Source: an optimization exercise on an open RTL-to-GDS flow (aim: small area). Production flows keep margins and buffers that such runs may drop. The RTL was checked by simulation tests, not by an equivalence proof against the original design. Not every run is shown, and edits may drop behaviour that the tests do not exercise.

**flow/run.sh**
```bash
#!/bin/bash
# synth_recipe.tcl (not shown) runs the flow's synth.tcl, then flattens the netlist and writes it again
# the make line also repeats each setting of config.mk as NAME=value (left out here)
make -C /OpenROAD-flow-scripts/flow DESIGN_CONFIG=/design/flow/config.mk WORK_HOME=/design/flow/orfs CLKGATE_MAP_FILE= SYNTH_SCRIPT=/design/flow/synth_recipe.tcl finish
```
**flow/config.mk**
```make
export PLATFORM = sky130hd
export DESIGN_NAME = checkers_top
export DESIGN_NICKNAME = checkers_top
export VERILOG_FILES = /design/flow/design.v
export SDC_FILE = /design/flow/constraint.sdc
export NUM_CORES = 4
export LEC_CHECK = 0
export CAP_MARGIN = 20
export CORE_MARGIN = 2
export CORE_UTILIZATION = 40
export PLACE_DENSITY = 0.6
export SLEW_MARGIN = 20
```
**flow/constraint.sdc**
```tcl
create_clock -name core_clock -period 10.0 [get_ports {clk}]
set_input_delay 2.0000 -clock core_clock [delete_from_list [all_inputs] [get_ports {clk}]]
set_output_delay 2.0000 -clock core_clock [all_outputs]
set_load 0.01 [all_outputs]
```
**flow/design.v**
```verilog
module getStatus(
    input [3:0] x_location,       
    input [3:0] y_location,       
    input [191:0] BoardState,     
    output reg [2:0] status       
);
    reg [5:0] index;   
		reg [2:0] result;
always @(*) begin
	index = (y_location) * 8 + (x_location);
	result = BoardState[index*3 +: 3];  
	status = result;
	end	
endmodule
module seven_segment (
input [3:0]i,
output reg [6:0]o
);
always@(*)
begin
   case (i)
     4'd0: o = 7'b1000000;
     4'd1: o = 7'b1111001;
     4'd2: o = 7'b0100100;
     4'd3: o = 7'b0110000;
     4'd4: o = 7'b0011001;
     4'd5: o = 7'b0010010;
     4'd6: o = 7'b0000010;
     4'd7: o = 7'b1111000;
     4'd8: o = 7'b0000000;
     4'd9: o = 7'b0010000;
     default: o = 7'b0000000;
   endcase
end
endmodule
module seven_segment_negative(i,o);
input i;
output reg [6:0]o;  
always@(*)
begin
   case (i)
    1'b1 : o = 7'b0111111;
    1'b0 : o = 7'b1111111;
   endcase
end
endmodule
module three_decimal_vals_w_neg (
input [3:0]val,
output [6:0]seg7_neg_sign,
output [6:0]seg7_dig0,
output [6:0]seg7_dig1,
output [6:0]seg7_dig2
);
reg [3:0] result_one_digit;
reg [3:0] result_ten_digit;
reg [3:0] result_hundred_digit;
reg result_is_negative;
always @(*) begin
	result_ten_digit = val[1];
	result_one_digit = val[0];
	result_hundred_digit = val[2];
	result_is_negative = 1'b0;
end
seven_segment dig2(result_hundred_digit,seg7_dig2);
seven_segment dig1(result_ten_digit,seg7_dig1);
seven_segment dig0(result_one_digit,seg7_dig0);
seven_segment_negative neg(result_is_negative,seg7_neg_sign);
endmodule
module selector (
    input clk,
    input rst,
    input s_rst,
    input submit,
    input [3:0] num,
    output reg [3:0] x1,
    output reg [3:0] y1,
    output reg [3:0] x2,
    output reg [3:0] y2,
    output reg done
);
reg [3:0] S;
reg [3:0] NS;
parameter START = 4'b0000,
    SET_x1 = 4'b0001,
    Debounce_1 = 4'b0010,
    SET_y1 = 4'b0011,
    Debounce_2 = 4'b0100,
    SET_x2 = 4'b0101,
    Debounce_3 = 4'b0110,
    SET_y2 = 4'b0111, 
    Debounce_4 = 4'b1000,
    DONE = 4'b1001;
always @(posedge clk or negedge rst) begin
    if (rst == 0)
        S <= START;
    else if (s_rst == 0)
        S <= START;
    else 
        S <= NS;
end
always @(*) begin
    case (S)
        START : begin
            if (submit == 0)  
                NS = SET_x1;
            else
                NS = START;
        end
        SET_x1 : begin
            if (submit == 1)
                NS = Debounce_1;
            else
                NS = SET_x1;
        end
        Debounce_1 : begin
            if (submit == 0)
                NS = SET_y1;
            else
                NS = Debounce_1; 
        end
        SET_y1 : begin
            if (submit == 1)
                NS = Debounce_2;
            else
                NS = SET_y1;
        end
        Debounce_2 : begin
            if (submit == 0)
                NS = SET_x2;
            else
                NS = Debounce_2;
        end
        SET_x2 : begin
            if (submit == 1)
                NS = Debounce_3;
            else
                NS = SET_x2;
        end
        Debounce_3 : begin
            if (submit == 0)
                NS = SET_y2;
            else
                NS = Debounce_3;
        end
        SET_y2 : begin
            if (submit == 1)
                NS = Debounce_4;
            else
                NS = SET_y2;
        end
        Debounce_4 : begin
            if (submit == 0)
                NS = DONE;
            else
                NS = Debounce_4; 
        end
        DONE : NS = DONE;
		  default : NS = START;
    endcase
end
always @(posedge clk or negedge rst) begin
    if (rst == 0) begin
        done <= 0;
        x1 <= 0;
        y1 <= 0;
        x2 <= 0;
        y2 <= 0;
    end
    else if (s_rst == 0) begin
        done <= 0;
        x1 <= 0;
        y1 <= 0;
        x2 <= 0;
        y2 <= 0;
    end
    else begin
        case (S)
            START : done <=0;
            SET_x1 : x1 <= num;
            Debounce_1 : done <= 0;
            SET_y1 : y1 <= num;
            Debounce_2 : done <= 0;
            SET_x2 : x2 <= num;
            Debounce_3 : done <= 0;
            SET_y2 : y2 <= num;
            Debounce_4 : done <= 0;
            DONE : done <= 1;
            default: done <= 0; 
        endcase
    end
end
endmodule
module PIECE_MOVER(
    input clk,
    input rst,
    input enable,
    input [191:0] BOARD,
    input Curr_Player_Turn,
    input [4:0] x_Selected,
    input [4:0] y_Selected,
    input [4:0] x_Target,
    input [4:0] y_Target,
    output reg [191:0] updated_board,
    output reg updated_Player_turn,  
    output reg done
);
    reg [7:0] S;
    reg [7:0] NS;
    wire [2:0] Select_Status;
    wire [2:0] Target_Status;
    parameter START = 8'd0,
              CHECK_PLAYER = 8'd1,
              CHECK_TARGET = 8'd2,
              CHECK_DISTANCE = 8'd3,
              REMOVE_SELECTED = 8'd4,
              PLACE_TARGET = 8'd5,
              REMOVE_CAPTURED = 8'd6,
              DONE = 8'd7,
              FAIL = 8'd8;
    localparam [191:0] INIT_BOARD = 192'b000010000010000010000010010000010000010000010000000010000010000010000010111000111000111000111000000111000111000111000111001000001000001000001000000001000001000001000001001000001000001000001000;
    reg [2:0] board_mem [0:63];
    always @(posedge clk or negedge rst) begin
        if (rst == 1'b0)
            S <= START;
        else
            S <= NS;
    end
    reg [5:0] distance;
    reg [5:0] x_distance, y_distance;
    always @(*) begin
        x_distance = 6'd0;
        y_distance = 6'd0;
        case (S)
            START: begin
                if (enable)
                    NS = CHECK_TARGET;
                else
                    NS = START;
            end
            CHECK_TARGET: begin
                if ((Select_Status != 3'b000) && (Select_Status != 3'b111) && (Target_Status == 3'b111))  
                    NS = CHECK_PLAYER;
                else
                    NS = FAIL;
            end
            CHECK_PLAYER: begin
                if (Curr_Player_Turn == 1) begin
                    if ((Select_Status == 3'b001) || (Select_Status == 3'b101))  
                        NS = CHECK_DISTANCE;
                    else
                        NS = FAIL;
                end else begin
                    if ((Select_Status == 3'b010) || (Select_Status == 3'b110))  
                        NS = CHECK_DISTANCE;
                    else
                        NS = FAIL;
                end
            end
            CHECK_DISTANCE: begin
                x_distance = (x_Selected > x_Target) ? (x_Selected - x_Target) : (x_Target - x_Selected);
                y_distance = (y_Selected > y_Target) ? (y_Selected - y_Target) : (y_Target - y_Selected);
                if (x_distance == 1 && y_distance == 1)
                    NS = REMOVE_SELECTED;  
                else if (x_distance == 2 && y_distance == 2)
                    NS = REMOVE_CAPTURED;  
                else
                    NS = FAIL;  
            end
            REMOVE_SELECTED: begin
                NS = PLACE_TARGET;
            end
            PLACE_TARGET: begin
                NS = DONE;
            end
            REMOVE_CAPTURED: begin
                NS = REMOVE_SELECTED;
            end
            DONE: begin
                NS = START;
            end
            FAIL: begin
                NS = START;
            end
            default: NS = START;
        endcase    
    end
    reg [191:0] next_board;
    reg [5:0] index_Target;
    reg [5:0] index_Selected;
    reg [5:0] removal_Index;
    reg [5:0] x_middle;
    reg [5:0] y_middle;
    always @(posedge clk or negedge rst) begin
        if (rst == 1'b0) begin
				updated_board <= INIT_BOARD;
            x_middle <=0;
            y_middle <=0;
            removal_Index <=0;
            board_mem[0] <= INIT_BOARD[2:0];
            board_mem[1] <= INIT_BOARD[5:3];
            board_mem[2] <= INIT_BOARD[8:6];
            board_mem[3] <= INIT_BOARD[11:9];
            board_mem[4] <= INIT_BOARD[14:12];
            board_mem[5] <= INIT_BOARD[17:15];
            board_mem[6] <= INIT_BOARD[20:18];
            board_mem[7] <= INIT_BOARD[23:21];
            board_mem[8] <= INIT_BOARD[26:24];
            board_mem[9] <= INIT_BOARD[29:27];
            board_mem[10] <= INIT_BOARD[32:30];
            board_mem[11] <= INIT_BOARD[35:33];
            board_mem[12] <= INIT_BOARD[38:36];
            board_mem[13] <= INIT_BOARD[41:39];
            board_mem[14] <= INIT_BOARD[44:42];
            board_mem[15] <= INIT_BOARD[47:45];
            board_mem[16] <= INIT_BOARD[50:48];
            board_mem[17] <= INIT_BOARD[53:51];
            board_mem[18] <= INIT_BOARD[56:54];
            board_mem[19] <= INIT_BOARD[59:57];
            board_mem[20] <= INIT_BOARD[62:60];
            board_mem[21] <= INIT_BOARD[65:63];
            board_mem[22] <= INIT_BOARD[68:66];
            board_mem[23] <= INIT_BOARD[71:69];
            board_mem[24] <= INIT_BOARD[74:72];
            board_mem[25] <= INIT_BOARD[77:75];
            board_mem[26] <= INIT_BOARD[80:78];
            board_mem[27] <= INIT_BOARD[83:81];
            board_mem[28] <= INIT_BOARD[86:84];
            board_mem[29] <= INIT_BOARD[89:87];
            board_mem[30] <= INIT_BOARD[92:90];
            board_mem[31] <= INIT_BOARD[95:93];
            board_mem[32] <= INIT_BOARD[98:96];
            board_mem[33] <= INIT_BOARD[101:99];
            board_mem[34] <= INIT_BOARD[104:102];
            board_mem[35] <= INIT_BOARD[107:105];
            board_mem[36] <= INIT_BOARD[110:108];
            board_mem[37] <= INIT_BOARD[113:111];
            board_mem[38] <= INIT_BOARD[116:114];
            board_mem[39] <= INIT_BOARD[119:117];
            board_mem[40] <= INIT_BOARD[122:120];
            board_mem[41] <= INIT_BOARD[125:123];
            board_mem[42] <= INIT_BOARD[128:126];
            board_mem[43] <= INIT_BOARD[131:129];
            board_mem[44] <= INIT_BOARD[134:132];
            board_mem[45] <= INIT_BOARD[137:135];
            board_mem[46] <= INIT_BOARD[140:138];
            board_mem[47] <= INIT_BOARD[143:141];
            board_mem[48] <= INIT_BOARD[146:144];
            board_mem[49] <= INIT_BOARD[149:147];
            board_mem[50] <= INIT_BOARD[152:150];
            board_mem[51] <= INIT_BOARD[155:153];
            board_mem[52] <= INIT_BOARD[158:156];
            board_mem[53] <= INIT_BOARD[161:159];
            board_mem[54] <= INIT_BOARD[164:162];
            board_mem[55] <= INIT_BOARD[167:165];
            board_mem[56] <= INIT_BOARD[170:168];
            board_mem[57] <= INIT_BOARD[173:171];
            board_mem[58] <= INIT_BOARD[176:174];
            board_mem[59] <= INIT_BOARD[179:177];
            board_mem[60] <= INIT_BOARD[182:180];
            board_mem[61] <= INIT_BOARD[185:183];
            board_mem[62] <= INIT_BOARD[188:186];
            board_mem[63] <= INIT_BOARD[191:189];
            updated_Player_turn <= 1'b1;  
            done <= 0;
        end else begin
            case (S)
                START: begin
                    index_Selected <= ((y_Selected) * 8 + x_Selected);  
                    index_Target <= ((y_Target) * 8 + x_Target);      
                    board_mem[0] <= BOARD[2:0];
                    board_mem[1] <= BOARD[5:3];
                    board_mem[2] <= BOARD[8:6];
                    board_mem[3] <= BOARD[11:9];
                    board_mem[4] <= BOARD[14:12];
                    board_mem[5] <= BOARD[17:15];
                    board_mem[6] <= BOARD[20:18];
                    board_mem[7] <= BOARD[23:21];
                    board_mem[8] <= BOARD[26:24];
                    board_mem[9] <= BOARD[29:27];
                    board_mem[10] <= BOARD[32:30];
                    board_mem[11] <= BOARD[35:33];
                    board_mem[12] <= BOARD[38:36];
                    board_mem[13] <= BOARD[41:39];
                    board_mem[14] <= BOARD[44:42];
                    board_mem[15] <= BOARD[47:45];
                    board_mem[16] <= BOARD[50:48];
                    board_mem[17] <= BOARD[53:51];
                    board_mem[18] <= BOARD[56:54];
                    board_mem[19] <= BOARD[59:57];
                    board_mem[20] <= BOARD[62:60];
                    board_mem[21] <= BOARD[65:63];
                    board_mem[22] <= BOARD[68:66];
                    board_mem[23] <= BOARD[71:69];
                    board_mem[24] <= BOARD[74:72];
                    board_mem[25] <= BOARD[77:75];
                    board_mem[26] <= BOARD[80:78];
                    board_mem[27] <= BOARD[83:81];
                    board_mem[28] <= BOARD[86:84];
                    board_mem[29] <= BOARD[89:87];
                    board_mem[30] <= BOARD[92:90];
                    board_mem[31] <= BOARD[95:93];
                    board_mem[32] <= BOARD[98:96];
                    board_mem[33] <= BOARD[101:99];
                    board_mem[34] <= BOARD[104:102];
                    board_mem[35] <= BOARD[107:105];
                    board_mem[36] <= BOARD[110:108];
                    board_mem[37] <= BOARD[113:111];
                    board_mem[38] <= BOARD[116:114];
                    board_mem[39] <= BOARD[119:117];
                    board_mem[40] <= BOARD[122:120];
                    board_mem[41] <= BOARD[125:123];
                    board_mem[42] <= BOARD[128:126];
                    board_mem[43] <= BOARD[131:129];
                    board_mem[44] <= BOARD[134:132];
                    board_mem[45] <= BOARD[137:135];
                    board_mem[46] <= BOARD[140:138];
                    board_mem[47] <= BOARD[143:141];
                    board_mem[48] <= BOARD[146:144];
                    board_mem[49] <= BOARD[149:147];
                    board_mem[50] <= BOARD[152:150];
                    board_mem[51] <= BOARD[155:153];
                    board_mem[52] <= BOARD[158:156];
                    board_mem[53] <= BOARD[161:159];
                    board_mem[54] <= BOARD[164:162];
                    board_mem[55] <= BOARD[167:165];
                    board_mem[56] <= BOARD[170:168];
                    board_mem[57] <= BOARD[173:171];
                    board_mem[58] <= BOARD[176:174];
                    board_mem[59] <= BOARD[179:177];
                    board_mem[60] <= BOARD[182:180];
                    board_mem[61] <= BOARD[185:183];
                    board_mem[62] <= BOARD[188:186];
                    board_mem[63] <= BOARD[191:189];
                    done <= 0;
                end
                CHECK_PLAYER : begin
                    x_middle <= (x_Target + x_Selected) >> 1;
                    y_middle <= (y_Target + y_Selected) >> 1;
                end
                CHECK_DISTANCE : begin
                    removal_Index <= y_middle * 8 + x_middle;
                end
                REMOVE_SELECTED: begin
                    board_mem[index_Selected] <= 3'b111;  
                end
                PLACE_TARGET: begin
                    if ((index_Target == 0) || (index_Target == 1) || (index_Target == 2) || (index_Target == 3) || (index_Target == 4) || (index_Target == 5) || (index_Target == 6) || (index_Target == 7) || (index_Target == 57) || (index_Target == 58) || (index_Target == 59) || (index_Target == 60) || (index_Target == 61) || (index_Target == 62) || (index_Target == 63))  
                        begin
                            if (Select_Status[1] == 1)  
                                begin
                                    board_mem[index_Target] <= 3'b110;    
                                end
                            else  
                                begin
                                    board_mem[index_Target] <= 3'b101;
                                end
                            end
                    else 
                        begin
                            board_mem[index_Target] <= Select_Status;  
                        end                            
                end
                REMOVE_CAPTURED: begin
                        if (board_mem[removal_Index] != 3'b000) begin
                            board_mem[removal_Index] <= 3'b111;  
                        end
                end
                DONE: begin
                    done <= 1;
                    updated_Player_turn <= !Curr_Player_Turn;  
                    updated_board[2:0]     <= board_mem[0];
                    updated_board[5:3]     <= board_mem[1];
                    updated_board[8:6]     <= board_mem[2];
                    updated_board[11:9]    <= board_mem[3];
                    updated_board[14:12]   <= board_mem[4];
                    updated_board[17:15]   <= board_mem[5];
                    updated_board[20:18]   <= board_mem[6];
                    updated_board[23:21]   <= board_mem[7];
                    updated_board[26:24]   <= board_mem[8];
                    updated_board[29:27]   <= board_mem[9];
                    updated_board[32:30]   <= board_mem[10];
                    updated_board[35:33]   <= board_mem[11];
                    updated_board[38:36]   <= board_mem[12];
                    updated_board[41:39]   <= board_mem[13];
                    updated_board[44:42]   <= board_mem[14];
                    updated_board[47:45]   <= board_mem[15];
                    updated_board[50:48]   <= board_mem[16];
                    updated_board[53:51]   <= board_mem[17];
                    updated_board[56:54]   <= board_mem[18];
                    updated_board[59:57]   <= board_mem[19];
                    updated_board[62:60]   <= board_mem[20];
                    updated_board[65:63]   <= board_mem[21];
                    updated_board[68:66]   <= board_mem[22];
                    updated_board[71:69]   <= board_mem[23];
                    updated_board[74:72]   <= board_mem[24];
                    updated_board[77:75]   <= board_mem[25];
                    updated_board[80:78]   <= board_mem[26];
                    updated_board[83:81]   <= board_mem[27];
                    updated_board[86:84]   <= board_mem[28];
                    updated_board[89:87]   <= board_mem[29];
                    updated_board[92:90]   <= board_mem[30];
                    updated_board[95:93]   <= board_mem[31];
                    updated_board[98:96]   <= board_mem[32];
                    updated_board[101:99]  <= board_mem[33];
                    updated_board[104:102] <= board_mem[34];
                    updated_board[107:105] <= board_mem[35];
                    updated_board[110:108] <= board_mem[36];
                    updated_board[113:111] <= board_mem[37];
                    updated_board[116:114] <= board_mem[38];
                    updated_board[119:117] <= board_mem[39];
                    updated_board[122:120] <= board_mem[40];
                    updated_board[125:123] <= board_mem[41];
                    updated_board[128:126] <= board_mem[42];
                    updated_board[131:129] <= board_mem[43];
                    updated_board[134:132] <= board_mem[44];
                    updated_board[137:135] <= board_mem[45];
                    updated_board[140:138] <= board_mem[46];
                    updated_board[143:141] <= board_mem[47];
                    updated_board[146:144] <= board_mem[48];
                    updated_board[149:147] <= board_mem[49];
                    updated_board[152:150] <= board_mem[50];
                    updated_board[155:153] <= board_mem[51];
                    updated_board[158:156] <= board_mem[52];
                    updated_board[161:159] <= board_mem[53];
                    updated_board[164:162] <= board_mem[54];
                    updated_board[167:165] <= board_mem[55];
                    updated_board[170:168] <= board_mem[56];
                    updated_board[173:171] <= board_mem[57];
                    updated_board[176:174] <= board_mem[58];
                    updated_board[179:177] <= board_mem[59];
                    updated_board[182:180] <= board_mem[60];
                    updated_board[185:183] <= board_mem[61];
                    updated_board[188:186] <= board_mem[62];
                    updated_board[191:189] <= board_mem[63];
                end
                FAIL: begin
                    done <= 1;
                    updated_Player_turn <= Curr_Player_Turn;
                    updated_board <= BOARD;  
                end
                default: ;
            endcase
        end
    end
    getStatus Select_Get(
        x_Selected,
        y_Selected,
        BOARD,
        Select_Status
    );
    getStatus Target_Get(
        x_Target,
        y_Target,
        BOARD,
        Target_Status
    );
endmodule
module BOARD_DRAWER (
    input clk,
    input rst,
    input [191:0]Board,
    output reg [14:0]the_vga_draw_frame_write_mem_address,  
    output reg [23:0]the_vga_draw_frame_write_mem_data,  
    output reg the_vga_draw_frame_write_a_pixel,  
    input enabled
);
reg [3:0]S;
reg [3:0]NS;
reg [14:0]IDX;  
reg [23:0] color;
wire [2:0] status;
reg [3:0] X;  
reg [3:0] Y;  
reg [14:0] counter;
parameter START = 4'd0,
    SET_ADDRESS = 4'd1,
    CONVERT_IDX = 4'd2,
    SET_COLOR = 4'd3,
    ENABLE_WRITE = 4'd4,
    DISABLE_WRITE = 4'd5,
    IDX_UP = 4'd6,
    CHECK_COLOR = 4'd7,
	 WAIT = 4'd8;
always @(posedge clk or negedge rst)
begin
	if (rst == 1'b0)
		S <= START;
	else
			S <= NS;
end
always @(*) begin
    case (S)
        START : NS = SET_ADDRESS;
		  SET_ADDRESS : NS = CONVERT_IDX;
        CONVERT_IDX : NS = CHECK_COLOR;
        CHECK_COLOR : NS = SET_COLOR;
        SET_COLOR : begin
            if ((enabled))  
                NS = ENABLE_WRITE;
            else begin
                if (enabled)  
                    NS = SET_COLOR;  
                else
                    NS = IDX_UP;  
            end
                end
        ENABLE_WRITE : NS = WAIT;
        WAIT : begin
		  if (counter >= 2)
			NS = DISABLE_WRITE;
		  else
			NS = WAIT;
		  end
		  DISABLE_WRITE : NS = IDX_UP;
        IDX_UP : NS = SET_ADDRESS;
        default : NS = START;
    endcase
end
getStatus g1 (
	.x_location(X),
	.y_location(Y),
   .BoardState(Board),
   .status(status)
);
reg [10:0] Y_step;
always @(posedge clk or negedge rst) begin
    if (rst == 1'b0) begin
		IDX <= 15'd0;  
        color <= 24'h000000;  
        the_vga_draw_frame_write_mem_address <= 15'd0;  
		the_vga_draw_frame_write_mem_data <= 24'd0;  
		the_vga_draw_frame_write_a_pixel <= 1'b0;  
		counter <= 6'd0;
		X <= 7;
		Y <= 7;
	end
    else begin
        case (S)
            START : begin
                the_vga_draw_frame_write_a_pixel <= 1'b0;
                IDX <= 15'd0;  
            end
            SET_ADDRESS : begin
                the_vga_draw_frame_write_mem_address <= IDX;
					 Y_step <= IDX % 120;
            end
            CONVERT_IDX : begin  
					if (Y_step < 15) begin
						Y <= 0;
						end
					else 
						if (Y_step > 14 && Y_step < 30) begin
							Y <= 1;
							end
						else
							if (Y_step > 29 && Y_step < 45) begin
								Y <= 2;
								end
							else
								if (Y_step > 44 && Y_step < 60) begin
									Y <= 3;
									end
								else
									if (Y_step > 59 && Y_step < 75) begin
										Y <= 4;
										end
									else
										if (Y_step > 74 && Y_step < 90) begin
											Y <= 5;
											end
										else
											if (Y_step > 89 && Y_step < 105) begin
												Y <= 6;
												end
											else begin
												Y <= 7;
												end
					if (IDX < 1801) begin
						X <= 0;
						end
					else 
						if (IDX > 1800 && IDX < 3601) begin
							X <= 1;
							end
						else
							if (IDX > 3600 && IDX < 5401) begin
								X <= 2;
								end
							else
								if (IDX > 5400 && IDX < 7201) begin
									X <= 3;
									end
								else
									if (IDX > 7200 && IDX < 9001) begin
										X <= 4;
										end
									else
										if (IDX > 9000 && IDX < 10801) begin
											X<= 5;
											end
										else
											if (IDX > 10800 && IDX < 12601) begin
												X<= 6;
												end
											else begin
												X<= 7;
												end 
            end
            SET_COLOR : begin
					case (status)
					  3'b000: color <= 24'hFFFFFF;  
					  3'b001: color <= 24'h98f5f9;  
					  3'b010: color <= 24'hfe5c5e;  
					  3'b101: color <= 24'h3f97fc;  
					  3'b110: color <= 24'hd80305;  
					  3'b111: color <= 24'h000000;  
					  default : color <= 24'h123123;  
				 endcase
			end
            CHECK_COLOR : begin
                the_vga_draw_frame_write_mem_data <= color;
            end
            ENABLE_WRITE : begin
					the_vga_draw_frame_write_a_pixel <= 1'b1;
                    counter <= 6'd0;
            end
            WAIT : counter <= counter + 6'd1;
            DISABLE_WRITE : begin
                the_vga_draw_frame_write_a_pixel <= 1'b0;
            end
            IDX_UP : begin
                if (IDX > 15'd14400)  
                    IDX <= 15'd0;
                else
                    IDX <= IDX + 15'd1 ;
            end
        endcase
    end
end
endmodule
module checkers_top (
    input             clk,            
    input             rst_n,          
    input             draw_n,         
    input             submit_n,       
    input      [3:0]  sw,             
    output     [6:0]  hex0,           
    output     [6:0]  hex1,           
    output     [6:0]  hex2,           
    output     [6:0]  hex3,           
    output     [9:0]  ledr,           
    output     [14:0] fb_addr,        
    output     [23:0] fb_data,        
    output            fb_we           
);
reg [191:0] BOARD;
wire rst;
assign rst = rst_n;
wire [14:0] adrr;
wire [23:0] framedraw;
wire en;
reg up;
wire enabled;
assign enabled = !draw_n || up;
assign ledr = adrr;
assign fb_addr = adrr;
assign fb_data = framedraw;
assign fb_we = en;
BOARD_DRAWER b1(
    clk,
    rst,
    BOARD,
    adrr,
    framedraw,
    en,
    enabled
	);
reg Curr_Player_Turn;
three_decimal_vals_w_neg display(
    {3'b000, Curr_Player_Turn},
    hex3,
    hex0,
    hex1,
    hex2
);
reg start_move;
wire move_done;
wire [191:0] updated_board;
wire corrected_Player_Turn;
wire [3:0] x1;
wire [3:0] y1;
wire [3:0] x2;
wire [3:0] y2;
wire Selector_done;
PIECE_MOVER p1(
    clk,
    rst,                      
    start_move,               
    BOARD,       
	Curr_Player_Turn,  
	{1'b0, x1},        
    {1'b0, y1},        
    {1'b0, x2},        
    {1'b0, y2},        
    updated_board,  
	corrected_Player_Turn,  
    move_done                
);
wire [3:0] num;
assign num = sw;
reg s_rst;
wire submit;
assign submit = !submit_n;
selector s1(
    clk,  
    rst,  
    s_rst,  
    submit,  
    num,  
    x1, 
    y1,
    x2,
    y2,
    Selector_done
);
reg [3:0] S;
reg [3:0] NS;
parameter StartState = 4'b0000 ,
	RUN_SELECTOR = 4'b0001,
	WAIT_SELECTOR = 4'b0011,
	RUN_PIECE_MOVER = 4'b0100,
	WAIT_MOVE = 4'b0101,
	UPDATE_BOARD = 4'b0110,
	DRAW_BOARD = 4'b0111,
	WAIT_DRAW = 4'b1000,
	DRAW_DONE = 4'b1001;
always @(posedge clk or negedge rst) begin
	if (rst == 0)
		S <= StartState;
	else
		S <= NS;
end
reg [20:0] wait_Counter;
always @(*) begin
	case (S)
		StartState : NS = RUN_SELECTOR;
		RUN_SELECTOR : NS = WAIT_SELECTOR;
		WAIT_SELECTOR : begin
			if (Selector_done)
				NS = RUN_PIECE_MOVER;
			else
				NS = WAIT_SELECTOR;
		end
		RUN_PIECE_MOVER : NS = WAIT_MOVE;
		WAIT_MOVE : begin
			if (move_done)
				NS = UPDATE_BOARD;
			else
				NS = WAIT_MOVE;
		end
		UPDATE_BOARD : NS = DRAW_BOARD;
		DRAW_BOARD : NS = WAIT_DRAW;
		WAIT_DRAW : begin
			if (wait_Counter > 20'd150000)
				NS = DRAW_DONE;
			else
				NS = WAIT_DRAW;
		end
		DRAW_DONE : NS = StartState;
		default: NS = StartState;
	endcase
end
always @(posedge clk or negedge rst) begin
	if (rst == 1'b0) begin
		s_rst <= 0;  
		start_move <= 0;  
		up <= 0;
		Curr_Player_Turn <= 1;  
		BOARD <= 192'b000010000010000010000010010000010000010000010000000010000010000010000010111000111000111000111000000111000111000111000111001000001000001000001000000001000001000001000001001000001000001000001000;
	end
	else begin
		case (S)
			StartState : begin
				s_rst <= 0;  
			end
			RUN_SELECTOR : begin
				s_rst <= 1;  
			end
			WAIT_SELECTOR : start_move <= 0;  
			RUN_PIECE_MOVER : start_move <= 1;  
			WAIT_MOVE : start_move <= 0;  
			UPDATE_BOARD : begin
				BOARD <= updated_board;
				Curr_Player_Turn <= corrected_Player_Turn;
			end
			DRAW_BOARD :begin
				up <= 1;  
				wait_Counter <= 0;
			end
			WAIT_DRAW : wait_Counter <= wait_Counter +1;
			DRAW_DONE : up <= 0;  
			default: up <= 0;
		endcase
	end
end
endmodule
```
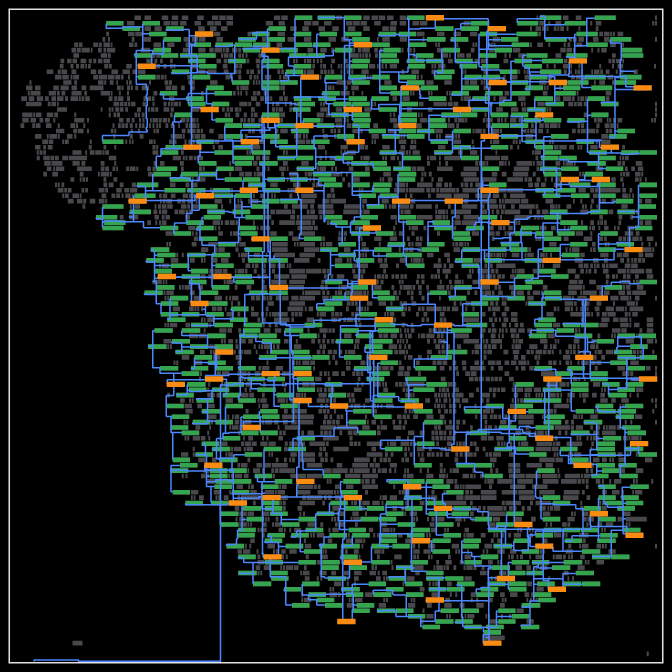
**Above:** run 1 (clock network drawn from the DEF).
clock wires: shown in blue, length 10600 um. flip-flops: shown in green, count 762. cells driving clock nets: shown in orange, count 85.
There are 86 routed clock nets. Position of the flops: widely spread.

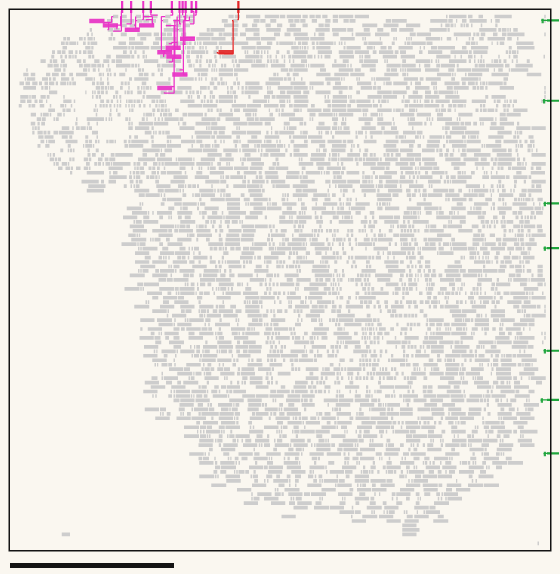
**Above:** run 1 (I/O nets highlighted).
The bar under the picture is 100 um long.
fb_we: shown in red, bits 1, direction output, end cells 1, buffers 1, wire 36.9 um. hex3: shown in green, bits 7, direction output, end cells 7, buffers 0, wire 26.7 um. ledr: shown in magenta, bits 10, direction output, end cells 10, buffers 10, wire 355 um.

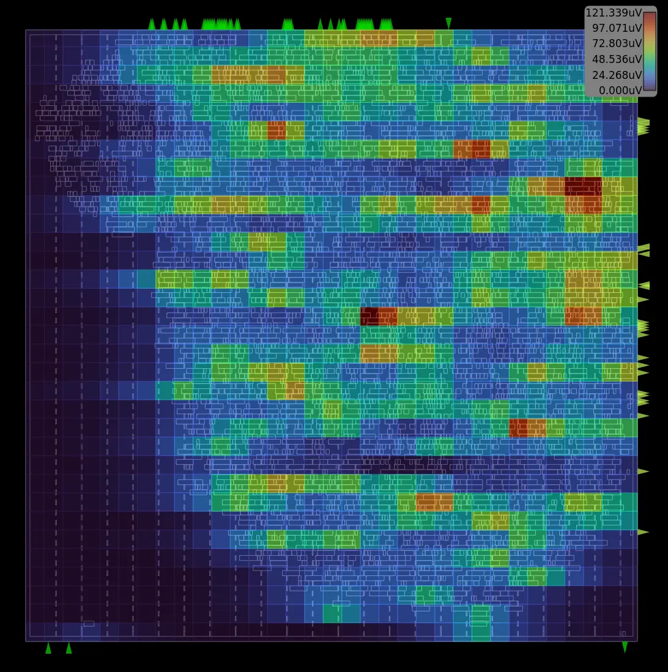
**Above:** run 1 (static IR drop).

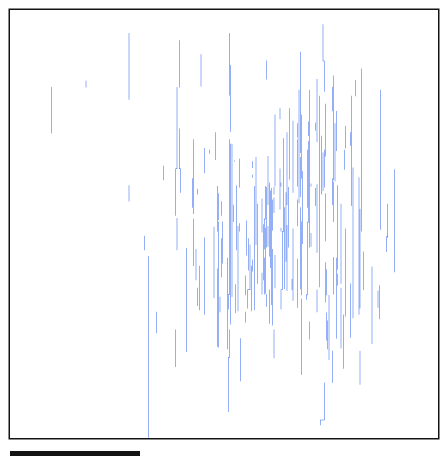
**Above:** run 1 (signal wires on met4).
The bar under the picture is 100 um long.
The layer carries 7090 um of wire. 121 nets have wire on it. The layer holds 5.2% of the routed length.

[run 1: metrics by stage]
stage	area, sq um	worst slack [ns]	hold WS (ns)	util, %
after floorplan	42300	5.30	0.435	-
after global placement	44000	4.27	0.445	41.9
after detailed placement	44100	4.23	0.446	42.0
after CTS	47000	4.20	0.456	44.8
after global routing	47100	3.79	0.467	44.9
final	47100	4.18	0.454	44.9
[run 1: registers in the layout, indices dropped and copies added (netlist names), 6 cells and up]
register,flops
b1.counter,15
b1.the_vga_draw_frame_write_mem_data,19
wait_Counter,21
p1.index_Target,6
b1.the_vga_draw_frame_write_mem_address,15
BOARD,192
p1.removal_Index,6
b1.Y_step,11
p1.board_mem,192
p1.index_Selected,6
b1.IDX,15
b1.color,19
p1.updated_board,192
[run 1: logic make-up (layout without fill, tap and decap cells)]
| family | Yosys count | in the layout | share of synthesized area (%) |
|---|---|---|---|
| mux | 573 | 573 | 18.4 |
| xor+xnor | 38 | 38 | 0.788 |
| simple gates | 1249 | 1249 | 13.5 |
| other cells | 2 | 25 | 0.0178 |
| flops | 762 | 762 | 46.1 |
| fa+ha+maj | 44 | 44 | 1.40 |
| compound gates | 985 | 985 | 14.8 |
| buf+inv | 513 | 473 | 5.01 |
==> report_table.html, run 1 <==
<table>
<tr><th>Metric</th><th>Value</th></tr>
<tr><th colspan="2">Synth</th></tr>
<tr><td>Fraction of synthesized cell area taken by the top area cell type</td><td>33.5%</td></tr>
<tr><td>Async set-reset flop share out of synthesis</td><td>94.2%</td></tr>
<tr><td>Commonest cells in the netlist</td><td>sky130_fd_sc_hd__nand2_1, sky130_fd_sc_hd__dfrtp_1, sky130_fd_sc_hd__a21oi_1</td></tr>
<tr><td>Synth Warn #</td><td>13</td></tr>
<tr><td>Yosys top cell by area</td><td>sky130_fd_sc_hd__dfrtp_1</td></tr>
<tr><td>Mean post-synth cell area</td><td>10.1 sq um</td></tr>
<tr><td>Cell types occupying the most area after synthesis</td><td>sky130_fd_sc_hd__dfrtp_1, sky130_fd_sc_hd__dfstp_2, sky130_fd_sc_hd__mux2_2, sky130_fd_sc_hd__mux4_2, sky130_fd_sc_hd__nand2_1</td></tr>
<tr><td>Prevailing post-synth register cell</td><td>sky130_fd_sc_hd__dfrtp_1</td></tr>
<tr><th colspan="2">Final layout</th></tr>
<tr><td>Non-clock buffer share</td><td>2.73%</td></tr>
<tr><td>Number of multi-input logic gates</td><td>2913</td></tr>
<tr><td>Multi-input gate share of total cell area</td><td>44.5%</td></tr>
<tr><td>Invs w/o clock</td><td>173</td></tr>
<tr><td>Count of buffers not belonging to the clock network in the layout</td><td>142</td></tr>
<tr><td>Clock buffer count</td><td>128</td></tr>
<tr><td>Cell type taking the most area</td><td>multi-input gates</td></tr>
<tr><td>Most common library cell in the layout ignoring fill and taps</td><td>sky130_fd_sc_hd__nand2_1</td></tr>
<tr><td>Layout cell share with drive strength beyond 1</td><td>21.4%</td></tr>
<tr><td>Number of flip-flops and latches</td><td>762</td></tr>
<tr><td>Fraction of area in registers</td><td>41.4%</td></tr>
<tr><td>Number of nets in the finished design</td><td>4127</td></tr>
<tr><td>Footprint of the multi-input gates</td><td>0.0210 sq mm</td></tr>
<tr><td>Total inserted antenna cells</td><td>1</td></tr>
<tr><td>Filler Cell Count</td><td>9790</td></tr>
<tr><td>Final std cells w/o fill</td><td>5540</td></tr>
<tr><td>Relative area change from synthesis to final layout</td><td>11.5%</td></tr>
<tr><th colspan="2">Worst setup path</th></tr>
<tr><td>Worst Path Arrival</td><td>6.34 ns</td></tr>
<tr><td>Worst endpoint required time</td><td>10.52 ns</td></tr>
<tr><td>Startpoint kind of the worst setup timing path</td><td>flip-flop</td></tr>
<tr><td>Stages on the worst setup path</td><td>18</td></tr>
<tr><td>Cells along the critical path</td><td>nand3_2, inv_1, ha_1, nand3b_1, o221a_4, or2_4, a311oi_1, o2bb2ai_2, and3b_1, mux2i_4, and2_1, a32o_1, o21ai_1, o31ai_4, o22ai_2, a21o_2, or3b_1, nand3_1</td></tr>
<tr><td>Start point of the critical path</td><td>b1.IDX[11]</td></tr>
<tr><td>Crit Reg-Reg Endpoint</td><td>b1.Y_step[10]</td></tr>
<tr><td>Max incr delay on CP</td><td>0.85 ns</td></tr>
<tr><td>Minimum setup slack among reg-to-reg paths</td><td>4.18 ns</td></tr>
<tr><td>Maximum net fanout on the critical path</td><td>25</td></tr>
<tr><td>Worst Reg-to-Reg Cells</td><td>18</td></tr>
<tr><td>Reg2reg start</td><td>b1.IDX[11]</td></tr>
<tr><td>Critical Path Sink</td><td>b1.Y_step[10]</td></tr>
<tr><td>Setup CP Type</td><td>reg -&gt; reg</td></tr>
<tr><th colspan="2">Route</th></tr>
<tr><td>Vias per inst</td><td>6.18</td></tr>
<tr><td>Met3 Wirelength</td><td>13000 um</td></tr>
<tr><td>Highest routing layer actually used</td><td>met5</td></tr>
<tr><td>Drt first-iter violations</td><td>4624</td></tr>
<tr><td>First drt pass iteration count</td><td>10</td></tr>
<tr><td>Routed length on met1</td><td>56700 um</td></tr>
<tr><td>Antenna Violating Nets Remaining</td><td>0</td></tr>
<tr><td>Overall via count from detail_route</td><td>34255</td></tr>
<tr><th colspan="2">Timing</th></tr>
<tr><td>Share of the clock period used by the worst path</td><td>58.2%</td></tr>
<tr><td>Number of max-slew violations in the final report</td><td>0</td></tr>
<tr><td>Min Clock Period, post-route</td><td>5.82 ns</td></tr>
<tr><td>Highest clock rate</td><td>172 MHz</td></tr>
<tr><td>Slew at the pin closest to its max-slew limit</td><td>1.20 ns</td></tr>
<tr><td>Total negative slack</td><td>0 ns</td></tr>
<tr><td>Setup repair after global routing missed its margin</td><td>no</td></tr>
<tr><td>Final Hold Viols</td><td>0</td></tr>
<tr><th colspan="2">Job</th></tr>
<tr><td>Max-cap check violation count</td><td>0</td></tr>
<tr><th colspan="2">Worst hold path</th></tr>
<tr><td>Hold path start</td><td>p1.updated_board[101]</td></tr>
<tr><th colspan="2">CTS</th></tr>
<tr><td>Post-CTS Setup Inserts</td><td>0</td></tr>
<tr><td>Clk slew on worst S/H paths</td><td>0.06 ns</td></tr>
<tr><td>Clock buffer depth</td><td>3</td></tr>
<tr><td>Post-cts sizing count</td><td>0</td></tr>
<tr><td>Clk sink count</td><td>762</td></tr>
<tr><td>Hold-fix buffer count after cts</td><td>0</td></tr>
<tr><td>Clock root cell</td><td>sky130_fd_sc_hd__clkbuf_16</td></tr>
<tr><th colspan="2">Placed design</th></tr>
<tr><td>Detailed placement HPWL</td><td>88900 um</td></tr>
<tr><td>Final GP Congestion</td><td>0.940</td></tr>
<tr><td>Number of port buffers</td><td>61</td></tr>
<tr><td>Placed Cells incl. Taps</td><td>5380</td></tr>
<tr><th colspan="2">Die</th></tr>
<tr><td>Ports</td><td>86</td></tr>
<tr><td>Site Rows</td><td>119</td></tr>
<tr><td>Number of tap instances</td><td>1391</td></tr>
<tr><td>Initial Util</td><td>40.2%</td></tr>
<tr><td>Total Die Area</td><td>0.108 sq mm</td></tr>
<tr><th colspan="2">Run status</th></tr>
<tr><td>Run status</td><td>no timing/DRC/antenna violations</td></tr>
<tr><th colspan="2">Global route</th></tr>
<tr><td>GR peak layer</td><td>met2</td></tr>
<tr><td>Wire length of the first global-routing pass</td><td>210000 um</td></tr>
<tr><td>Antenna violations before repair</td><td>4</td></tr>
<tr><td>Grt met2 use</td><td>36.8%</td></tr>
<tr><td>Total grt overflow</td><td>0</td></tr>
<tr><td>Global-route usage over all layers</td><td>25.0%</td></tr>
<tr><td>Grt met3 use</td><td>5.88%</td></tr>
<tr><td>Vias in the first global route</td><td>32922</td></tr>
</table>
==> run 2: a larger rewrite; changed files in full <==
==> flow/design.v <==
module checkers_top (
    input             clk,
    input             rst_n,
    input             draw_n,
    input             submit_n,
    input      [3:0]  sw,
    output     [6:0]  hex0,
    output     [6:0]  hex1,
    output     [6:0]  hex2,
    output     [6:0]  hex3,
    output     [9:0]  ledr,
    output     [14:0] fb_addr,
    output     [23:0] fb_data,
    output            fb_we
);
reg [31:0] be;    
reg [31:0] bp;    
reg [31:0] bk;    
reg turn;         
assign hex0 = {1'b1, turn, turn, turn, 2'b00, turn};
assign hex1 = 7'b1000000;
assign hex2 = 7'b1000000;
assign hex3 = 7'b1111111;
reg [17:0] c;
reg [3:0] x1, y1, x2, y2;
wire pressed = !submit_n;
wire [2:0] sr = y1[2:0] + {2'b00, x1[3]};
wire [4:0] sb = {sr, x1[2:1]};
wire sdark = x1[0] ^ sr[0];
wire [2:0] tr = y2[2:0] + {2'b00, x2[3]};
wire [4:0] tb = {tr, x2[2:1]};
wire tdark = x2[0] ^ tr[0];
wire s_e = be[sb];
wire s_p = bp[sb];
wire s_k = bk[sb];
wire t_e = be[tb];
wire ok1 = sdark & ~s_e & tdark & t_e;
wire mine = s_p ^ turn;
wire [3:0] dx = (x1 > x2) ? x1 - x2 : x2 - x1;
wire [3:0] dy = (y1 > y2) ? y1 - y2 : y2 - y1;
wire d1 = (dx == 4'd1) && (dy == 4'd1);
wire d2 = (dx == 4'd2) && (dy == 4'd2);
wire [4:0] xsum = x1 + x2;
wire [4:0] ysum = y1 + y2;
wire [3:0] xm = xsum[4:1];
wire [3:0] ym = ysum[4:1];
wire [2:0] mr = ym[2:0] + {2'b00, xm[3]};
wire [4:0] mb = {mr, xm[2:1]};
wire mdark = xm[0] ^ mr[0];
wire king = (tr == 3'd0) | ((tr == 3'd7) & (x2[2:0] != 3'd0));
wire valid = ok1 & mine & (d1 | d2);
wire lowc = ~|c[17:4];
wire c_sel = lowc & (c[3:0] >= 4'd2) & (c[3:0] <= 4'd10);
wire c_done = lowc & (c[3:0] == 4'd11);
wire c_end = &{c[17], c[14], c[11], c[9], c[3], c[1], c[0]};    
wire upd = (c == 18'd23);
wire up = (|c[17:5]) | (c[4] & c[3] & (|c[2:0]));               
wire [4:0] off = !ok1 ? 5'd17 : !mine ? 5'd16 : d1 ? 5'd13 : d2 ? 5'd12 : 5'd15;
always @(posedge clk or negedge rst_n) begin
    if (!rst_n)
        c <= 18'd0;
    else if (c_end)
        c <= 18'd0;
    else if (c_done)
        c <= {13'd0, off};
    else if (!c_sel || (c[0] == pressed))
        c <= c + 18'd1;
end
always @(posedge clk) begin
    if (lowc && c[3:0] == 4'd3) x1 <= sw;
    if (lowc && c[3:0] == 4'd5) y1 <= sw;
    if (lowc && c[3:0] == 4'd7) x2 <= sw;
    if (lowc && c[3:0] == 4'd9) y2 <= sw;
end
integer i;
always @(posedge clk or negedge rst_n) begin
    if (!rst_n) begin
        be <= 32'h000FF000;
        bp <= 32'hFFF00000;
        bk <= 32'h00000000;
        turn <= 1'b1;
    end else if (upd && valid) begin
        turn <= ~turn;
        for (i = 0; i < 32; i = i + 1) begin
            if (i == tb) begin
                be[i] <= 1'b0;
                bp[i] <= s_p;
                bk[i] <= s_k | king;
            end else if (i == sb || (d2 && mdark && i == mb)) begin
                be[i] <= 1'b1;
            end
        end
    end
end
localparam [3:0] D_SA = 4'd0, D_CI = 4'd1, D_CC = 4'd2, D_SC = 4'd3,
                 D_EW = 4'd4, D_W1 = 4'd5, D_W2 = 4'd6, D_W3 = 4'd7,
                 D_DW = 4'd8, D_IU = 4'd9, D_ST = 4'd10, D_S0 = 4'd11;
localparam [2:0] K_P1 = 3'd0, K_K1 = 3'd1, K_P2 = 3'd2, K_K2 = 3'd3,
                 K_E = 3'd4, K_W = 3'd7;
reg [3:0] ds;
reg [14:0] addr;
reg [3:0] s15;    
reg [2:0] yc;     
reg [3:0] m15;    
reg [2:0] xc;     
reg [2:0] colr;
reg [2:0] dat;
wire en = ~draw_n | up;
wire wrap = &{addr[13], addr[12], addr[11], addr[6], addr[0]};   
wire [4:0] rb = {yc, xc[2:1]};
wire light = ~(xc[0] ^ yc[0]);
wire [2:0] cls = light ? K_W : be[rb] ? K_E : {1'b0, bp[rb], bk[rb]};
always @(posedge clk or negedge rst_n) begin
    if (!rst_n) begin
        ds <= D_ST;
        addr <= 15'd0;
        s15 <= 4'd0;
        yc <= 3'd0;
        m15 <= 4'd15;
        xc <= 3'd0;
        colr <= K_E;
    end else begin
        case (ds)
            D_ST: ds <= D_S0;
            D_S0: ds <= D_CI;
            D_SA: ds <= D_CI;
            D_CI: ds <= D_CC;
            D_CC: ds <= D_SC;
            D_SC: ds <= en ? D_EW : D_IU;
            D_EW: ds <= D_W1;
            D_W1: ds <= D_W2;
            D_W2: ds <= D_W3;
            D_W3: ds <= D_DW;
            D_DW: ds <= D_IU;
            D_IU: ds <= D_SA;
            default: ds <= D_ST;
        endcase
        if (ds == D_SA) begin
            if (wrap) begin
                addr <= 15'd0;
                s15 <= 4'd0;
                yc <= 3'd0;
                m15 <= 4'd15;
                xc <= 3'd0;
            end else begin
                addr <= addr + 15'd1;
                s15 <= (s15 == 4'd14) ? 4'd0 : s15 + 4'd1;
                if (s15 == 4'd14) yc <= yc + 3'd1;
                if (s15 == 4'd0 && yc == 3'd0) begin
                    m15 <= (m15 == 4'd14) ? 4'd0 : m15 + 4'd1;
                    if (m15 == 4'd14 && xc != 3'd7) xc <= xc + 3'd1;
                end
            end
        end
        if (ds == D_SC) colr <= cls;
    end
end
always @(posedge clk) begin
    if (ds == D_CC) dat <= colr;
end
reg [23:0] rgb;
always @(*) begin
    case (dat)
        K_P1: rgb = 24'h98f5f9;
        K_K1: rgb = 24'h3f97fc;
        K_P2: rgb = 24'hfe5c5e;
        K_K2: rgb = 24'hd80305;
        K_E:  rgb = 24'h000000;
        default: rgb = 24'hffffff;
    endcase
end
assign fb_addr = addr;
assign ledr = addr[9:0];
assign fb_data = rgb;
assign fb_we = (ds == D_W1) | (ds == D_W2) | (ds == D_W3) | (ds == D_DW);
endmodule
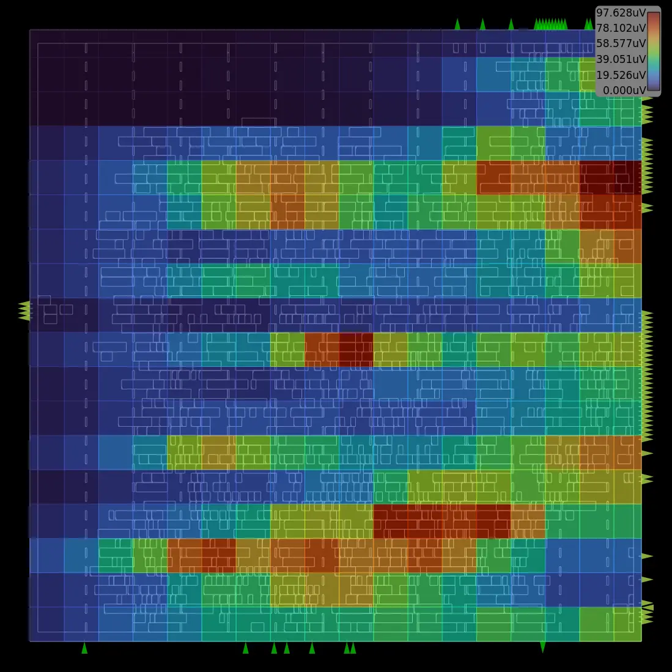
**Above:** run 2 (static IR drop).

==> run 2 against run 1 <==
Effect of this change: critical path depth fell by 8; core utilization is 0.14 points lower; flip-flop and latch count shrank 592; global-route usage is 4.1 points lower; synthesized cell count shrank 71%; maximum frequency up 13%; via count is 73% lower; design area decreased by 72%; register-to-register slack better by 0.66 ns; routed wire length decreased by 77%; setup slack better by 0.66 ns; synthesized area fell by 71%; critical path type unchanged; highest routed layer unchanged.
==> report_table.html, run 2 <==
<table>
<tr><th>Metric</th><th>Value</th></tr>
<tr><th colspan="2">Run status</th></tr>
<tr><td>Run status</td><td>no timing/DRC/antenna violations</td></tr>
<tr><th colspan="2">Die</th></tr>
<tr><td>Floorplan die width</td><td>178 um</td></tr>
<tr><td>Initial Util</td><td>40.7%</td></tr>
<tr><td>Total Die Area</td><td>0.0317 sq mm</td></tr>
<tr><td>Ports</td><td>86</td></tr>
<tr><td>Height of the die</td><td>178 um</td></tr>
<tr><td>Site Rows</td><td>63</td></tr>
<tr><td>Core area</td><td>0.0297 sq mm</td></tr>
<tr><th colspan="2">CTS</th></tr>
<tr><td>Hold-fix buffer count after cts</td><td>0</td></tr>
<tr><td>TritonCTS buffer count</td><td>17</td></tr>
<tr><td>Post-cts sizing count</td><td>0</td></tr>
<tr><td>Clock root cell</td><td>sky130_fd_sc_hd__clkbuf_16</td></tr>
<tr><td>Clk slew on worst S/H paths</td><td>0.08 ns</td></tr>
<tr><td>Clk sink count</td><td>170</td></tr>
<tr><td>H-tree depth</td><td>4</td></tr>
<tr><td>Clock buffer depth</td><td>2</td></tr>
<tr><td>TritonCTS clock tree</td><td>yes</td></tr>
<tr><td>Post-CTS Setup Inserts</td><td>0</td></tr>
<tr><th colspan="2">Route</th></tr>
<tr><td>Vias per inst</td><td>5.83</td></tr>
<tr><td>Highest routing layer actually used</td><td>met5</td></tr>
<tr><td>Met2 routed WL</td><td>14700 um</td></tr>
<tr><td>Overall via count from detail_route</td><td>9246</td></tr>
<tr><td>Routed length on met1</td><td>14500 um</td></tr>
<tr><td>Drt first-iter violations</td><td>955</td></tr>
<tr><td>First drt pass iteration count</td><td>5</td></tr>
<tr><td>Met3 Wirelength</td><td>2170 um</td></tr>
<tr><td>Antenna Violating Nets Remaining</td><td>0</td></tr>
<tr><th colspan="2">Timing</th></tr>
<tr><td>Minimum hold slack</td><td>0.450 ns</td></tr>
<tr><td>Final Hold Viols</td><td>0</td></tr>
<tr><td>Min Clock Period, post-route</td><td>5.16 ns</td></tr>
<tr><td>Number of endpoints failing setup at the final stage</td><td>0</td></tr>
<tr><td>Setup repair after global routing missed its margin</td><td>no</td></tr>
<tr><td>Total negative slack</td><td>0 ns</td></tr>
<tr><td>Slew at the pin closest to its max-slew limit</td><td>1.15 ns</td></tr>
<tr><td>Worst setup margin</td><td>4.84 ns</td></tr>
<tr><td>Number of max-slew violations in the final report</td><td>0</td></tr>
<tr><td>Share of the clock period used by the worst path</td><td>51.6%</td></tr>
<tr><td>Worst slew margin</td><td>22.8%</td></tr>
<tr><td>Highest clock rate</td><td>194 MHz</td></tr>
<tr><th colspan="2">Placed design</th></tr>
<tr><td>Number of port buffers</td><td>61</td></tr>
<tr><td>Post-place setup slack</td><td>4.76 ns</td></tr>
<tr><td>Detailed placement HPWL</td><td>23000 um</td></tr>
<tr><td>Final GP Congestion</td><td>0.891</td></tr>
<tr><td>Instance area after placement</td><td>0.0127 sq mm</td></tr>
<tr><td>Placed Cells incl. Taps</td><td>1553</td></tr>
<tr><th colspan="2">Final layout</th></tr>
<tr><td>Relative area change from synthesis to final layout</td><td>9.80%</td></tr>
<tr><td>Number of nets in the finished design</td><td>1236</td></tr>
<tr><td>Utilization after layout</td><td>44.7%</td></tr>
<tr><td>Largest regs</td><td>be (32), bk (32), bp (32)</td></tr>
<tr><td>Total inserted antenna cells</td><td>0</td></tr>
<tr><td>Layout cell share with drive strength beyond 1</td><td>20.3%</td></tr>
<tr><td>Commonest non-fill, non-tap cells in the layout</td><td>sky130_fd_sc_hd__dfrtp_1, sky130_fd_sc_hd__nor2_1, sky130_fd_sc_hd__nand3_1, sky130_fd_sc_hd__nand2_1, sky130_fd_sc_hd__clkdlybuf4s50_1</td></tr>
<tr><td>Area of all placed cells without fillers</td><td>0.0133 sq mm</td></tr>
<tr><td>Final std cells w/o fill</td><td>1586</td></tr>
<tr><td>Most common library cell in the layout ignoring fill and taps</td><td>sky130_fd_sc_hd__dfrtp_1</td></tr>
<tr><th colspan="2">Global route</th></tr>
<tr><td>Pin count of the biggest net entering global routing</td><td>85</td></tr>
<tr><td>Wire length of the first global-routing pass</td><td>50600 um</td></tr>
<tr><td>Antenna violations before repair</td><td>1</td></tr>
<tr><td>Total grt overflow</td><td>0</td></tr>
<tr><td>GR peak layer</td><td>met2</td></tr>
<tr><td>Grt met3 use</td><td>4.09%</td></tr>
<tr><td>Global-route usage over all layers</td><td>20.9%</td></tr>
<tr><td>Vias in the first global route</td><td>8756</td></tr>
<tr><td>Grt met2 use</td><td>32.5%</td></tr>
<tr><th colspan="2">Worst setup path</th></tr>
<tr><td>Critical Path Sink Type</td><td>flip-flop</td></tr>
<tr><td>Startpoint kind of the worst setup timing path</td><td>flip-flop</td></tr>
<tr><td>Max incr delay on CP</td><td>0.96 ns</td></tr>
<tr><td>Minimum setup slack among reg-to-reg paths</td><td>4.84 ns</td></tr>
<tr><td>Worst Reg-to-Reg Cells</td><td>10</td></tr>
<tr><td>Crit-path slowest cell</td><td>sky130_fd_sc_hd__or3b_4</td></tr>
<tr><td>Worst Path Arrival</td><td>5.49 ns</td></tr>
<tr><td>Worst endpoint required time</td><td>10.33 ns</td></tr>
<tr><td>Maximum net fanout on the critical path</td><td>47</td></tr>
<tr><td>Cells along the critical path</td><td>buf_4, inv_1, ha_1, or3b_1, a211o_1, a221oi_2, nand4_2, or3b_4, nor3_1, mux2_2</td></tr>
<tr><td>CP bufs+invs</td><td>2</td></tr>
<tr><td>Setup CP Type</td><td>reg -&gt; reg</td></tr>
<tr><td>Reg2reg start</td><td>x1[2]</td></tr>
<tr><td>Crit Reg-Reg Endpoint</td><td>bp[0]</td></tr>
<tr><th colspan="2">Synth</th></tr>
<tr><td>Sequential element share of the synthesized area</td><td>36.2%</td></tr>
<tr><td>Cell types occupying the most area after synthesis</td><td>sky130_fd_sc_hd__dfrtp_1, sky130_fd_sc_hd__mux4_2, sky130_fd_sc_hd__dfstp_2, sky130_fd_sc_hd__edfxtp_1, sky130_fd_sc_hd__mux2_2</td></tr>
<tr><td>Prevailing post-synth register cell</td><td>sky130_fd_sc_hd__dfrtp_1</td></tr>
<tr><td>Yosys top cell by area</td><td>sky130_fd_sc_hd__dfrtp_1</td></tr>
<tr><td>Simple-gate area share of the yosys netlist</td><td>18.2%</td></tr>
<tr><td>Cell area after synthesis</td><td>0.0121 sq mm</td></tr>
<tr><td>Mean post-synth cell area</td><td>10.1 sq um</td></tr>
<tr><td>Synth Warn #</td><td>1</td></tr>
<tr><td>Largest family of logic cells by synthesized area</td><td>simple AND/OR/NAND/NOR gates</td></tr>
<tr><td>Synth Area in XOR/XNOR</td><td>3.22%</td></tr>
<tr><td>Commonest cells in the netlist</td><td>sky130_fd_sc_hd__dfrtp_1, sky130_fd_sc_hd__nor2_1, sky130_fd_sc_hd__nand2_1, sky130_fd_sc_hd__nand3_1, sky130_fd_sc_hd__buf_4</td></tr>
<tr><td>Synthesized-area fraction occupied by ao, oa, aoi and oai cells</td><td>11.8%</td></tr>
<tr><td>Fraction of synthesized cell area taken by the top area cell type</td><td>25.4%</td></tr>
<tr><td>Most numerous cell in the Yosys netlist</td><td>sky130_fd_sc_hd__dfrtp_1</td></tr>
<tr><td>Fraction of synthesized area in multiplexers</td><td>18.0%</td></tr>
<tr><td>Synth unique cells</td><td>71</td></tr>
<tr><td>Async set-reset flop share out of synthesis</td><td>88.8%</td></tr>
<tr><td>Post-synthesis adder-cell area fraction</td><td>5.02%</td></tr>
<tr><th colspan="2">Worst hold path</th></tr>
<tr><td>Hold path start</td><td>colr[1]</td></tr>
<tr><td>Hold-critical path depth</td><td>0</td></tr>
<tr><th colspan="2">Job</th></tr>
<tr><td>Max-cap check violation count</td><td>0</td></tr>
</table>
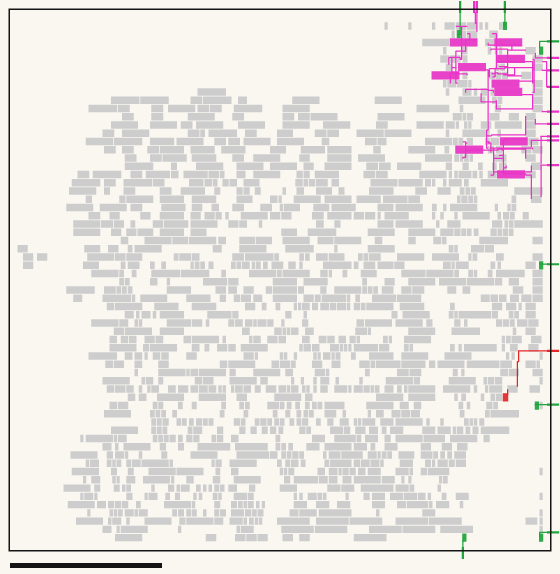
**Above:** run 2 (I/O nets highlighted).
The bar under the picture is 50 um long.
hex3: shown in green, bits 7, direction output, end cells 7, buffers 0, wire 34.6 um. fb_we: shown in red, bits 1, direction output, end cells 1, buffers 1, wire 23.8 um. ledr: shown in magenta, bits 10, direction output, end cells 10, buffers 10, wire 466 um.

==> run 2: changes by cell type after synthesis, sizes merged, moves of 72 or more <==
cell    before  now
nand2      674   67
dfrtp      566  123
a21oi      395   38
mux2       299   70
clkbuf     267   47
a22oi      209    2
dfstp      152   28
mux2i      143   20
o21ai      161   39
inv        172   52
mux4       131   49
nor2       152   79
nor4        81    9
==> run 2: how the worst max path moves through the flow <==
stage	start	to	slack (ns)	cells past startpoint
2_1_floorplan	x1[2]	bk[25]	5.59	16
3_3_place_gp	x1[2]	be[28]	4.69	11
3_5_place_dp	x1[2]	be[11]	4.76	10
4_1_cts	x1[2]	be[11]	4.76	10
5_1_grt	x1[2]	bp[2]	4.60	10
6_report	x1[2]	bp[0]	4.84	10
==> run 2: final cells by class <==
| class | count | area, sq um |
|---|---|---|
| fillers | 2781 | 16400 |
| multi-input cells | 868 | 6930 |
| flip-flops and latches | 170 | 4380 |
| repair buffers | 74 | 711 |
| well taps | 390 | 488 |
| clock buffers | 19 | 464 |
| inverters | 52 | 195 |
| clock inverters | 13 | 125 |
==> run 3: a larger rewrite; changed files in full <==
==> flow/design.v <==
module checkers_top (
    input             clk,
    input             rst_n,
    input             draw_n,
    input             submit_n,
    input      [3:0]  sw,
    output     [6:0]  hex0,
    output     [6:0]  hex1,
    output     [6:0]  hex2,
    output     [6:0]  hex3,
    output     [9:0]  ledr,
    output     [14:0] fb_addr,
    output     [23:0] fb_data,
    output            fb_we
);
reg [31:0] be;    
reg [31:0] bp;    
reg [31:0] bk;    
reg turn;         
assign hex0 = {1'b1, turn, turn, turn, 2'b00, turn};
assign hex1 = 7'b1000000;
assign hex2 = 7'b1000000;
assign hex3 = 7'b1111111;
reg F;
reg [4:0] cl;
reg [12:0] ch;
reg [2:0] y2h;
wire pressed = !submit_n;
wire [3:0] x1 = ch[3:0];
wire [3:0] y1 = ch[7:4];
wire [3:0] x2 = ch[11:8];
wire [3:0] y2 = {y2h, ch[12]};
reg s_e, s_p, s_k, t_e;
wire [2:0] sr = y1[2:0] + {2'b00, x1[3]};
wire [4:0] sb = {sr, x1[2:1]};
wire sdark = x1[0] ^ sr[0];
wire [2:0] tr = y2[2:0] + {2'b00, x2[3]};
wire [4:0] tb = {tr, x2[2:1]};
wire tdark = x2[0] ^ tr[0];
wire ok1 = sdark & ~s_e & tdark & t_e;
wire mine = s_p ^ turn;
wire [4:0] dx = {1'b0, x1} - {1'b0, x2};
wire [4:0] dy = {1'b0, y1} - {1'b0, y2};
wire d1 = ((dx == 5'd1) | (dx == 5'd31)) & ((dy == 5'd1) | (dy == 5'd31));
wire d2 = ((dx == 5'd2) | (dx == 5'd30)) & ((dy == 5'd2) | (dy == 5'd30));
wire [4:0] xsum = x1 + x2;
wire [4:0] ysum = y1 + y2;
wire [3:0] xm = xsum[4:1];
wire [3:0] ym = ysum[4:1];
wire [2:0] mr = ym[2:0] + {2'b00, xm[3]};
wire [4:0] mb = {mr, xm[2:1]};
wire mdark = xm[0] ^ mr[0];
wire king = (tr == 3'd0) | ((tr == 3'd7) & (x2[2:0] != 3'd0));
wire valid = ok1 & mine & (d1 | d2);
wire c_sel = (cl >= 5'd2) & (cl <= 5'd10);
wire c_end = &{ch[12], ch[9], ch[6], ch[4], cl[3], cl[1], cl[0]};    
wire upd = !F & (cl == 5'd23);
wire up = F;
wire [4:0] off = !ok1 ? 5'd20 : !mine ? 5'd19 : d1 ? 5'd16 : d2 ? 5'd15 : 5'd18;
always @(posedge clk or negedge rst_n) begin
    if (!rst_n) begin
        F <= 1'b0;
        cl <= 5'd31;
    end else if (F) begin
        if (c_end) begin
            F <= 1'b0;
            cl <= 5'd0;
        end else
            cl <= cl + 5'd1;
    end else if (cl == 5'd24) begin
        F <= 1'b1;
        cl <= 5'd25;
    end else if (cl == 5'd14)
        cl <= off;
    else if (cl == 5'd31)
        cl <= 5'd1;
    else if (!c_sel || (cl[0] == pressed))
        cl <= cl + 5'd1;
end
always @(posedge clk) begin
    if (F) begin
        if (&cl) ch <= ch + 13'd1;
    end else begin
        if (cl == 5'd24) ch <= 13'd0;
        if (cl == 5'd3) ch[3:0] <= sw;
        if (cl == 5'd5) ch[7:4] <= sw;
        if (cl == 5'd7) ch[11:8] <= sw;
        if (cl == 5'd9) {y2h, ch[12]} <= sw;
    end
end
wire dsc;
wire [4:0] rb;
wire [4:0] ra = dsc ? rb : (cl >= 5'd10) ? tb : sb;
wire r_e = be[ra];
wire r_p = bp[ra];
wire r_k = bk[ra];
always @(posedge clk) begin
    if (!F && !dsc && cl >= 5'd6 && cl <= 5'd9) begin
        s_e <= r_e;
        s_p <= r_p;
        s_k <= r_k;
    end
    if (!F && !dsc && cl >= 5'd10 && cl <= 5'd13)
        t_e <= r_e;
end
wire binit = !F & (cl == 5'd31);
always @(posedge clk or negedge rst_n) begin
    if (!rst_n)
        turn <= 1'b1;
    else if (upd && valid)
        turn <= ~turn;
end
integer i;
always @(posedge clk) begin
    if (binit) begin
        be <= 32'h000FF000;
        bp <= 32'hFFF00000;
        bk <= 32'h00000000;
    end else if (upd && valid) begin
        for (i = 0; i < 32; i = i + 1) begin
            if (i == tb) begin
                be[i] <= 1'b0;
                bp[i] <= s_p;
                bk[i] <= s_k | king;
            end else if (i == sb || (d2 && mdark && i == mb)) begin
                be[i] <= 1'b1;
            end
        end
    end
end
localparam [3:0] D_SA = 4'd0, D_CI = 4'd1, D_CC = 4'd2, D_SC = 4'd3,
                 D_EW = 4'd4, D_W1 = 4'd5, D_W2 = 4'd6, D_W3 = 4'd7,
                 D_DW = 4'd8, D_IU = 4'd9, D_ST = 4'd10, D_S0 = 4'd11;
localparam [2:0] K_P1 = 3'd0, K_K1 = 3'd1, K_P2 = 3'd2, K_K2 = 3'd3,
                 K_E = 3'd4, K_W = 3'd7;
reg [3:0] ds;
reg [14:0] addr;
reg [3:0] s15;    
reg [2:0] yc;     
reg [3:0] m15;    
reg [2:0] xc;     
reg [2:0] colr;
reg [2:0] dat;
wire en = ~draw_n | up;
wire wrap = &{addr[13], addr[12], addr[11], addr[6], addr[0]};   
assign rb = {yc, xc[2:1]};
assign dsc = (ds == D_SC);
wire light = ~(xc[0] ^ yc[0]);
wire [2:0] cls = light ? K_W : r_e ? K_E : {1'b0, r_p, r_k};
always @(posedge clk or negedge rst_n) begin
    if (!rst_n) begin
        ds <= D_ST;
        addr <= 15'd0;
    end else begin
        case (ds)
            D_ST: ds <= D_S0;
            D_S0: ds <= D_CI;
            D_SA: ds <= D_CI;
            D_CI: ds <= D_CC;
            D_CC: ds <= D_SC;
            D_SC: ds <= en ? D_EW : D_IU;
            D_EW: ds <= D_W1;
            D_W1: ds <= D_W2;
            D_W2: ds <= D_W3;
            D_W3: ds <= D_DW;
            D_DW: ds <= D_IU;
            D_IU: ds <= D_SA;
            default: ds <= D_ST;
        endcase
        if (ds == D_SA) begin
            if (wrap)
                addr <= 15'd0;
            else
                addr <= addr + 15'd1;
        end
    end
end
always @(posedge clk) begin
        if (ds == D_ST || (ds == D_SA && wrap)) begin
                s15 <= 4'd0;
                yc <= 3'd0;
                m15 <= 4'd15;
                xc <= 3'd0;
        end else if (ds == D_SA) begin
            begin
                s15 <= (s15 == 4'd14) ? 4'd0 : s15 + 4'd1;
                if (s15 == 4'd14) yc <= yc + 3'd1;
                if (s15 == 4'd0 && yc == 3'd0) begin
                    m15 <= (m15 == 4'd14) ? 4'd0 : m15 + 4'd1;
                    if (m15 == 4'd14 && xc != 3'd7) xc <= xc + 3'd1;
                end
            end
        end
        if (ds == D_ST) colr <= K_E;
        if (ds == D_SC) colr <= cls;
end
always @(posedge clk) begin
    if (ds == D_CC) dat <= colr;
end
reg [23:0] rgb;
always @(*) begin
    case (dat)
        K_P1: rgb = 24'h98f5f9;
        K_K1: rgb = 24'h3f97fc;
        K_P2: rgb = 24'hfe5c5e;
        K_K2: rgb = 24'hd80305;
        K_E:  rgb = 24'h000000;
        default: rgb = 24'hffffff;
    endcase
end
assign fb_addr = addr;
assign ledr = addr[9:0];
assign fb_data = rgb;
assign fb_we = (ds == D_W1) | (ds == D_W2) | (ds == D_W3) | (ds == D_DW);
endmodule
==> flow/config.mk <==
export PLATFORM = sky130hd
export DESIGN_NAME = checkers_top
export DESIGN_NICKNAME = checkers_top
export VERILOG_FILES = /design/flow/design.v
export SDC_FILE = /design/flow/constraint.sdc
export NUM_CORES = 4
export LEC_CHECK = 0
export ABC_AREA = 1
export CAP_MARGIN = 20
export CORE_MARGIN = 2
export CORE_UTILIZATION = 40
export PLACE_DENSITY = 0.6
export SLEW_MARGIN = 20
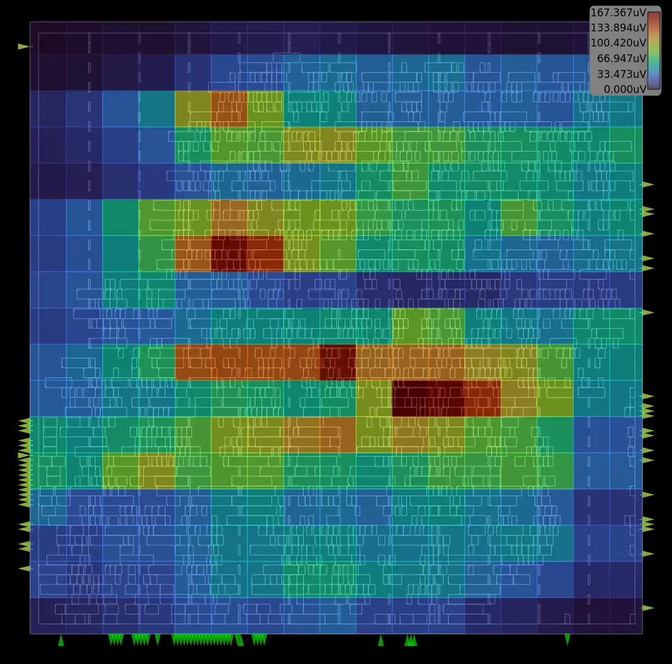
**Above:** run 3 (static IR drop).

==> run 3 against run 2 <==
Effect of this change: still clean on timing, DRC and antenna; worst hold slack got worse by 0.011 ns; sequential share of layout area is 2.7 points lower; via count grew 12%; setup slack better by 0.93 ns; critical path depth decreased by 4; register-to-register slack gained 1.5 ns.
==> report_table.html, run 3 <==
<table>
<tr><th>Metric</th><th>Value</th></tr>
<tr><th colspan="2">CTS</th></tr>
<tr><td>Clock root cell</td><td>sky130_fd_sc_hd__clkbuf_16</td></tr>
<tr><td>TritonCTS clock tree</td><td>yes</td></tr>
<tr><td>Clock buffer depth</td><td>2</td></tr>
<tr><td>Clock Latency Late Sink</td><td>0.44 ns</td></tr>
<tr><td>Clk sink count</td><td>162</td></tr>
<tr><td>Clk slew on worst S/H paths</td><td>0.07 ns</td></tr>
<tr><td>Post-CTS Setup Inserts</td><td>0</td></tr>
<tr><td>TritonCTS buffer count</td><td>17</td></tr>
<tr><td>H-tree depth</td><td>4</td></tr>
<tr><td>Post-cts sizing count</td><td>0</td></tr>
<tr><td>Hold-fix buffer count after cts</td><td>0</td></tr>
<tr><th colspan="2">Synth</th></tr>
<tr><td>Synthesized instance count</td><td>1648</td></tr>
<tr><td>Fraction of synthesized cell area taken by the top area cell type</td><td>20.2%</td></tr>
<tr><td>Cell area after synthesis</td><td>0.0109 sq mm</td></tr>
<tr><td>Cell types occupying the most area after synthesis</td><td>sky130_fd_sc_hd__dfxtp_1, sky130_fd_sc_hd__nand2_1, sky130_fd_sc_hd__nor2_1, sky130_fd_sc_hd__nand3_1, sky130_fd_sc_hd__inv_1</td></tr>
<tr><td>Count of state elements after synthesis</td><td>162</td></tr>
<tr><td>Mean post-synth cell area</td><td>6.61 sq um</td></tr>
<tr><td>Commonest cells in the netlist</td><td>sky130_fd_sc_hd__nand2_1, sky130_fd_sc_hd__nor2_1, sky130_fd_sc_hd__inv_1</td></tr>
<tr><td>Sequential element share of the synthesized area</td><td>33.4%</td></tr>
<tr><td>Number of synthesized flops with an enable pin</td><td>26</td></tr>
<tr><td>Async set-reset flop share out of synthesis</td><td>16.0%</td></tr>
<tr><td>Yosys top cell by area</td><td>sky130_fd_sc_hd__dfxtp_1</td></tr>
<tr><td>Synth Warn #</td><td>1</td></tr>
<tr><td>Most numerous cell in the Yosys netlist</td><td>sky130_fd_sc_hd__nand2_1</td></tr>
<tr><td>Prevailing post-synth register cell</td><td>sky130_fd_sc_hd__dfxtp_1</td></tr>
<tr><td>Synth unique cells</td><td>57</td></tr>
<tr><th colspan="2">Worst setup path</th></tr>
<tr><td>CP bufs+invs</td><td>2</td></tr>
<tr><td>Reg2reg start</td><td>ch[0]</td></tr>
<tr><td>Worst Path Arrival</td><td>2.23 ns</td></tr>
<tr><td>Startpoint kind of the worst setup timing path</td><td>flip-flop</td></tr>
<tr><td>Max incr delay on CP</td><td>0.48 ns</td></tr>
<tr><td>Worst endpoint required time</td><td>8.00 ns</td></tr>
<tr><td>Crit Reg-Reg Endpoint</td><td>be[21]</td></tr>
<tr><td>Maximum net fanout on the critical path</td><td>6</td></tr>
<tr><td>Worst Reg-to-Reg Cells</td><td>16</td></tr>
<tr><td>Start point of the critical path</td><td>dat[0]</td></tr>
<tr><td>Crit-path slowest cell</td><td>sky130_fd_sc_hd__clkdlybuf4s50_1</td></tr>
<tr><td>Stages on the worst setup path</td><td>6</td></tr>
<tr><td>Critical Path Sink</td><td>fb_data[8]</td></tr>
<tr><td>Cells along the critical path</td><td>nor2_1, inv_1, nand2_1, a21oi_1, or2_2, clkdlybuf4s50_1</td></tr>
<tr><td>Setup CP Type</td><td>reg -&gt; out</td></tr>
<tr><td>Minimum setup slack among reg-to-reg paths</td><td>6.31 ns</td></tr>
<tr><td>Critical Path Sink Type</td><td>primary output</td></tr>
<tr><td>Critical path's top delay family</td><td>simple AND/OR/NAND/NOR gates</td></tr>
<tr><th colspan="2">Run status</th></tr>
<tr><td>Run status</td><td>no timing/DRC/antenna violations</td></tr>
<tr><th colspan="2">Route</th></tr>
<tr><td>Vias per inst</td><td>5.17</td></tr>
<tr><td>Drt first-iter violations</td><td>751</td></tr>
<tr><td>Antenna Violating Nets Remaining</td><td>0</td></tr>
<tr><td>First drt pass iteration count</td><td>5</td></tr>
<tr><td>WL per Instance</td><td>15.2 um</td></tr>
<tr><td>DRC</td><td>0</td></tr>
<tr><td>Sum of routed wire length over all layers</td><td>30500 um</td></tr>
<tr><td>Overall via count from detail_route</td><td>10371</td></tr>
<tr><th colspan="2">Worst hold path</th></tr>
<tr><td>Hold-critical path depth</td><td>0</td></tr>
<tr><td>Hold path start</td><td>colr[1]</td></tr>
<tr><td>Terminating pin of the worst hold path</td><td>dat[1]</td></tr>
<tr><td>Hold WC Path Type</td><td>reg -&gt; reg</td></tr>
<tr><th colspan="2">Global route</th></tr>
<tr><td>Antenna violations before repair</td><td>0</td></tr>
<tr><td>Pin count of the biggest net entering global routing</td><td>86</td></tr>
<tr><td>Global-route usage over all layers</td><td>21.9%</td></tr>
<tr><td>Vias in the first global route</td><td>9899</td></tr>
<tr><td>Wire length of the first global-routing pass</td><td>50400 um</td></tr>
<tr><td>Total grt overflow</td><td>0</td></tr>
<tr><th colspan="2">Timing</th></tr>
<tr><td>Final Hold Viols</td><td>0</td></tr>
<tr><td>Number of endpoints failing setup at the final stage</td><td>0</td></tr>
<tr><td>Number of max-slew violations in the final report</td><td>0</td></tr>
<tr><td>Slew at the pin closest to its max-slew limit</td><td>0.963 ns</td></tr>
<tr><td>Highest clock rate</td><td>236 MHz</td></tr>
<tr><td>Minimum hold slack</td><td>0.438 ns</td></tr>
<tr><td>Share of the clock period used by the worst path</td><td>42.3%</td></tr>
<tr><td>Worst slew margin</td><td>35.8%</td></tr>
<tr><td>Total negative slack</td><td>0 ns</td></tr>
<tr><td>Setup repair after global routing missed its margin</td><td>no</td></tr>
<tr><td>Min Clock Period, post-route</td><td>4.23 ns</td></tr>
<tr><td>Skew final</td><td>0.0135 ns</td></tr>
<tr><th colspan="2">Final layout</th></tr>
<tr><td>Layout cell share with drive strength beyond 1</td><td>5.53%</td></tr>
<tr><td>Number of nets in the finished design</td><td>1695</td></tr>
<tr><td>Total inserted antenna cells</td><td>0</td></tr>
<tr><td>Utilization after layout</td><td>44.7%</td></tr>
<tr><td>Relative area change from synthesis to final layout</td><td>10.3%</td></tr>
<tr><td>Most common library cell in the layout ignoring fill and taps</td><td>sky130_fd_sc_hd__nand2_1</td></tr>
<tr><td>Commonest non-fill, non-tap cells in the layout</td><td>sky130_fd_sc_hd__nand2_1, sky130_fd_sc_hd__nor2_1, sky130_fd_sc_hd__inv_1, sky130_fd_sc_hd__nand3_1, sky130_fd_sc_hd__dfxtp_1</td></tr>
<tr><td>Largest regs</td><td>be (32), bk (32), bp (32)</td></tr>
<tr><th colspan="2">Die</th></tr>
<tr><td>Floorplan die width</td><td>169 um</td></tr>
<tr><td>Ports</td><td>86</td></tr>
<tr><td>Site Rows</td><td>60</td></tr>
<tr><td>Initial Util</td><td>40.5%</td></tr>
<tr><td>Core area</td><td>0.0269 sq mm</td></tr>
<tr><td>Total Die Area</td><td>0.0286 sq mm</td></tr>
<tr><td>Height of the die</td><td>169 um</td></tr>
<tr><th colspan="2">Placed design</th></tr>
<tr><td>Detailed placement HPWL</td><td>21600 um</td></tr>
<tr><td>Number of port buffers</td><td>61</td></tr>
<tr><td>Final GP Congestion</td><td>0.928</td></tr>
<tr><th colspan="2">Job</th></tr>
<tr><td>Max-cap check violation count</td><td>0</td></tr>
</table>
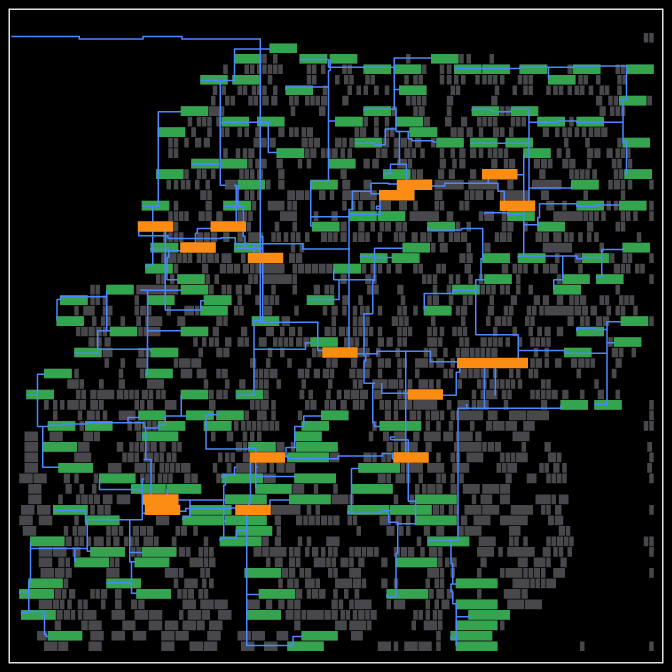
**Above:** run 3 (clock network drawn from the DEF).
flip-flops: shown in green, count 162. clock wires: shown in blue, length 2390 um. cells driving clock nets: shown in orange, count 17.
There are 18 routed clock nets. Position of the flops: widely spread.

==> run 3: cell type report <==
class | count | area [sq um]
clock buffers | 19 | 443
clock inverters | 13 | 139
fillers | 2816 | 14900
inverters | 226 | 850
multi-input cells | 1171 | 5810
flip-flops and latches | 162 | 3640
well taps | 341 | 427
repair buffers | 73 | 701
==> run 3: per-layer routing <==
layer	wire, um	global-route usage, %	part of all wire, %
met1	13400	28.7	44
met2	14400	37.1	47
met3	1930	3.60	6.3
met4	682	6.50	2.2
met5	0	0	0
==> run 3: stage by stage <==
step | instance area [sq um] | setup slack (ns) | cells
after floorplan | 11000 | 6.68 | 1670
after global placement | 11400 | 6.03 | 1973
after detailed placement | 11400 | 5.89 | 1973
after CTS | 12000 | 5.75 | 2005
after global routing | 12000 | 5.63 | 2005
final | 12000 | 5.77 | 2005
==> run 3: logic make-up (layout without fill, tap and decap cells) <==
group	Yosys count	after routing	share of synthesized area, %
simple gates	928	928	38.0
compound gates	164	164	8.41
fa+ha+maj	36	36	4.41
buf+inv	337	331	14.1
flops	162	162	33.4
xor+xnor	19	19	1.53
other cells	2	24	0.0689
## Run 4: files that changed since run 3, shown whole
removed: flow/run.sh
==> flow/design.v <==
module checkers_top (
    input             clk,
    input             rst_n,
    input             draw_n,
    input             submit_n,
    input      [3:0]  sw,
    output     [6:0]  hex0,
    output     [6:0]  hex1,
    output     [6:0]  hex2,
    output     [6:0]  hex3,
    output     [9:0]  ledr,
    output     [14:0] fb_addr,
    output     [23:0] fb_data,
    output            fb_we
);
reg turn;         
assign hex0 = {1'b1, turn, turn, turn, 2'b00, turn};
assign hex1 = 7'b1000000;
assign hex2 = 7'b1000000;
assign hex3 = 7'b1111111;
reg F;
reg [4:0] cl;
reg [12:0] ch;
reg [2:0] y2h;
reg win;          
reg pw;           
wire pressed = !submit_n;
wire [3:0] x1 = ch[3:0];
wire [3:0] y1 = ch[7:4];
wire [3:0] x2 = ch[11:8];
wire [3:0] y2 = {y2h, ch[12]};
reg s_e, s_p, s_k, t_e;
wire [2:0] sr = y1[2:0] + {2'b00, x1[3]};
wire [4:0] sb = {sr, x1[2:1]};
wire sdark = x1[0] ^ sr[0];
wire [2:0] tr = y2[2:0] + {2'b00, x2[3]};
wire [4:0] tb = {tr, x2[2:1]};
wire tdark = x2[0] ^ tr[0];
wire ok1 = sdark & ~s_e & tdark & t_e;
wire mine = s_p ^ turn;
wire [4:0] dx = {1'b0, x1} - {1'b0, x2};
wire [4:0] dy = {1'b0, y1} - {1'b0, y2};
wire d1 = ((dx == 5'd1) | (dx == 5'd31)) & ((dy == 5'd1) | (dy == 5'd31));
wire d2 = ((dx == 5'd2) | (dx == 5'd30)) & ((dy == 5'd2) | (dy == 5'd30));
wire [4:0] xsum = x1 + x2;
wire [4:0] ysum = y1 + y2;
wire [3:0] xm = xsum[4:1];
wire [3:0] ym = ysum[4:1];
wire [2:0] mr = ym[2:0] + {2'b00, xm[3]};
wire [4:0] mb = {mr, xm[2:1]};
wire mdark = xm[0] ^ mr[0];
wire mclr = d2 & mdark;
wire king = (tr == 3'd0) | ((tr == 3'd7) & (x2[2:0] != 3'd0));
wire valid = ok1 & mine & (d1 | d2);
wire P = s_p;
wire K = s_k | king;
wire c_sel = (cl >= 5'd2) & (cl <= 5'd10);
wire c_end = F & (&{ch[12], ch[9], ch[6], ch[4], ~cl[4], cl[3], cl[1], cl[0]});   
wire upd = !F & (cl == 5'd23);
wire up = F;
wire [4:0] off = !ok1 ? 5'd20 : !mine ? 5'd19 : d1 ? 5'd16 : d2 ? 5'd15 : 5'd18;
always @(posedge clk or negedge rst_n) begin
    if (!rst_n) begin
        F <= 1'b0;
        cl <= 5'd0;
        win <= 1'b0;
        pw <= 1'b0;
        turn <= 1'b1;
    end else begin
        if (F) begin
            if (c_end) begin
                F <= 1'b0;
                cl <= 5'd0;
            end else
                cl <= cl + 5'd1;
            if (&cl) begin
                win <= 1'b0;
                pw <= 1'b0;
            end
        end else if (cl == 5'd24) begin
            F <= 1'b1;
            cl <= 5'd25;
        end else if (cl == 5'd14)
            cl <= off;
        else if (!c_sel || (cl[0] == pressed))
            cl <= cl + 5'd1;
        if (upd) begin
            win <= 1'b1;
            pw <= valid;
            if (valid) turn <= ~turn;
        end
    end
end
always @(posedge clk) begin
    if (F) begin
        if (&cl) ch <= win ? 13'd1 : ch + 13'd1;
    end else begin
        if (cl == 5'd3) ch[3:0] <= sw;
        if (cl == 5'd5) ch[7:4] <= sw;
        if (cl == 5'd7) ch[11:8] <= sw;
        if (cl == 5'd9) {y2h, ch[12]} <= sw;
    end
end
reg [95:0] ring;
reg [2:0] ph;
reg ini;
always @(posedge clk or negedge rst_n) begin
    if (!rst_n) begin
        ph <= 3'd0;
        ini <= 1'b1;
    end else begin
        ph <= ph + 3'd1;
        if (ph == 3'd7) ini <= 1'b0;
    end
end
wire [11:0] r0 = ring[11:0];
wire [3:0] tdec = (pw && tr == ph) ? (4'b0001 << x2[2:1]) : 4'b0000;
wire [3:0] sdec = (pw && sr == ph) ? (4'b0001 << x1[2:1]) : 4'b0000;
wire [3:0] mdec = (pw && mclr && mr == ph) ? (4'b0001 << xm[2:1]) : 4'b0000;
wire [3:0] ie = ini ? {4{ph == 3'd3 || ph == 3'd4}} : (r0[3:0] & ~tdec) | sdec | mdec;
wire [3:0] ip = ini ? {4{ph >= 3'd5}} : (r0[7:4] & ~tdec) | (tdec & {4{P}});
wire [3:0] ik = ini ? 4'b0000 : (r0[11:8] & ~tdec) | (tdec & {4{K}});
always @(posedge clk)
    ring <= {ik, ip, ie, ring[95:12]};
wire dsc;
wire [4:0] rb;
wire [4:0] ra = dsc ? rb : (cl >= 5'd10) ? tb : sb;
wire [2:0] rpos = ra[4:2] - ph;
wire [11:0] rw = ring[rpos * 12 +: 12];
wire f_t = pw & (ra == tb);
wire f_s = pw & ((ra == sb) | (mclr & (ra == mb)));
wire r_e = ini ? (ra[4:2] == 3'd3 || ra[4:2] == 3'd4) : f_t ? 1'b0 : f_s ? 1'b1 : rw[ra[1:0]];
wire r_p = ini ? (ra[4:2] >= 3'd5) : f_t ? P : rw[4 + ra[1:0]];
wire r_k = ini ? 1'b0 : f_t ? K : rw[8 + ra[1:0]];
always @(posedge clk) begin
    if (!F && !dsc && cl >= 5'd6 && cl <= 5'd9) begin
        s_e <= r_e;
        s_p <= r_p;
        s_k <= r_k;
    end
    if (!F && !dsc && cl >= 5'd10 && cl <= 5'd13)
        t_e <= r_e;
end
localparam [3:0] D_SA = 4'd0, D_CI = 4'd1, D_CC = 4'd2, D_SC = 4'd3,
                 D_EW = 4'd4, D_W1 = 4'd5, D_W2 = 4'd6, D_W3 = 4'd7,
                 D_DW = 4'd8, D_IU = 4'd9, D_ST = 4'd10, D_S0 = 4'd11;
localparam [2:0] K_P1 = 3'd0, K_K1 = 3'd1, K_P2 = 3'd2, K_K2 = 3'd3,
                 K_E = 3'd4, K_W = 3'd7;
reg [3:0] ds;
reg [14:0] addr;
reg [3:0] s15;    
reg [2:0] yc;     
reg [3:0] m15;    
reg [2:0] xc;     
reg [2:0] colr;
reg [2:0] dat;
wire en = ~draw_n | up;
wire wrap = &{addr[13], addr[12], addr[11], addr[6], addr[0]};   
assign rb = {yc, xc[2:1]};
assign dsc = (ds == D_SC);
wire light = ~(xc[0] ^ yc[0]);
wire [2:0] cls = light ? K_W : r_e ? K_E : {1'b0, r_p, r_k};
always @(posedge clk or negedge rst_n) begin
    if (!rst_n) begin
        ds <= D_ST;
        addr <= 15'd0;
    end else begin
        case (ds)
            D_ST: ds <= D_S0;
            D_S0: ds <= D_CI;
            D_SA: ds <= D_CI;
            D_CI: ds <= D_CC;
            D_CC: ds <= D_SC;
            D_SC: ds <= en ? D_EW : D_IU;
            D_EW: ds <= D_W1;
            D_W1: ds <= D_W2;
            D_W2: ds <= D_W3;
            D_W3: ds <= D_DW;
            D_DW: ds <= D_IU;
            D_IU: ds <= D_SA;
            default: ds <= D_ST;
        endcase
        if (ds == D_SA) begin
            if (wrap)
                addr <= 15'd0;
            else
                addr <= addr + 15'd1;
        end
    end
end
always @(posedge clk) begin
        if (ds == D_ST || (ds == D_SA && wrap)) begin
                s15 <= 4'd0;
                yc <= 3'd0;
                m15 <= 4'd15;
                xc <= 3'd0;
        end else if (ds == D_SA) begin
            begin
                s15 <= (s15 == 4'd14) ? 4'd0 : s15 + 4'd1;
                if (s15 == 4'd14) yc <= yc + 3'd1;
                if (s15 == 4'd0 && yc == 3'd0) begin
                    m15 <= (m15 == 4'd14) ? 4'd0 : m15 + 4'd1;
                    if (m15 == 4'd14 && xc != 3'd7) xc <= xc + 3'd1;
                end
            end
        end
        if (ds == D_ST) colr <= K_E;
        if (ds == D_SC) colr <= cls;
end
always @(posedge clk) begin
    if (ds == D_CC) dat <= colr;
end
reg [23:0] rgb;
always @(*) begin
    case (dat)
        K_P1: rgb = 24'h98f5f9;
        K_K1: rgb = 24'h3f97fc;
        K_P2: rgb = 24'hfe5c5e;
        K_K2: rgb = 24'hd80305;
        K_E:  rgb = 24'h000000;
        default: rgb = 24'hffffff;
    endcase
end
assign fb_addr = addr;
assign ledr = addr[9:0];
assign fb_data = rgb;
assign fb_we = (ds == D_W1) | (ds == D_W2) | (ds == D_W3) | (ds == D_DW);
endmodule
==> flow/flow/run.sh <==
#!/bin/bash
# Own layout flow: the standard layout (standard.sh) with two changes.
#  - Synthesis is the standard flow's (synth_recipe.tcl, unchanged) except that ABC maps the
#    logic with an area-oriented script (flow/abc_area.script) instead of
#    ORFS's, which buffers and upsizes for speed; registers are untouched.
#  - The port buffers that global placement adds are sky130_fd_sc_hd__buf_1.
# Each tool's full output stays in orfs/logs/; make's output goes to flow.log.
set -euo pipefail
W=$(pwd)
cat > "$W/area_synth.tcl" <<TCL
proc abc {args} {
  set i [lsearch -exact \$args -script]
  if {\$i >= 0} { lset args [expr {\$i + 1}] $W/flow/abc_area.script }
  yosys abc {*}\$args
}
source $W/synth_recipe.tcl
TCL
bash "$W/standard.sh" "SYNTH_SCRIPT=$W/area_synth.tcl" \
  "BUFFER_PORTS_ARGS=-buffer_cell sky130_fd_sc_hd__buf_1" finish > "$W/flow.log" 2>&1
==> flow/flow/abc_area.script <==
strash
&get -n
&fraig -x
&put
scorr
dc2
dretime
strash
&get -n
&dch -f
&nf -R 1000
&put
==> flow/standard.sh <==
#!/bin/bash
# synth_recipe.tcl (not shown) runs the flow's synth.tcl, then flattens the netlist and writes it again
# the make line also repeats each setting of config.mk as NAME=value (left out here)
make -C /OpenROAD-flow-scripts/flow DESIGN_CONFIG=/design/flow/config.mk WORK_HOME=/design/flow/orfs CLKGATE_MAP_FILE= SYNTH_SCRIPT=/design/flow/synth_recipe.tcl "${@:-finish}"
==> flow/config.mk <==
export PLATFORM = sky130hd
export DESIGN_NAME = checkers_top
export DESIGN_NICKNAME = checkers_top
export VERILOG_FILES = /design/flow/design.v
export SDC_FILE = /design/flow/constraint.sdc
export NUM_CORES = 4
export LEC_CHECK = 0
export CAP_MARGIN = 20
export CORE_MARGIN = 2
export CORE_UTILIZATION = 40
export PLACE_DENSITY = 0.6
export SLEW_MARGIN = 20
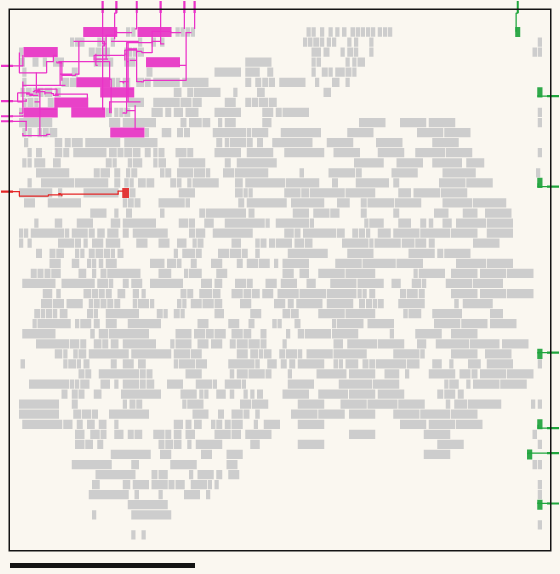
**Above:** run 4 (I/O nets highlighted).
The bar under the picture is 50 um long.
ledr: shown in magenta, bits 10, direction output, end cells 10, buffers 10, wire 440 um. hex3: shown in green, bits 7, direction output, end cells 7, buffers 0, wire 29.1 um. fb_we: shown in red, bits 1, direction output, end cells 1, buffers 1, wire 33.9 um.

==> run 4 against run 3 <==
Effect of this change: critical path depth is 11 higher; clock skew down 0.0035 ns; final cell count shrank 44%; design area is 26% lower; global-route usage shrank 5.2 points; worst hold slack worse by 0.090 ns; synthesized cell count is 53% lower; critical path type is now reg -> reg.
==> report_table.html, run 4 <==
<table>
<tr><th>Metric</th><th>Value</th></tr>
<tr><th colspan="2">Synth</th></tr>
<tr><td>Synth unique cells</td><td>59</td></tr>
<tr><td>Sequential element share of the synthesized area</td><td>47.0%</td></tr>
<tr><td>Count of state elements after synthesis</td><td>168</td></tr>
<tr><td>Fraction of synthesized area in multiplexers</td><td>8.16%</td></tr>
<tr><td>Most numerous cell in the Yosys netlist</td><td>sky130_fd_sc_hd__dfxtp_1</td></tr>
<tr><td>Yosys top cell by area</td><td>sky130_fd_sc_hd__dfxtp_1</td></tr>
<tr><td>Synthesized-area fraction occupied by ao, oa, aoi and oai cells</td><td>14.6%</td></tr>
<tr><td>Cell types occupying the most area after synthesis</td><td>sky130_fd_sc_hd__dfxtp_1, sky130_fd_sc_hd__edfxtp_1, sky130_fd_sc_hd__dfrtp_1, sky130_fd_sc_hd__mux4_2, sky130_fd_sc_hd__ha_1</td></tr>
<tr><td>Synth Warn #</td><td>1</td></tr>
<tr><td>Prevailing post-synth register cell</td><td>sky130_fd_sc_hd__dfxtp_1</td></tr>
<tr><td>Synthesized instance count</td><td>775</td></tr>
<tr><td>Async set-reset flop share out of synthesis</td><td>19.0%</td></tr>
<tr><td>Mean post-synth cell area</td><td>10.4 sq um</td></tr>
<tr><td>Fraction of synthesized cell area taken by the top area cell type</td><td>27.3%</td></tr>
<tr><th colspan="2">Die</th></tr>
<tr><td>Site Rows</td><td>51</td></tr>
<tr><td>Initial Util</td><td>41.1%</td></tr>
<tr><td>Floorplan die width</td><td>146 um</td></tr>
<tr><td>Height of the die</td><td>146 um</td></tr>
<tr><th colspan="2">Timing</th></tr>
<tr><td>Highest clock rate</td><td>188 MHz</td></tr>
<tr><td>Setup repair after global routing missed its margin</td><td>no</td></tr>
<tr><td>Final Hold Viols</td><td>0</td></tr>
<tr><td>Worst slew margin</td><td>26.1%</td></tr>
<tr><td>Total negative slack</td><td>0 ns</td></tr>
<tr><td>Number of endpoints failing setup at the final stage</td><td>0</td></tr>
<tr><td>Slew at the pin closest to its max-slew limit</td><td>1.10 ns</td></tr>
<tr><td>Minimum hold slack</td><td>0.348 ns</td></tr>
<tr><td>Min Clock Period, post-route</td><td>5.32 ns</td></tr>
<tr><th colspan="2">CTS</th></tr>
<tr><td>Post-CTS Setup Inserts</td><td>0</td></tr>
<tr><td>TritonCTS clock tree</td><td>yes</td></tr>
<tr><td>Hold-fix buffer count after cts</td><td>0</td></tr>
<tr><td>Clk sink count</td><td>168</td></tr>
<tr><td>Clock buffer depth</td><td>2</td></tr>
<tr><td>Post-cts sizing count</td><td>0</td></tr>
<tr><th colspan="2">Placed design</th></tr>
<tr><td>Detailed placement HPWL</td><td>12400 um</td></tr>
<tr><td>Placed Cells incl. Taps</td><td>1081</td></tr>
<tr><td>Final GP Congestion</td><td>0.840</td></tr>
<tr><td>Number of port buffers</td><td>61</td></tr>
<tr><th colspan="2">Worst hold path</th></tr>
<tr><td>Terminating pin of the worst hold path</td><td>ring[60]</td></tr>
<tr><td>Hold path start</td><td>ring[72]</td></tr>
<tr><th colspan="2">Route</th></tr>
<tr><td>Routed length on met1</td><td>8360 um</td></tr>
<tr><td>Highest routing layer actually used</td><td>met4</td></tr>
<tr><td>Vias per inst</td><td>5.28</td></tr>
<tr><td>Sum of routed wire length over all layers</td><td>17300 um</td></tr>
<tr><td>DRC</td><td>0</td></tr>
<tr><th colspan="2">Final layout</th></tr>
<tr><td>Number of nets in the finished design</td><td>885</td></tr>
<tr><td>Largest regs</td><td>ring (96), addr (15), ch (13)</td></tr>
<tr><td>Layout cell share with drive strength beyond 1</td><td>7.43%</td></tr>
<tr><td>Number of flip-flops under the largest register name</td><td>96</td></tr>
<tr><td>Final std cells w/o fill</td><td>1113</td></tr>
<tr><td>Commonest non-fill, non-tap cells in the layout</td><td>sky130_fd_sc_hd__dfxtp_1, sky130_fd_sc_hd__o21ai_0, sky130_fd_sc_hd__a21oi_1, sky130_fd_sc_hd__buf_1, sky130_fd_sc_hd__nor2_1</td></tr>
<tr><td>Most common library cell in the layout ignoring fill and taps</td><td>sky130_fd_sc_hd__dfxtp_1</td></tr>
<tr><th colspan="2">Run status</th></tr>
<tr><td>Run status</td><td>no timing/DRC/antenna violations</td></tr>
<tr><th colspan="2">Worst setup path</th></tr>
<tr><td>Stages on the worst setup path</td><td>17</td></tr>
<tr><td>Setup CP Type</td><td>reg -&gt; reg</td></tr>
<tr><td>Crit Reg-Reg Endpoint</td><td>colr[0]</td></tr>
<tr><td>Minimum setup slack among reg-to-reg paths</td><td>4.68 ns</td></tr>
<tr><td>Critical Path Sink</td><td>colr[0]</td></tr>
<tr><td>Crit-path slowest cell</td><td>sky130_fd_sc_hd__fa_1</td></tr>
<tr><td>Worst Path Arrival</td><td>5.58 ns</td></tr>
<tr><td>Worst endpoint required time</td><td>10.26 ns</td></tr>
<tr><td>Critical path's top delay family</td><td>compound AO/OA/AOI/OAI gates</td></tr>
<tr><td>CP bufs+invs</td><td>2</td></tr>
<tr><td>Startpoint kind of the worst setup timing path</td><td>flip-flop</td></tr>
<tr><td>Max incr delay on CP</td><td>1.05 ns</td></tr>
<tr><td>Cells along the critical path</td><td>clkinv_1, nand2_1, a21oi_1, o21ai_0, o21ai_0, clkinv_1, ha_1, fa_1, mux4_2, mux2_1, a21oi_1, o21ai_0, o21ai_0, a211o_1, o21ai_0, nand2b_1, a21oi_1</td></tr>
<tr><th colspan="2">Global route</th></tr>
<tr><td>Grt met3 use</td><td>3.44%</td></tr>
<tr><td>Antenna violations before repair</td><td>0</td></tr>
<tr><td>Vias in the first global route</td><td>5599</td></tr>
<tr><td>Global-route track usage on met1</td><td>22.9%</td></tr>
<tr><td>Total grt overflow</td><td>0</td></tr>
<tr><td>Pin count of the biggest net entering global routing</td><td>33</td></tr>
<tr><th colspan="2">Job</th></tr>
<tr><td>Max-cap check violation count</td><td>0</td></tr>
</table>
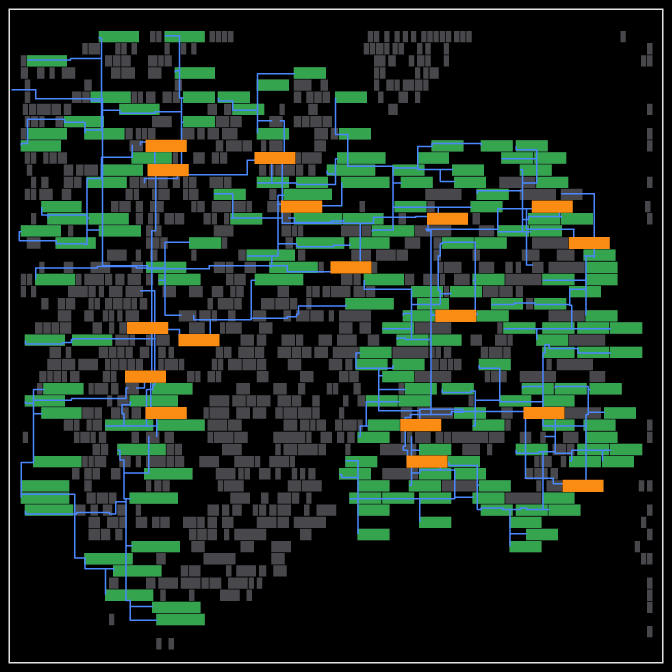
**Above:** run 4 (clock network drawn from the DEF).
clock wires: shown in blue, length 2010 um. cells driving clock nets: shown in orange, count 17. flip-flops: shown in green, count 168.
There are 18 routed clock nets.

[run 4: cell types whose count changed after synthesis, sizes merged, moves of 18 or more]
| cell | delta |
|---|---|
| mux4 | +21 |
| clkinv | +38 |
| nor2 | -193 |
| nand3 | -155 |
| nand2 | -383 |
| inv | -225 |
| clkbuf | -25 |
| buf | -38 |
| nand4 | -38 |
| xnor2 | +18 |
[run 4: cell type report]
type | count | area, sq um
clock buffers | 20 | 447
clock inverters | 12 | 93.8
repair buffers | 67 | 275
multi-input cells | 542 | 3860
flip-flops and latches | 168 | 3790
fillers | 1900 | 10700
well taps | 265 | 332
inverters | 39 | 146
[run 4: per-stage QoR]
step / setup WS, ns / utilization, % / cell area [sq um]
floorplan: 4.90 / - / 8150
global placement: 4.93 / 42.8 / 8410
detailed placement: 4.80 / 42.8 / 8410
CTS: 4.74 / 45.5 / 8950
global route: 4.26 / 45.5 / 8950
finish: 4.68 / 45.5 / 8950
--- run 5 (diff from run 4) ---
--- a/flow/config.mk
+++ b/flow/config.mk
@@ -8,5 +8,6 @@
 export CAP_MARGIN = 20
 export CORE_MARGIN = 2
 export CORE_UTILIZATION = 40
+export CTS_BUF_LIST = sky130_fd_sc_hd__clkbuf_4 sky130_fd_sc_hd__clkbuf_8
 export PLACE_DENSITY = 0.6
 export SLEW_MARGIN = 20
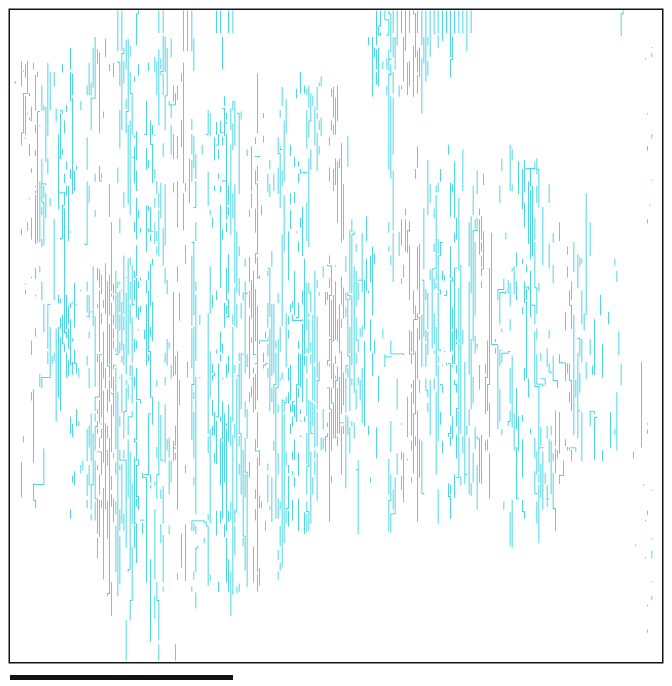
**Above:** run 5 (metal 2).
The bar under the picture is 50 um long.
731 nets have wire on it. The layer holds 46% of the routed length. The longest straight run is 45.6 um. The layer carries 8030 um of wire. The wires run mostly vertical.

==> run 5 against run 4 <==
Effect of this change: die area stayed put; core utilization decreased by 0.94 points; highest routed layer unchanged; non-clock buffer count unchanged.
==> report_table.html, run 5 <==
<table>
<tr><th>Metric</th><th>Value</th></tr>
<tr><th colspan="2">Global route</th></tr>
<tr><td>Wire length of the first global-routing pass</td><td>28700 um</td></tr>
<tr><td>GR peak layer</td><td>met2</td></tr>
<tr><td>Antenna violations before repair</td><td>0</td></tr>
<tr><td>Vias in the first global route</td><td>5566</td></tr>
<tr><td>Global-route track usage on met1</td><td>22.8%</td></tr>
<tr><td>Grt met3 use</td><td>3.62%</td></tr>
<tr><td>Pin count of the biggest net entering global routing</td><td>33</td></tr>
<tr><td>Grt met2 use</td><td>27.1%</td></tr>
<tr><td>Total grt overflow</td><td>0</td></tr>
<tr><td>Global-route usage over all layers</td><td>16.6%</td></tr>
<tr><th colspan="2">Timing</th></tr>
<tr><td>Highest clock rate</td><td>190 MHz</td></tr>
<tr><td>Slew at the pin closest to its max-slew limit</td><td>1.13 ns</td></tr>
<tr><td>Min Clock Period, post-route</td><td>5.26 ns</td></tr>
<tr><td>Worst setup margin</td><td>4.74 ns</td></tr>
<tr><td>Minimum hold slack</td><td>0.346 ns</td></tr>
<tr><td>Share of the clock period used by the worst path</td><td>52.6%</td></tr>
<tr><td>Setup repair after global routing missed its margin</td><td>no</td></tr>
<tr><td>Number of max-slew violations in the final report</td><td>0</td></tr>
<tr><td>Worst slew margin</td><td>23.8%</td></tr>
<tr><td>Final Hold Viols</td><td>0</td></tr>
<tr><td>Total negative slack</td><td>0 ns</td></tr>
<tr><td>Number of endpoints failing setup at the final stage</td><td>0</td></tr>
<tr><td>Skew final</td><td>0.0127 ns</td></tr>
<tr><th colspan="2">Die</th></tr>
<tr><td>Core area</td><td>0.0197 sq mm</td></tr>
<tr><td>Height of the die</td><td>146 um</td></tr>
<tr><td>Floorplan die width</td><td>146 um</td></tr>
<tr><td>Ports</td><td>86</td></tr>
<tr><td>Total Die Area</td><td>0.0213 sq mm</td></tr>
<tr><td>Site Rows</td><td>51</td></tr>
<tr><td>Initial Util</td><td>41.1%</td></tr>
<tr><th colspan="2">Final layout</th></tr>
<tr><td>Register bank with the most flops</td><td>ring</td></tr>
<tr><td>Area of all placed cells without fillers</td><td>0.00876 sq mm</td></tr>
<tr><td>Most common library cell in the layout ignoring fill and taps</td><td>sky130_fd_sc_hd__dfxtp_1</td></tr>
<tr><td>Relative area change from synthesis to final layout</td><td>8.59%</td></tr>
<tr><td>Total inserted antenna cells</td><td>0</td></tr>
<tr><td>Layout cell share with drive strength beyond 1</td><td>7.67%</td></tr>
<tr><td>Final std cells w/o fill</td><td>1113</td></tr>
<tr><td>Utilization after layout</td><td>44.6%</td></tr>
<tr><td>Number of flip-flops under the largest register name</td><td>96</td></tr>
<tr><td>Largest regs</td><td>ring (96), addr (15), ch (13)</td></tr>
<tr><td>Number of nets in the finished design</td><td>885</td></tr>
<tr><td>Commonest non-fill, non-tap cells in the layout</td><td>sky130_fd_sc_hd__dfxtp_1, sky130_fd_sc_hd__o21ai_0, sky130_fd_sc_hd__a21oi_1, sky130_fd_sc_hd__buf_1, sky130_fd_sc_hd__nor2_1</td></tr>
<tr><th colspan="2">Worst setup path</th></tr>
<tr><td>Setup CP Type</td><td>reg -&gt; reg</td></tr>
<tr><td>Critical Path Sink Type</td><td>flip-flop</td></tr>
<tr><td>Most common cell type on the critical path</td><td>sky130_fd_sc_hd__o21ai_0</td></tr>
<tr><td>CP bufs+invs</td><td>2</td></tr>
<tr><td>Startpoint kind of the worst setup timing path</td><td>flip-flop</td></tr>
<tr><td>Critical path's top delay family</td><td>compound AO/OA/AOI/OAI gates</td></tr>
<tr><td>Crit-path slowest cell</td><td>sky130_fd_sc_hd__fa_1</td></tr>
<tr><td>Worst Path Arrival</td><td>5.56 ns</td></tr>
<tr><td>Max incr delay on CP</td><td>1.04 ns</td></tr>
<tr><td>Cells along the critical path</td><td>clkinv_1, nand2_1, a21oi_1, o21ai_0, o21ai_0, clkinv_1, ha_1, fa_1, mux4_2, mux2_1, a21oi_1, o21ai_0, o21ai_0, a211o_1, o21ai_0, nand2b_1, a21oi_1</td></tr>
<tr><td>Worst endpoint required time</td><td>10.30 ns</td></tr>
<tr><td>Maximum net fanout on the critical path</td><td>19</td></tr>
<tr><th colspan="2">Synth</th></tr>
<tr><td>Synth Area in XOR/XNOR</td><td>4.56%</td></tr>
<tr><td>Fraction of synthesized area in multiplexers</td><td>8.16%</td></tr>
<tr><td>Synth Warn #</td><td>1</td></tr>
<tr><td>Most numerous cell in the Yosys netlist</td><td>sky130_fd_sc_hd__dfxtp_1</td></tr>
<tr><td>Prevailing post-synth register cell</td><td>sky130_fd_sc_hd__dfxtp_1</td></tr>
<tr><td>Async set-reset flop share out of synthesis</td><td>19.0%</td></tr>
<tr><td>Largest family of logic cells by synthesized area</td><td>compound AO/OA/AOI/OAI gates</td></tr>
<tr><td>Mean post-synth cell area</td><td>10.4 sq um</td></tr>
<tr><td>Simple-gate area share of the yosys netlist</td><td>12.4%</td></tr>
<tr><td>Cell area after synthesis</td><td>0.00807 sq mm</td></tr>
<tr><td>Synthesized instance count</td><td>775</td></tr>
<tr><td>Fraction of synthesized cell area taken by the top area cell type</td><td>27.3%</td></tr>
<tr><td>Yosys top cell by area</td><td>sky130_fd_sc_hd__dfxtp_1</td></tr>
<tr><td>Sequential element share of the synthesized area</td><td>47.0%</td></tr>
<tr><td>Cell types occupying the most area after synthesis</td><td>sky130_fd_sc_hd__dfxtp_1, sky130_fd_sc_hd__edfxtp_1, sky130_fd_sc_hd__dfrtp_1, sky130_fd_sc_hd__mux4_2, sky130_fd_sc_hd__ha_1</td></tr>
<tr><td>Post-synthesis adder-cell area fraction</td><td>6.98%</td></tr>
<tr><td>Count of state elements after synthesis</td><td>168</td></tr>
<tr><td>Synthesized-area fraction occupied by ao, oa, aoi and oai cells</td><td>14.6%</td></tr>
<tr><td>Number of synthesized flops with an enable pin</td><td>26</td></tr>
<tr><td>Synth unique cells</td><td>59</td></tr>
<tr><td>Commonest cells in the netlist</td><td>sky130_fd_sc_hd__dfxtp_1, sky130_fd_sc_hd__o21ai_0, sky130_fd_sc_hd__a21oi_1</td></tr>
<tr><th colspan="2">Route</th></tr>
<tr><td>Vias per inst</td><td>5.26</td></tr>
<tr><td>WL per Instance</td><td>15.5 um</td></tr>
<tr><td>Overall via count from detail_route</td><td>5851</td></tr>
<tr><td>First drt pass iteration count</td><td>4</td></tr>
<tr><td>Sum of routed wire length over all layers</td><td>17300 um</td></tr>
<tr><td>Antenna Violating Nets Remaining</td><td>0</td></tr>
<tr><td>Drt first-iter violations</td><td>468</td></tr>
<tr><td>DRC</td><td>0</td></tr>
<tr><th colspan="2">CTS</th></tr>
<tr><td>Clk sink count</td><td>168</td></tr>
<tr><td>Post-cts sizing count</td><td>0</td></tr>
<tr><td>Post-CTS Setup Inserts</td><td>0</td></tr>
<tr><td>Clock buffer depth</td><td>2</td></tr>
<tr><td>Hold-fix buffer count after cts</td><td>0</td></tr>
<tr><td>TritonCTS buffer count</td><td>17</td></tr>
<tr><td>Clock Latency Late Sink</td><td>0.46 ns</td></tr>
<tr><td>TritonCTS clock tree</td><td>yes</td></tr>
<tr><td>H-tree depth</td><td>4</td></tr>
<tr><td>Clk slew on worst S/H paths</td><td>0.09 ns</td></tr>
<tr><td>Clock root cell</td><td>sky130_fd_sc_hd__clkbuf_8</td></tr>
<tr><th colspan="2">Placed design</th></tr>
<tr><td>Post-place setup slack</td><td>4.80 ns</td></tr>
<tr><td>Placed Cells incl. Taps</td><td>1081</td></tr>
<tr><td>Detailed placement HPWL</td><td>12400 um</td></tr>
<tr><td>Instance area after placement</td><td>0.00841 sq mm</td></tr>
<tr><td>Number of port buffers</td><td>61</td></tr>
<tr><td>Final GP Congestion</td><td>0.840</td></tr>
<tr><th colspan="2">Run status</th></tr>
<tr><td>Run status</td><td>no timing/DRC/antenna violations</td></tr>
<tr><th colspan="2">Worst hold path</th></tr>
<tr><td>Hold WC Path Type</td><td>reg -&gt; reg</td></tr>
<tr><th colspan="2">Job</th></tr>
<tr><td>Max-cap check violation count</td><td>0</td></tr>
</table>
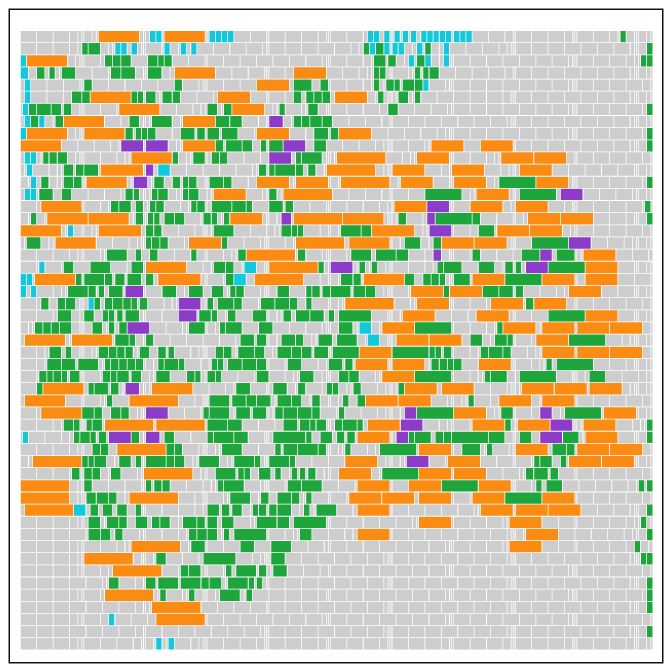
**Above:** run 5 (placed cells, one colour a class).
Fill, decap, tap and diode cells in grey.
other buffers and delay cells: shown in cyan, cells 67, share of their area 3.3%. clock drivers and dummy loads: shown in purple, cells 32, share of their area 4.2%. all other logic: shown in green, cells 581, share of their area 48%. flip-flops: shown in orange, cells 168, share of their area 45%.

## run 5: area by class of cell
| type | count | area, sq um |
|---|---|---|
| fill | 1931 | 10900 |
| multi-input combinational | 542 | 3860 |
| sequential | 168 | 3790 |
| tap | 265 | 332 |
| timing repair buffer | 67 | 275 |
| clock buffer | 20 | 263 |
| inverter | 39 | 146 |
| clock inverter | 12 | 93.8 |
## run 5: final timing paths
check	from	endpoint	slack (ns)	cells after the start
max	cl[2]	colr[0]	4.74	17
min	ring[95]	ring[83]	0.35	0
max reg2reg	cl[2]	colr[0]	4.74	17
min reg2reg	ring[95]	ring[83]	0.35	0
max in group asynchronous	rst_n	addr[1]	7.83	1
min in group asynchronous	rst_n	addr[7]	1.63	1
## run 5: cell families after synthesis
| group | count (synthesis) |
|---|---|
| simple gates | 200 |
| compound gates | 195 |
| flops | 168 |
| buf+inv | 87 |
| fa+ha+maj | 42 |
| xor+xnor | 42 |
| mux | 39 |
| other cells | 2 |
## run 5: layer usage
layer  part of all wire (%)  vias up
li1                       -     2885
met1                     48     2811
met4                   0.83        0
met2                     46      142
met3                    4.3       13
met5                      0        -
--- run 6 (diff from run 5) ---
--- a/flow/flow/run.sh
+++ b/flow/flow/run.sh
@@ -3,6 +3,7 @@
 #  - Synthesis is the standard flow's (synth_recipe.tcl, unchanged) except that ABC maps the
 #    logic with an area-oriented script (flow/abc_area.script) instead of
 #    ORFS's, which buffers and upsizes for speed; registers are untouched.
+#    Adders are left to ABC too (no ORFS adder cells), which maps them smaller.
 #  - The port buffers that global placement adds are sky130_fd_sc_hd__buf_1.
 # Each tool's full output stays in orfs/logs/; make's output goes to flow.log.
 set -euo pipefail
@@ -15,5 +16,5 @@
 }
 source $W/synth_recipe.tcl
 TCL
-bash "$W/standard.sh" "SYNTH_SCRIPT=$W/area_synth.tcl" \
+bash "$W/standard.sh" "SYNTH_SCRIPT=$W/area_synth.tcl" "ADDER_MAP_FILE=" \
   "BUFFER_PORTS_ARGS=-buffer_cell sky130_fd_sc_hd__buf_1" finish > "$W/flow.log" 2>&1
--- a/flow/config.mk
+++ b/flow/config.mk
@@ -9,5 +9,7 @@
 export CORE_MARGIN = 2
 export CORE_UTILIZATION = 40
 export CTS_BUF_LIST = sky130_fd_sc_hd__clkbuf_4 sky130_fd_sc_hd__clkbuf_8
+export CTS_CLUSTER_DIAMETER = 100
+export CTS_CLUSTER_SIZE = 40
 export PLACE_DENSITY = 0.6
 export SLEW_MARGIN = 20
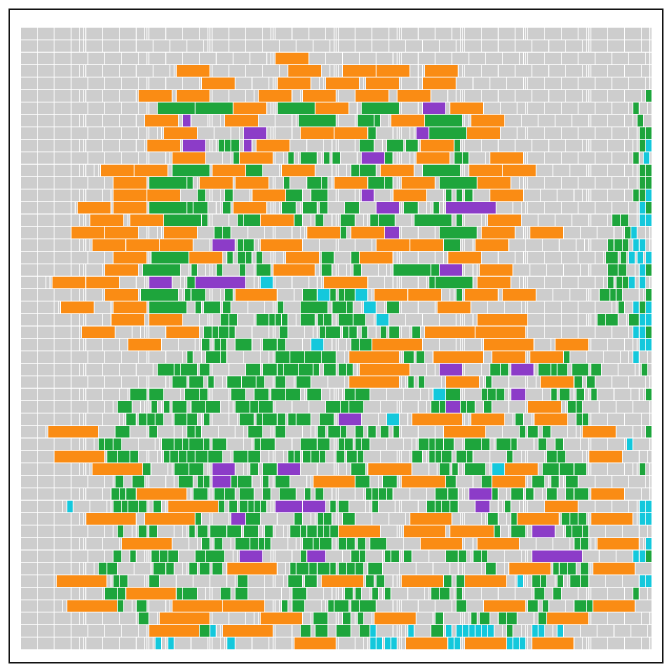
**Above:** run 6 (placed cells, one colour a class).
Fill, decap, tap and diode cells in grey.
other buffers and delay cells: shown in cyan, cells 70, share of their area 3.7%. all other logic: shown in green, cells 570, share of their area 45%. flip-flops: shown in orange, cells 168, share of their area 47%. clock drivers and dummy loads: shown in purple, cells 32, share of their area 5.3%.

==> run 6 against run 5 <==
Effect of this change: synthesized cell count shrank 1.4%; die area decreased by 4.8%; core utilization grew 0.36 points.
==> report_table.html, run 6 <==
<table>
<tr><th>Metric</th><th>Value</th></tr>
<tr><th colspan="2">Worst setup path</th></tr>
<tr><td>Worst endpoint required time</td><td>10.31 ns</td></tr>
<tr><td>Crit Reg-Reg Endpoint</td><td>colr[1]</td></tr>
<tr><td>Critical Path Sink Type</td><td>flip-flop</td></tr>
<tr><td>Critical Path Sink</td><td>colr[1]</td></tr>
<tr><td>Setup CP Type</td><td>reg -&gt; reg</td></tr>
<tr><td>Minimum setup slack among reg-to-reg paths</td><td>5.25 ns</td></tr>
<tr><td>Max incr delay on CP</td><td>0.62 ns</td></tr>
<tr><th colspan="2">Die</th></tr>
<tr><td>Site Rows</td><td>50</td></tr>
<tr><td>Number of tap instances</td><td>234</td></tr>
<tr><td>Initial Util</td><td>40.9%</td></tr>
<tr><td>Total Die Area</td><td>0.0203 sq mm</td></tr>
<tr><td>Floorplan die width</td><td>143 um</td></tr>
<tr><td>Ports</td><td>86</td></tr>
<tr><th colspan="2">Placed design</th></tr>
<tr><td>Final GP Congestion</td><td>0.859</td></tr>
<tr><td>Placed Cells incl. Taps</td><td>1042</td></tr>
<tr><td>Number of port buffers</td><td>61</td></tr>
<tr><td>Post-place setup slack</td><td>5.31 ns</td></tr>
<tr><th colspan="2">Timing</th></tr>
<tr><td>Total negative slack</td><td>0 ns</td></tr>
<tr><td>Final Hold Viols</td><td>0</td></tr>
<tr><td>Slew at the pin closest to its max-slew limit</td><td>0.960 ns</td></tr>
<tr><td>Number of endpoints failing setup at the final stage</td><td>0</td></tr>
<tr><td>Share of the clock period used by the worst path</td><td>47.5%</td></tr>
<tr><td>Worst slew margin</td><td>35.7%</td></tr>
<tr><th colspan="2">Synth</th></tr>
<tr><td>Synthesized instance count</td><td>764</td></tr>
<tr><td>Cell area after synthesis</td><td>0.00767 sq mm</td></tr>
<tr><td>Commonest cells in the netlist</td><td>sky130_fd_sc_hd__dfxtp_1, sky130_fd_sc_hd__nor2_1, sky130_fd_sc_hd__nand2_1</td></tr>
<tr><td>Mean post-synth cell area</td><td>10.0 sq um</td></tr>
<tr><td>Most numerous cell in the Yosys netlist</td><td>sky130_fd_sc_hd__dfxtp_1</td></tr>
<tr><td>Number of synthesized flops with an enable pin</td><td>26</td></tr>
<tr><td>Fraction of synthesized area in multiplexers</td><td>8.00%</td></tr>
<tr><td>Simple-gate area share of the yosys netlist</td><td>15.5%</td></tr>
<tr><th colspan="2">Run status</th></tr>
<tr><td>Run status</td><td>no timing/DRC/antenna violations</td></tr>
<tr><th colspan="2">Final layout</th></tr>
<tr><td>Fraction of area in registers</td><td>44.9%</td></tr>
<tr><td>Filler Cell Count</td><td>1797</td></tr>
<tr><td>Count of buffers not belonging to the clock network in the layout</td><td>70</td></tr>
<tr><td>Register bank with the most flops</td><td>ring</td></tr>
<tr><td>Final std cells w/o fill</td><td>1074</td></tr>
<tr><td>Most common library cell in the layout ignoring fill and taps</td><td>sky130_fd_sc_hd__dfxtp_1</td></tr>
<tr><td>Largest regs</td><td>ring (96), addr (15), ch (13)</td></tr>
<tr><td>Area of all placed cells without fillers</td><td>0.00843 sq mm</td></tr>
<tr><td>Number of nets in the finished design</td><td>835</td></tr>
<tr><td>Relative area change from synthesis to final layout</td><td>9.90%</td></tr>
<tr><td>Number of multi-input logic gates</td><td>550</td></tr>
<tr><td>Commonest non-fill, non-tap cells in the layout</td><td>sky130_fd_sc_hd__dfxtp_1, sky130_fd_sc_hd__nor2_1, sky130_fd_sc_hd__nand2_1, sky130_fd_sc_hd__buf_1, sky130_fd_sc_hd__a21oi_1</td></tr>
<tr><th colspan="2">CTS</th></tr>
<tr><td>Clk slew on worst S/H paths</td><td>0.09 ns</td></tr>
<tr><td>Hold-fix buffer count after cts</td><td>0</td></tr>
<tr><td>TritonCTS clock tree</td><td>yes</td></tr>
<tr><td>Post-CTS Setup Inserts</td><td>0</td></tr>
<tr><td>Clock Latency Late Sink</td><td>0.47 ns</td></tr>
<tr><th colspan="2">Global route</th></tr>
<tr><td>Grt met2 use</td><td>26.1%</td></tr>
<tr><td>Global-route usage over all layers</td><td>16.7%</td></tr>
<tr><td>GR peak layer</td><td>met2</td></tr>
<tr><td>Antenna violations before repair</td><td>0</td></tr>
<tr><td>Grt met3 use</td><td>3.97%</td></tr>
<tr><td>Total grt overflow</td><td>0</td></tr>
<tr><th colspan="2">Route</th></tr>
<tr><td>First drt pass iteration count</td><td>5</td></tr>
<tr><td>Antenna Violating Nets Remaining</td><td>0</td></tr>
<tr><td>DRC</td><td>0</td></tr>
<tr><td>Met3 Wirelength</td><td>664 um</td></tr>
<tr><td>Vias per inst</td><td>5.24</td></tr>
<tr><th colspan="2">Worst hold path</th></tr>
<tr><td>Terminating pin of the worst hold path</td><td>ring[17]</td></tr>
<tr><td>Hold path start</td><td>ring[29]</td></tr>
</table>
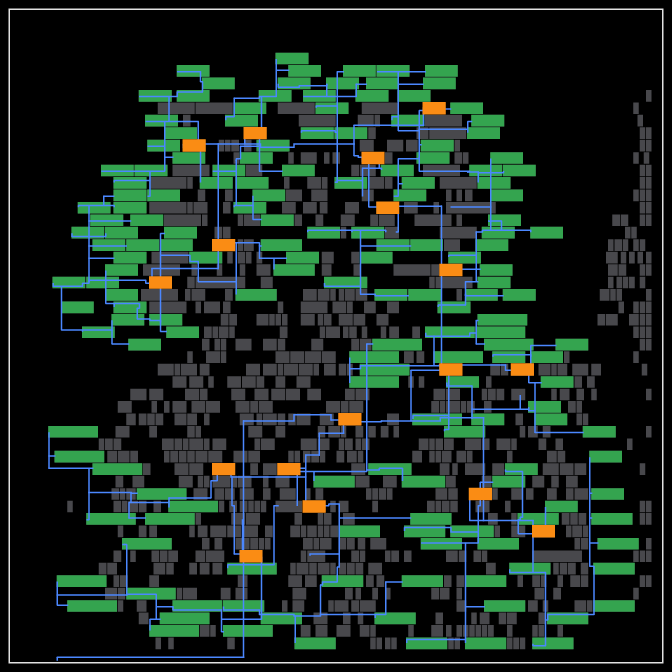
**Above:** run 6 (clock network drawn from the DEF).
flip-flops: shown in green, count 168. cells driving clock nets: shown in orange, count 17. clock wires: shown in blue, length 1980 um.
There are 18 routed clock nets.

## run 6: cell types whose count changed in the layout (fill, tap and decap cells not counted), moves of 5 or more
cell | before | now
sky130_fd_sc_hd__ha_1 | 37 | 0
sky130_fd_sc_hd__nand2_1 | 35 | 68
sky130_fd_sc_hd__xor2_1 | 14 | 34
sky130_fd_sc_hd__clkinv_1 | 39 | 20
sky130_fd_sc_hd__nor2_1 | 58 | 72
sky130_fd_sc_hd__o21ai_0 | 63 | 51
sky130_fd_sc_hd__nor3_1 | 16 | 26
sky130_fd_sc_hd__and2_0 | 3 | 12
sky130_fd_sc_hd__and3_1 | 17 | 10
sky130_fd_sc_hd__a21oi_1 | 60 | 55
sky130_fd_sc_hd__fa_1 | 5 | 0
## run 6: critical path: cells and delay by family (launching register included)
kind	cells	cell delay [ns]
DFF	1	0.58
muxes	1	0.26
buffers and inverters	1	0.35
and+or+nand+nor	4	1.04
AOI/OAI and AO/OA	7	1.96
xor gates and xnor gates	2	0.40

==> notes/layouts.md <==
Pictures saved along the way, in no particular order.

Placed cells, one colour a class.
Fill, decap, tap and diode cells in grey.
Plate I
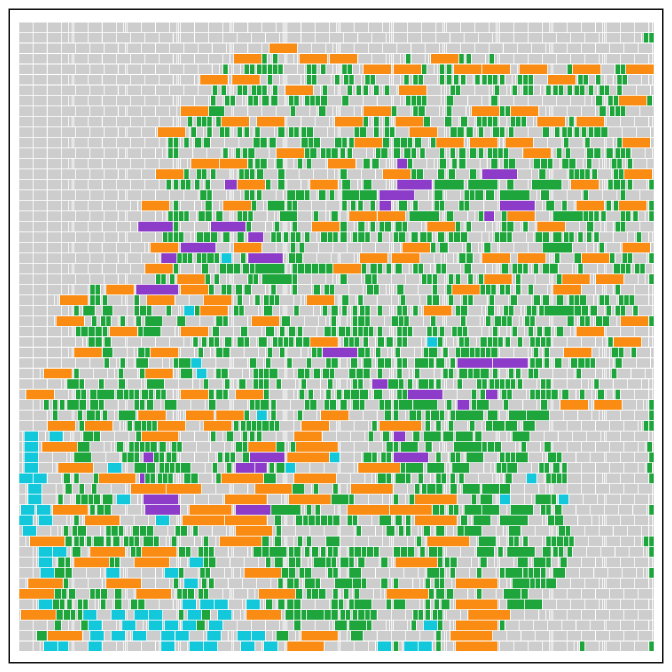
Plate II
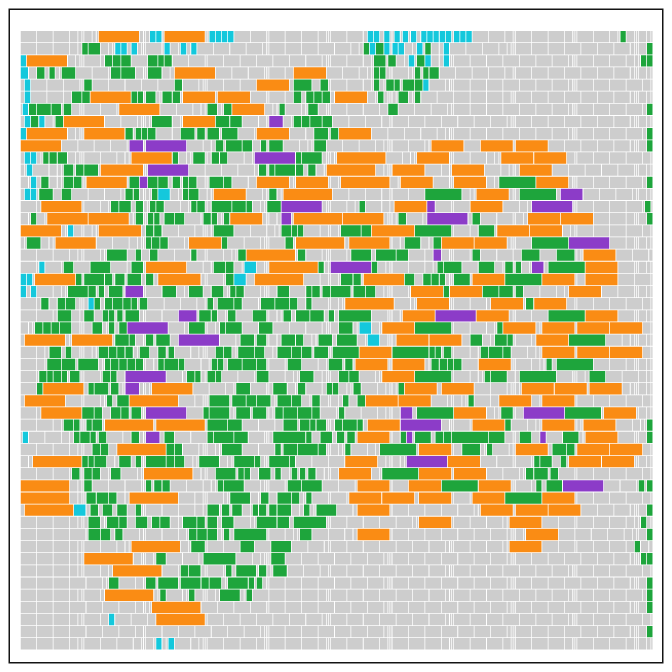
Plate III
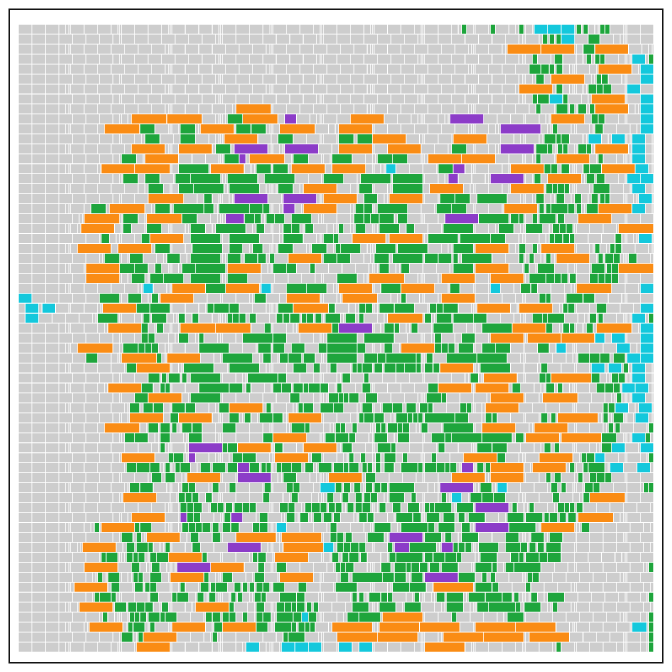
Plate IV
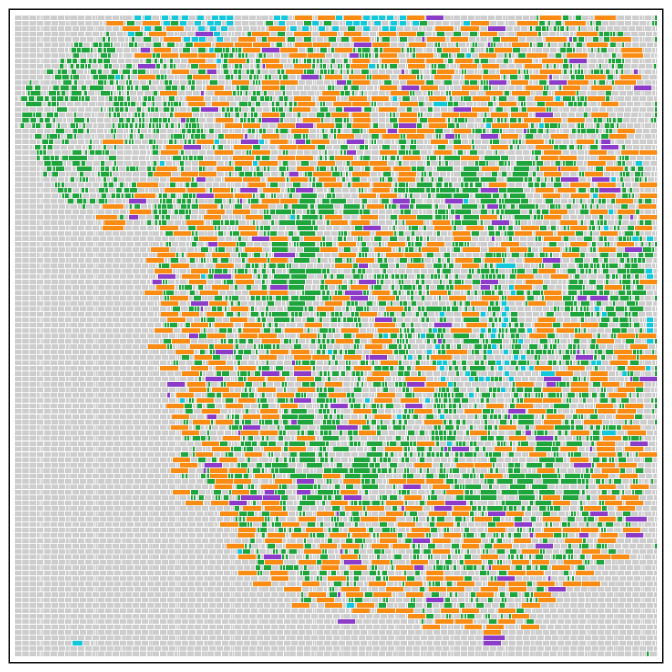
- Plate II = run 4
- Plate III = run 2
- Plate IV = run 1
- Plate I = run 3

port drivers added, routing unchanged:
The results above use ideal ports. As a check the final layouts listed here were re-extracted and re-timed, cells and wires unchanged. Step 1, drivers: a clkbuf_16 drives clk and a buf_2 each remaining input, both assumed. Step 2 moves the port delays by t, midway between the first and last clock arrival at a register: inputs arrive t later, outputs are due t later. That takes back most of the time a late clock gives input paths. a / b / c = ideal ports / drivers / drivers and shift; a / b = the first two.
| run | t, ns | setup WS [ns] | cell pins on the clock port's net |
|---|---|---|---|
| run 1 | 0.724 | 4.177 / 4.177 / 4.177 | 1 |
| run 2 | 0.485 | 4.840 / 4.840 / 4.840 | 1 |
| run 3 | 0.479 | 5.770 / 5.721 / 6.201 | 1 |
| run 4 | 0.465 | 4.685 / 4.685 / 4.685 | 1 |
| run 5 | 0.487 | 4.745 / 4.745 / 4.745 | 1 |
| run 6 | 0.496 | 5.251 / 5.251 / 5.251 | 1 |
After both steps every run listed still meets setup and hold.
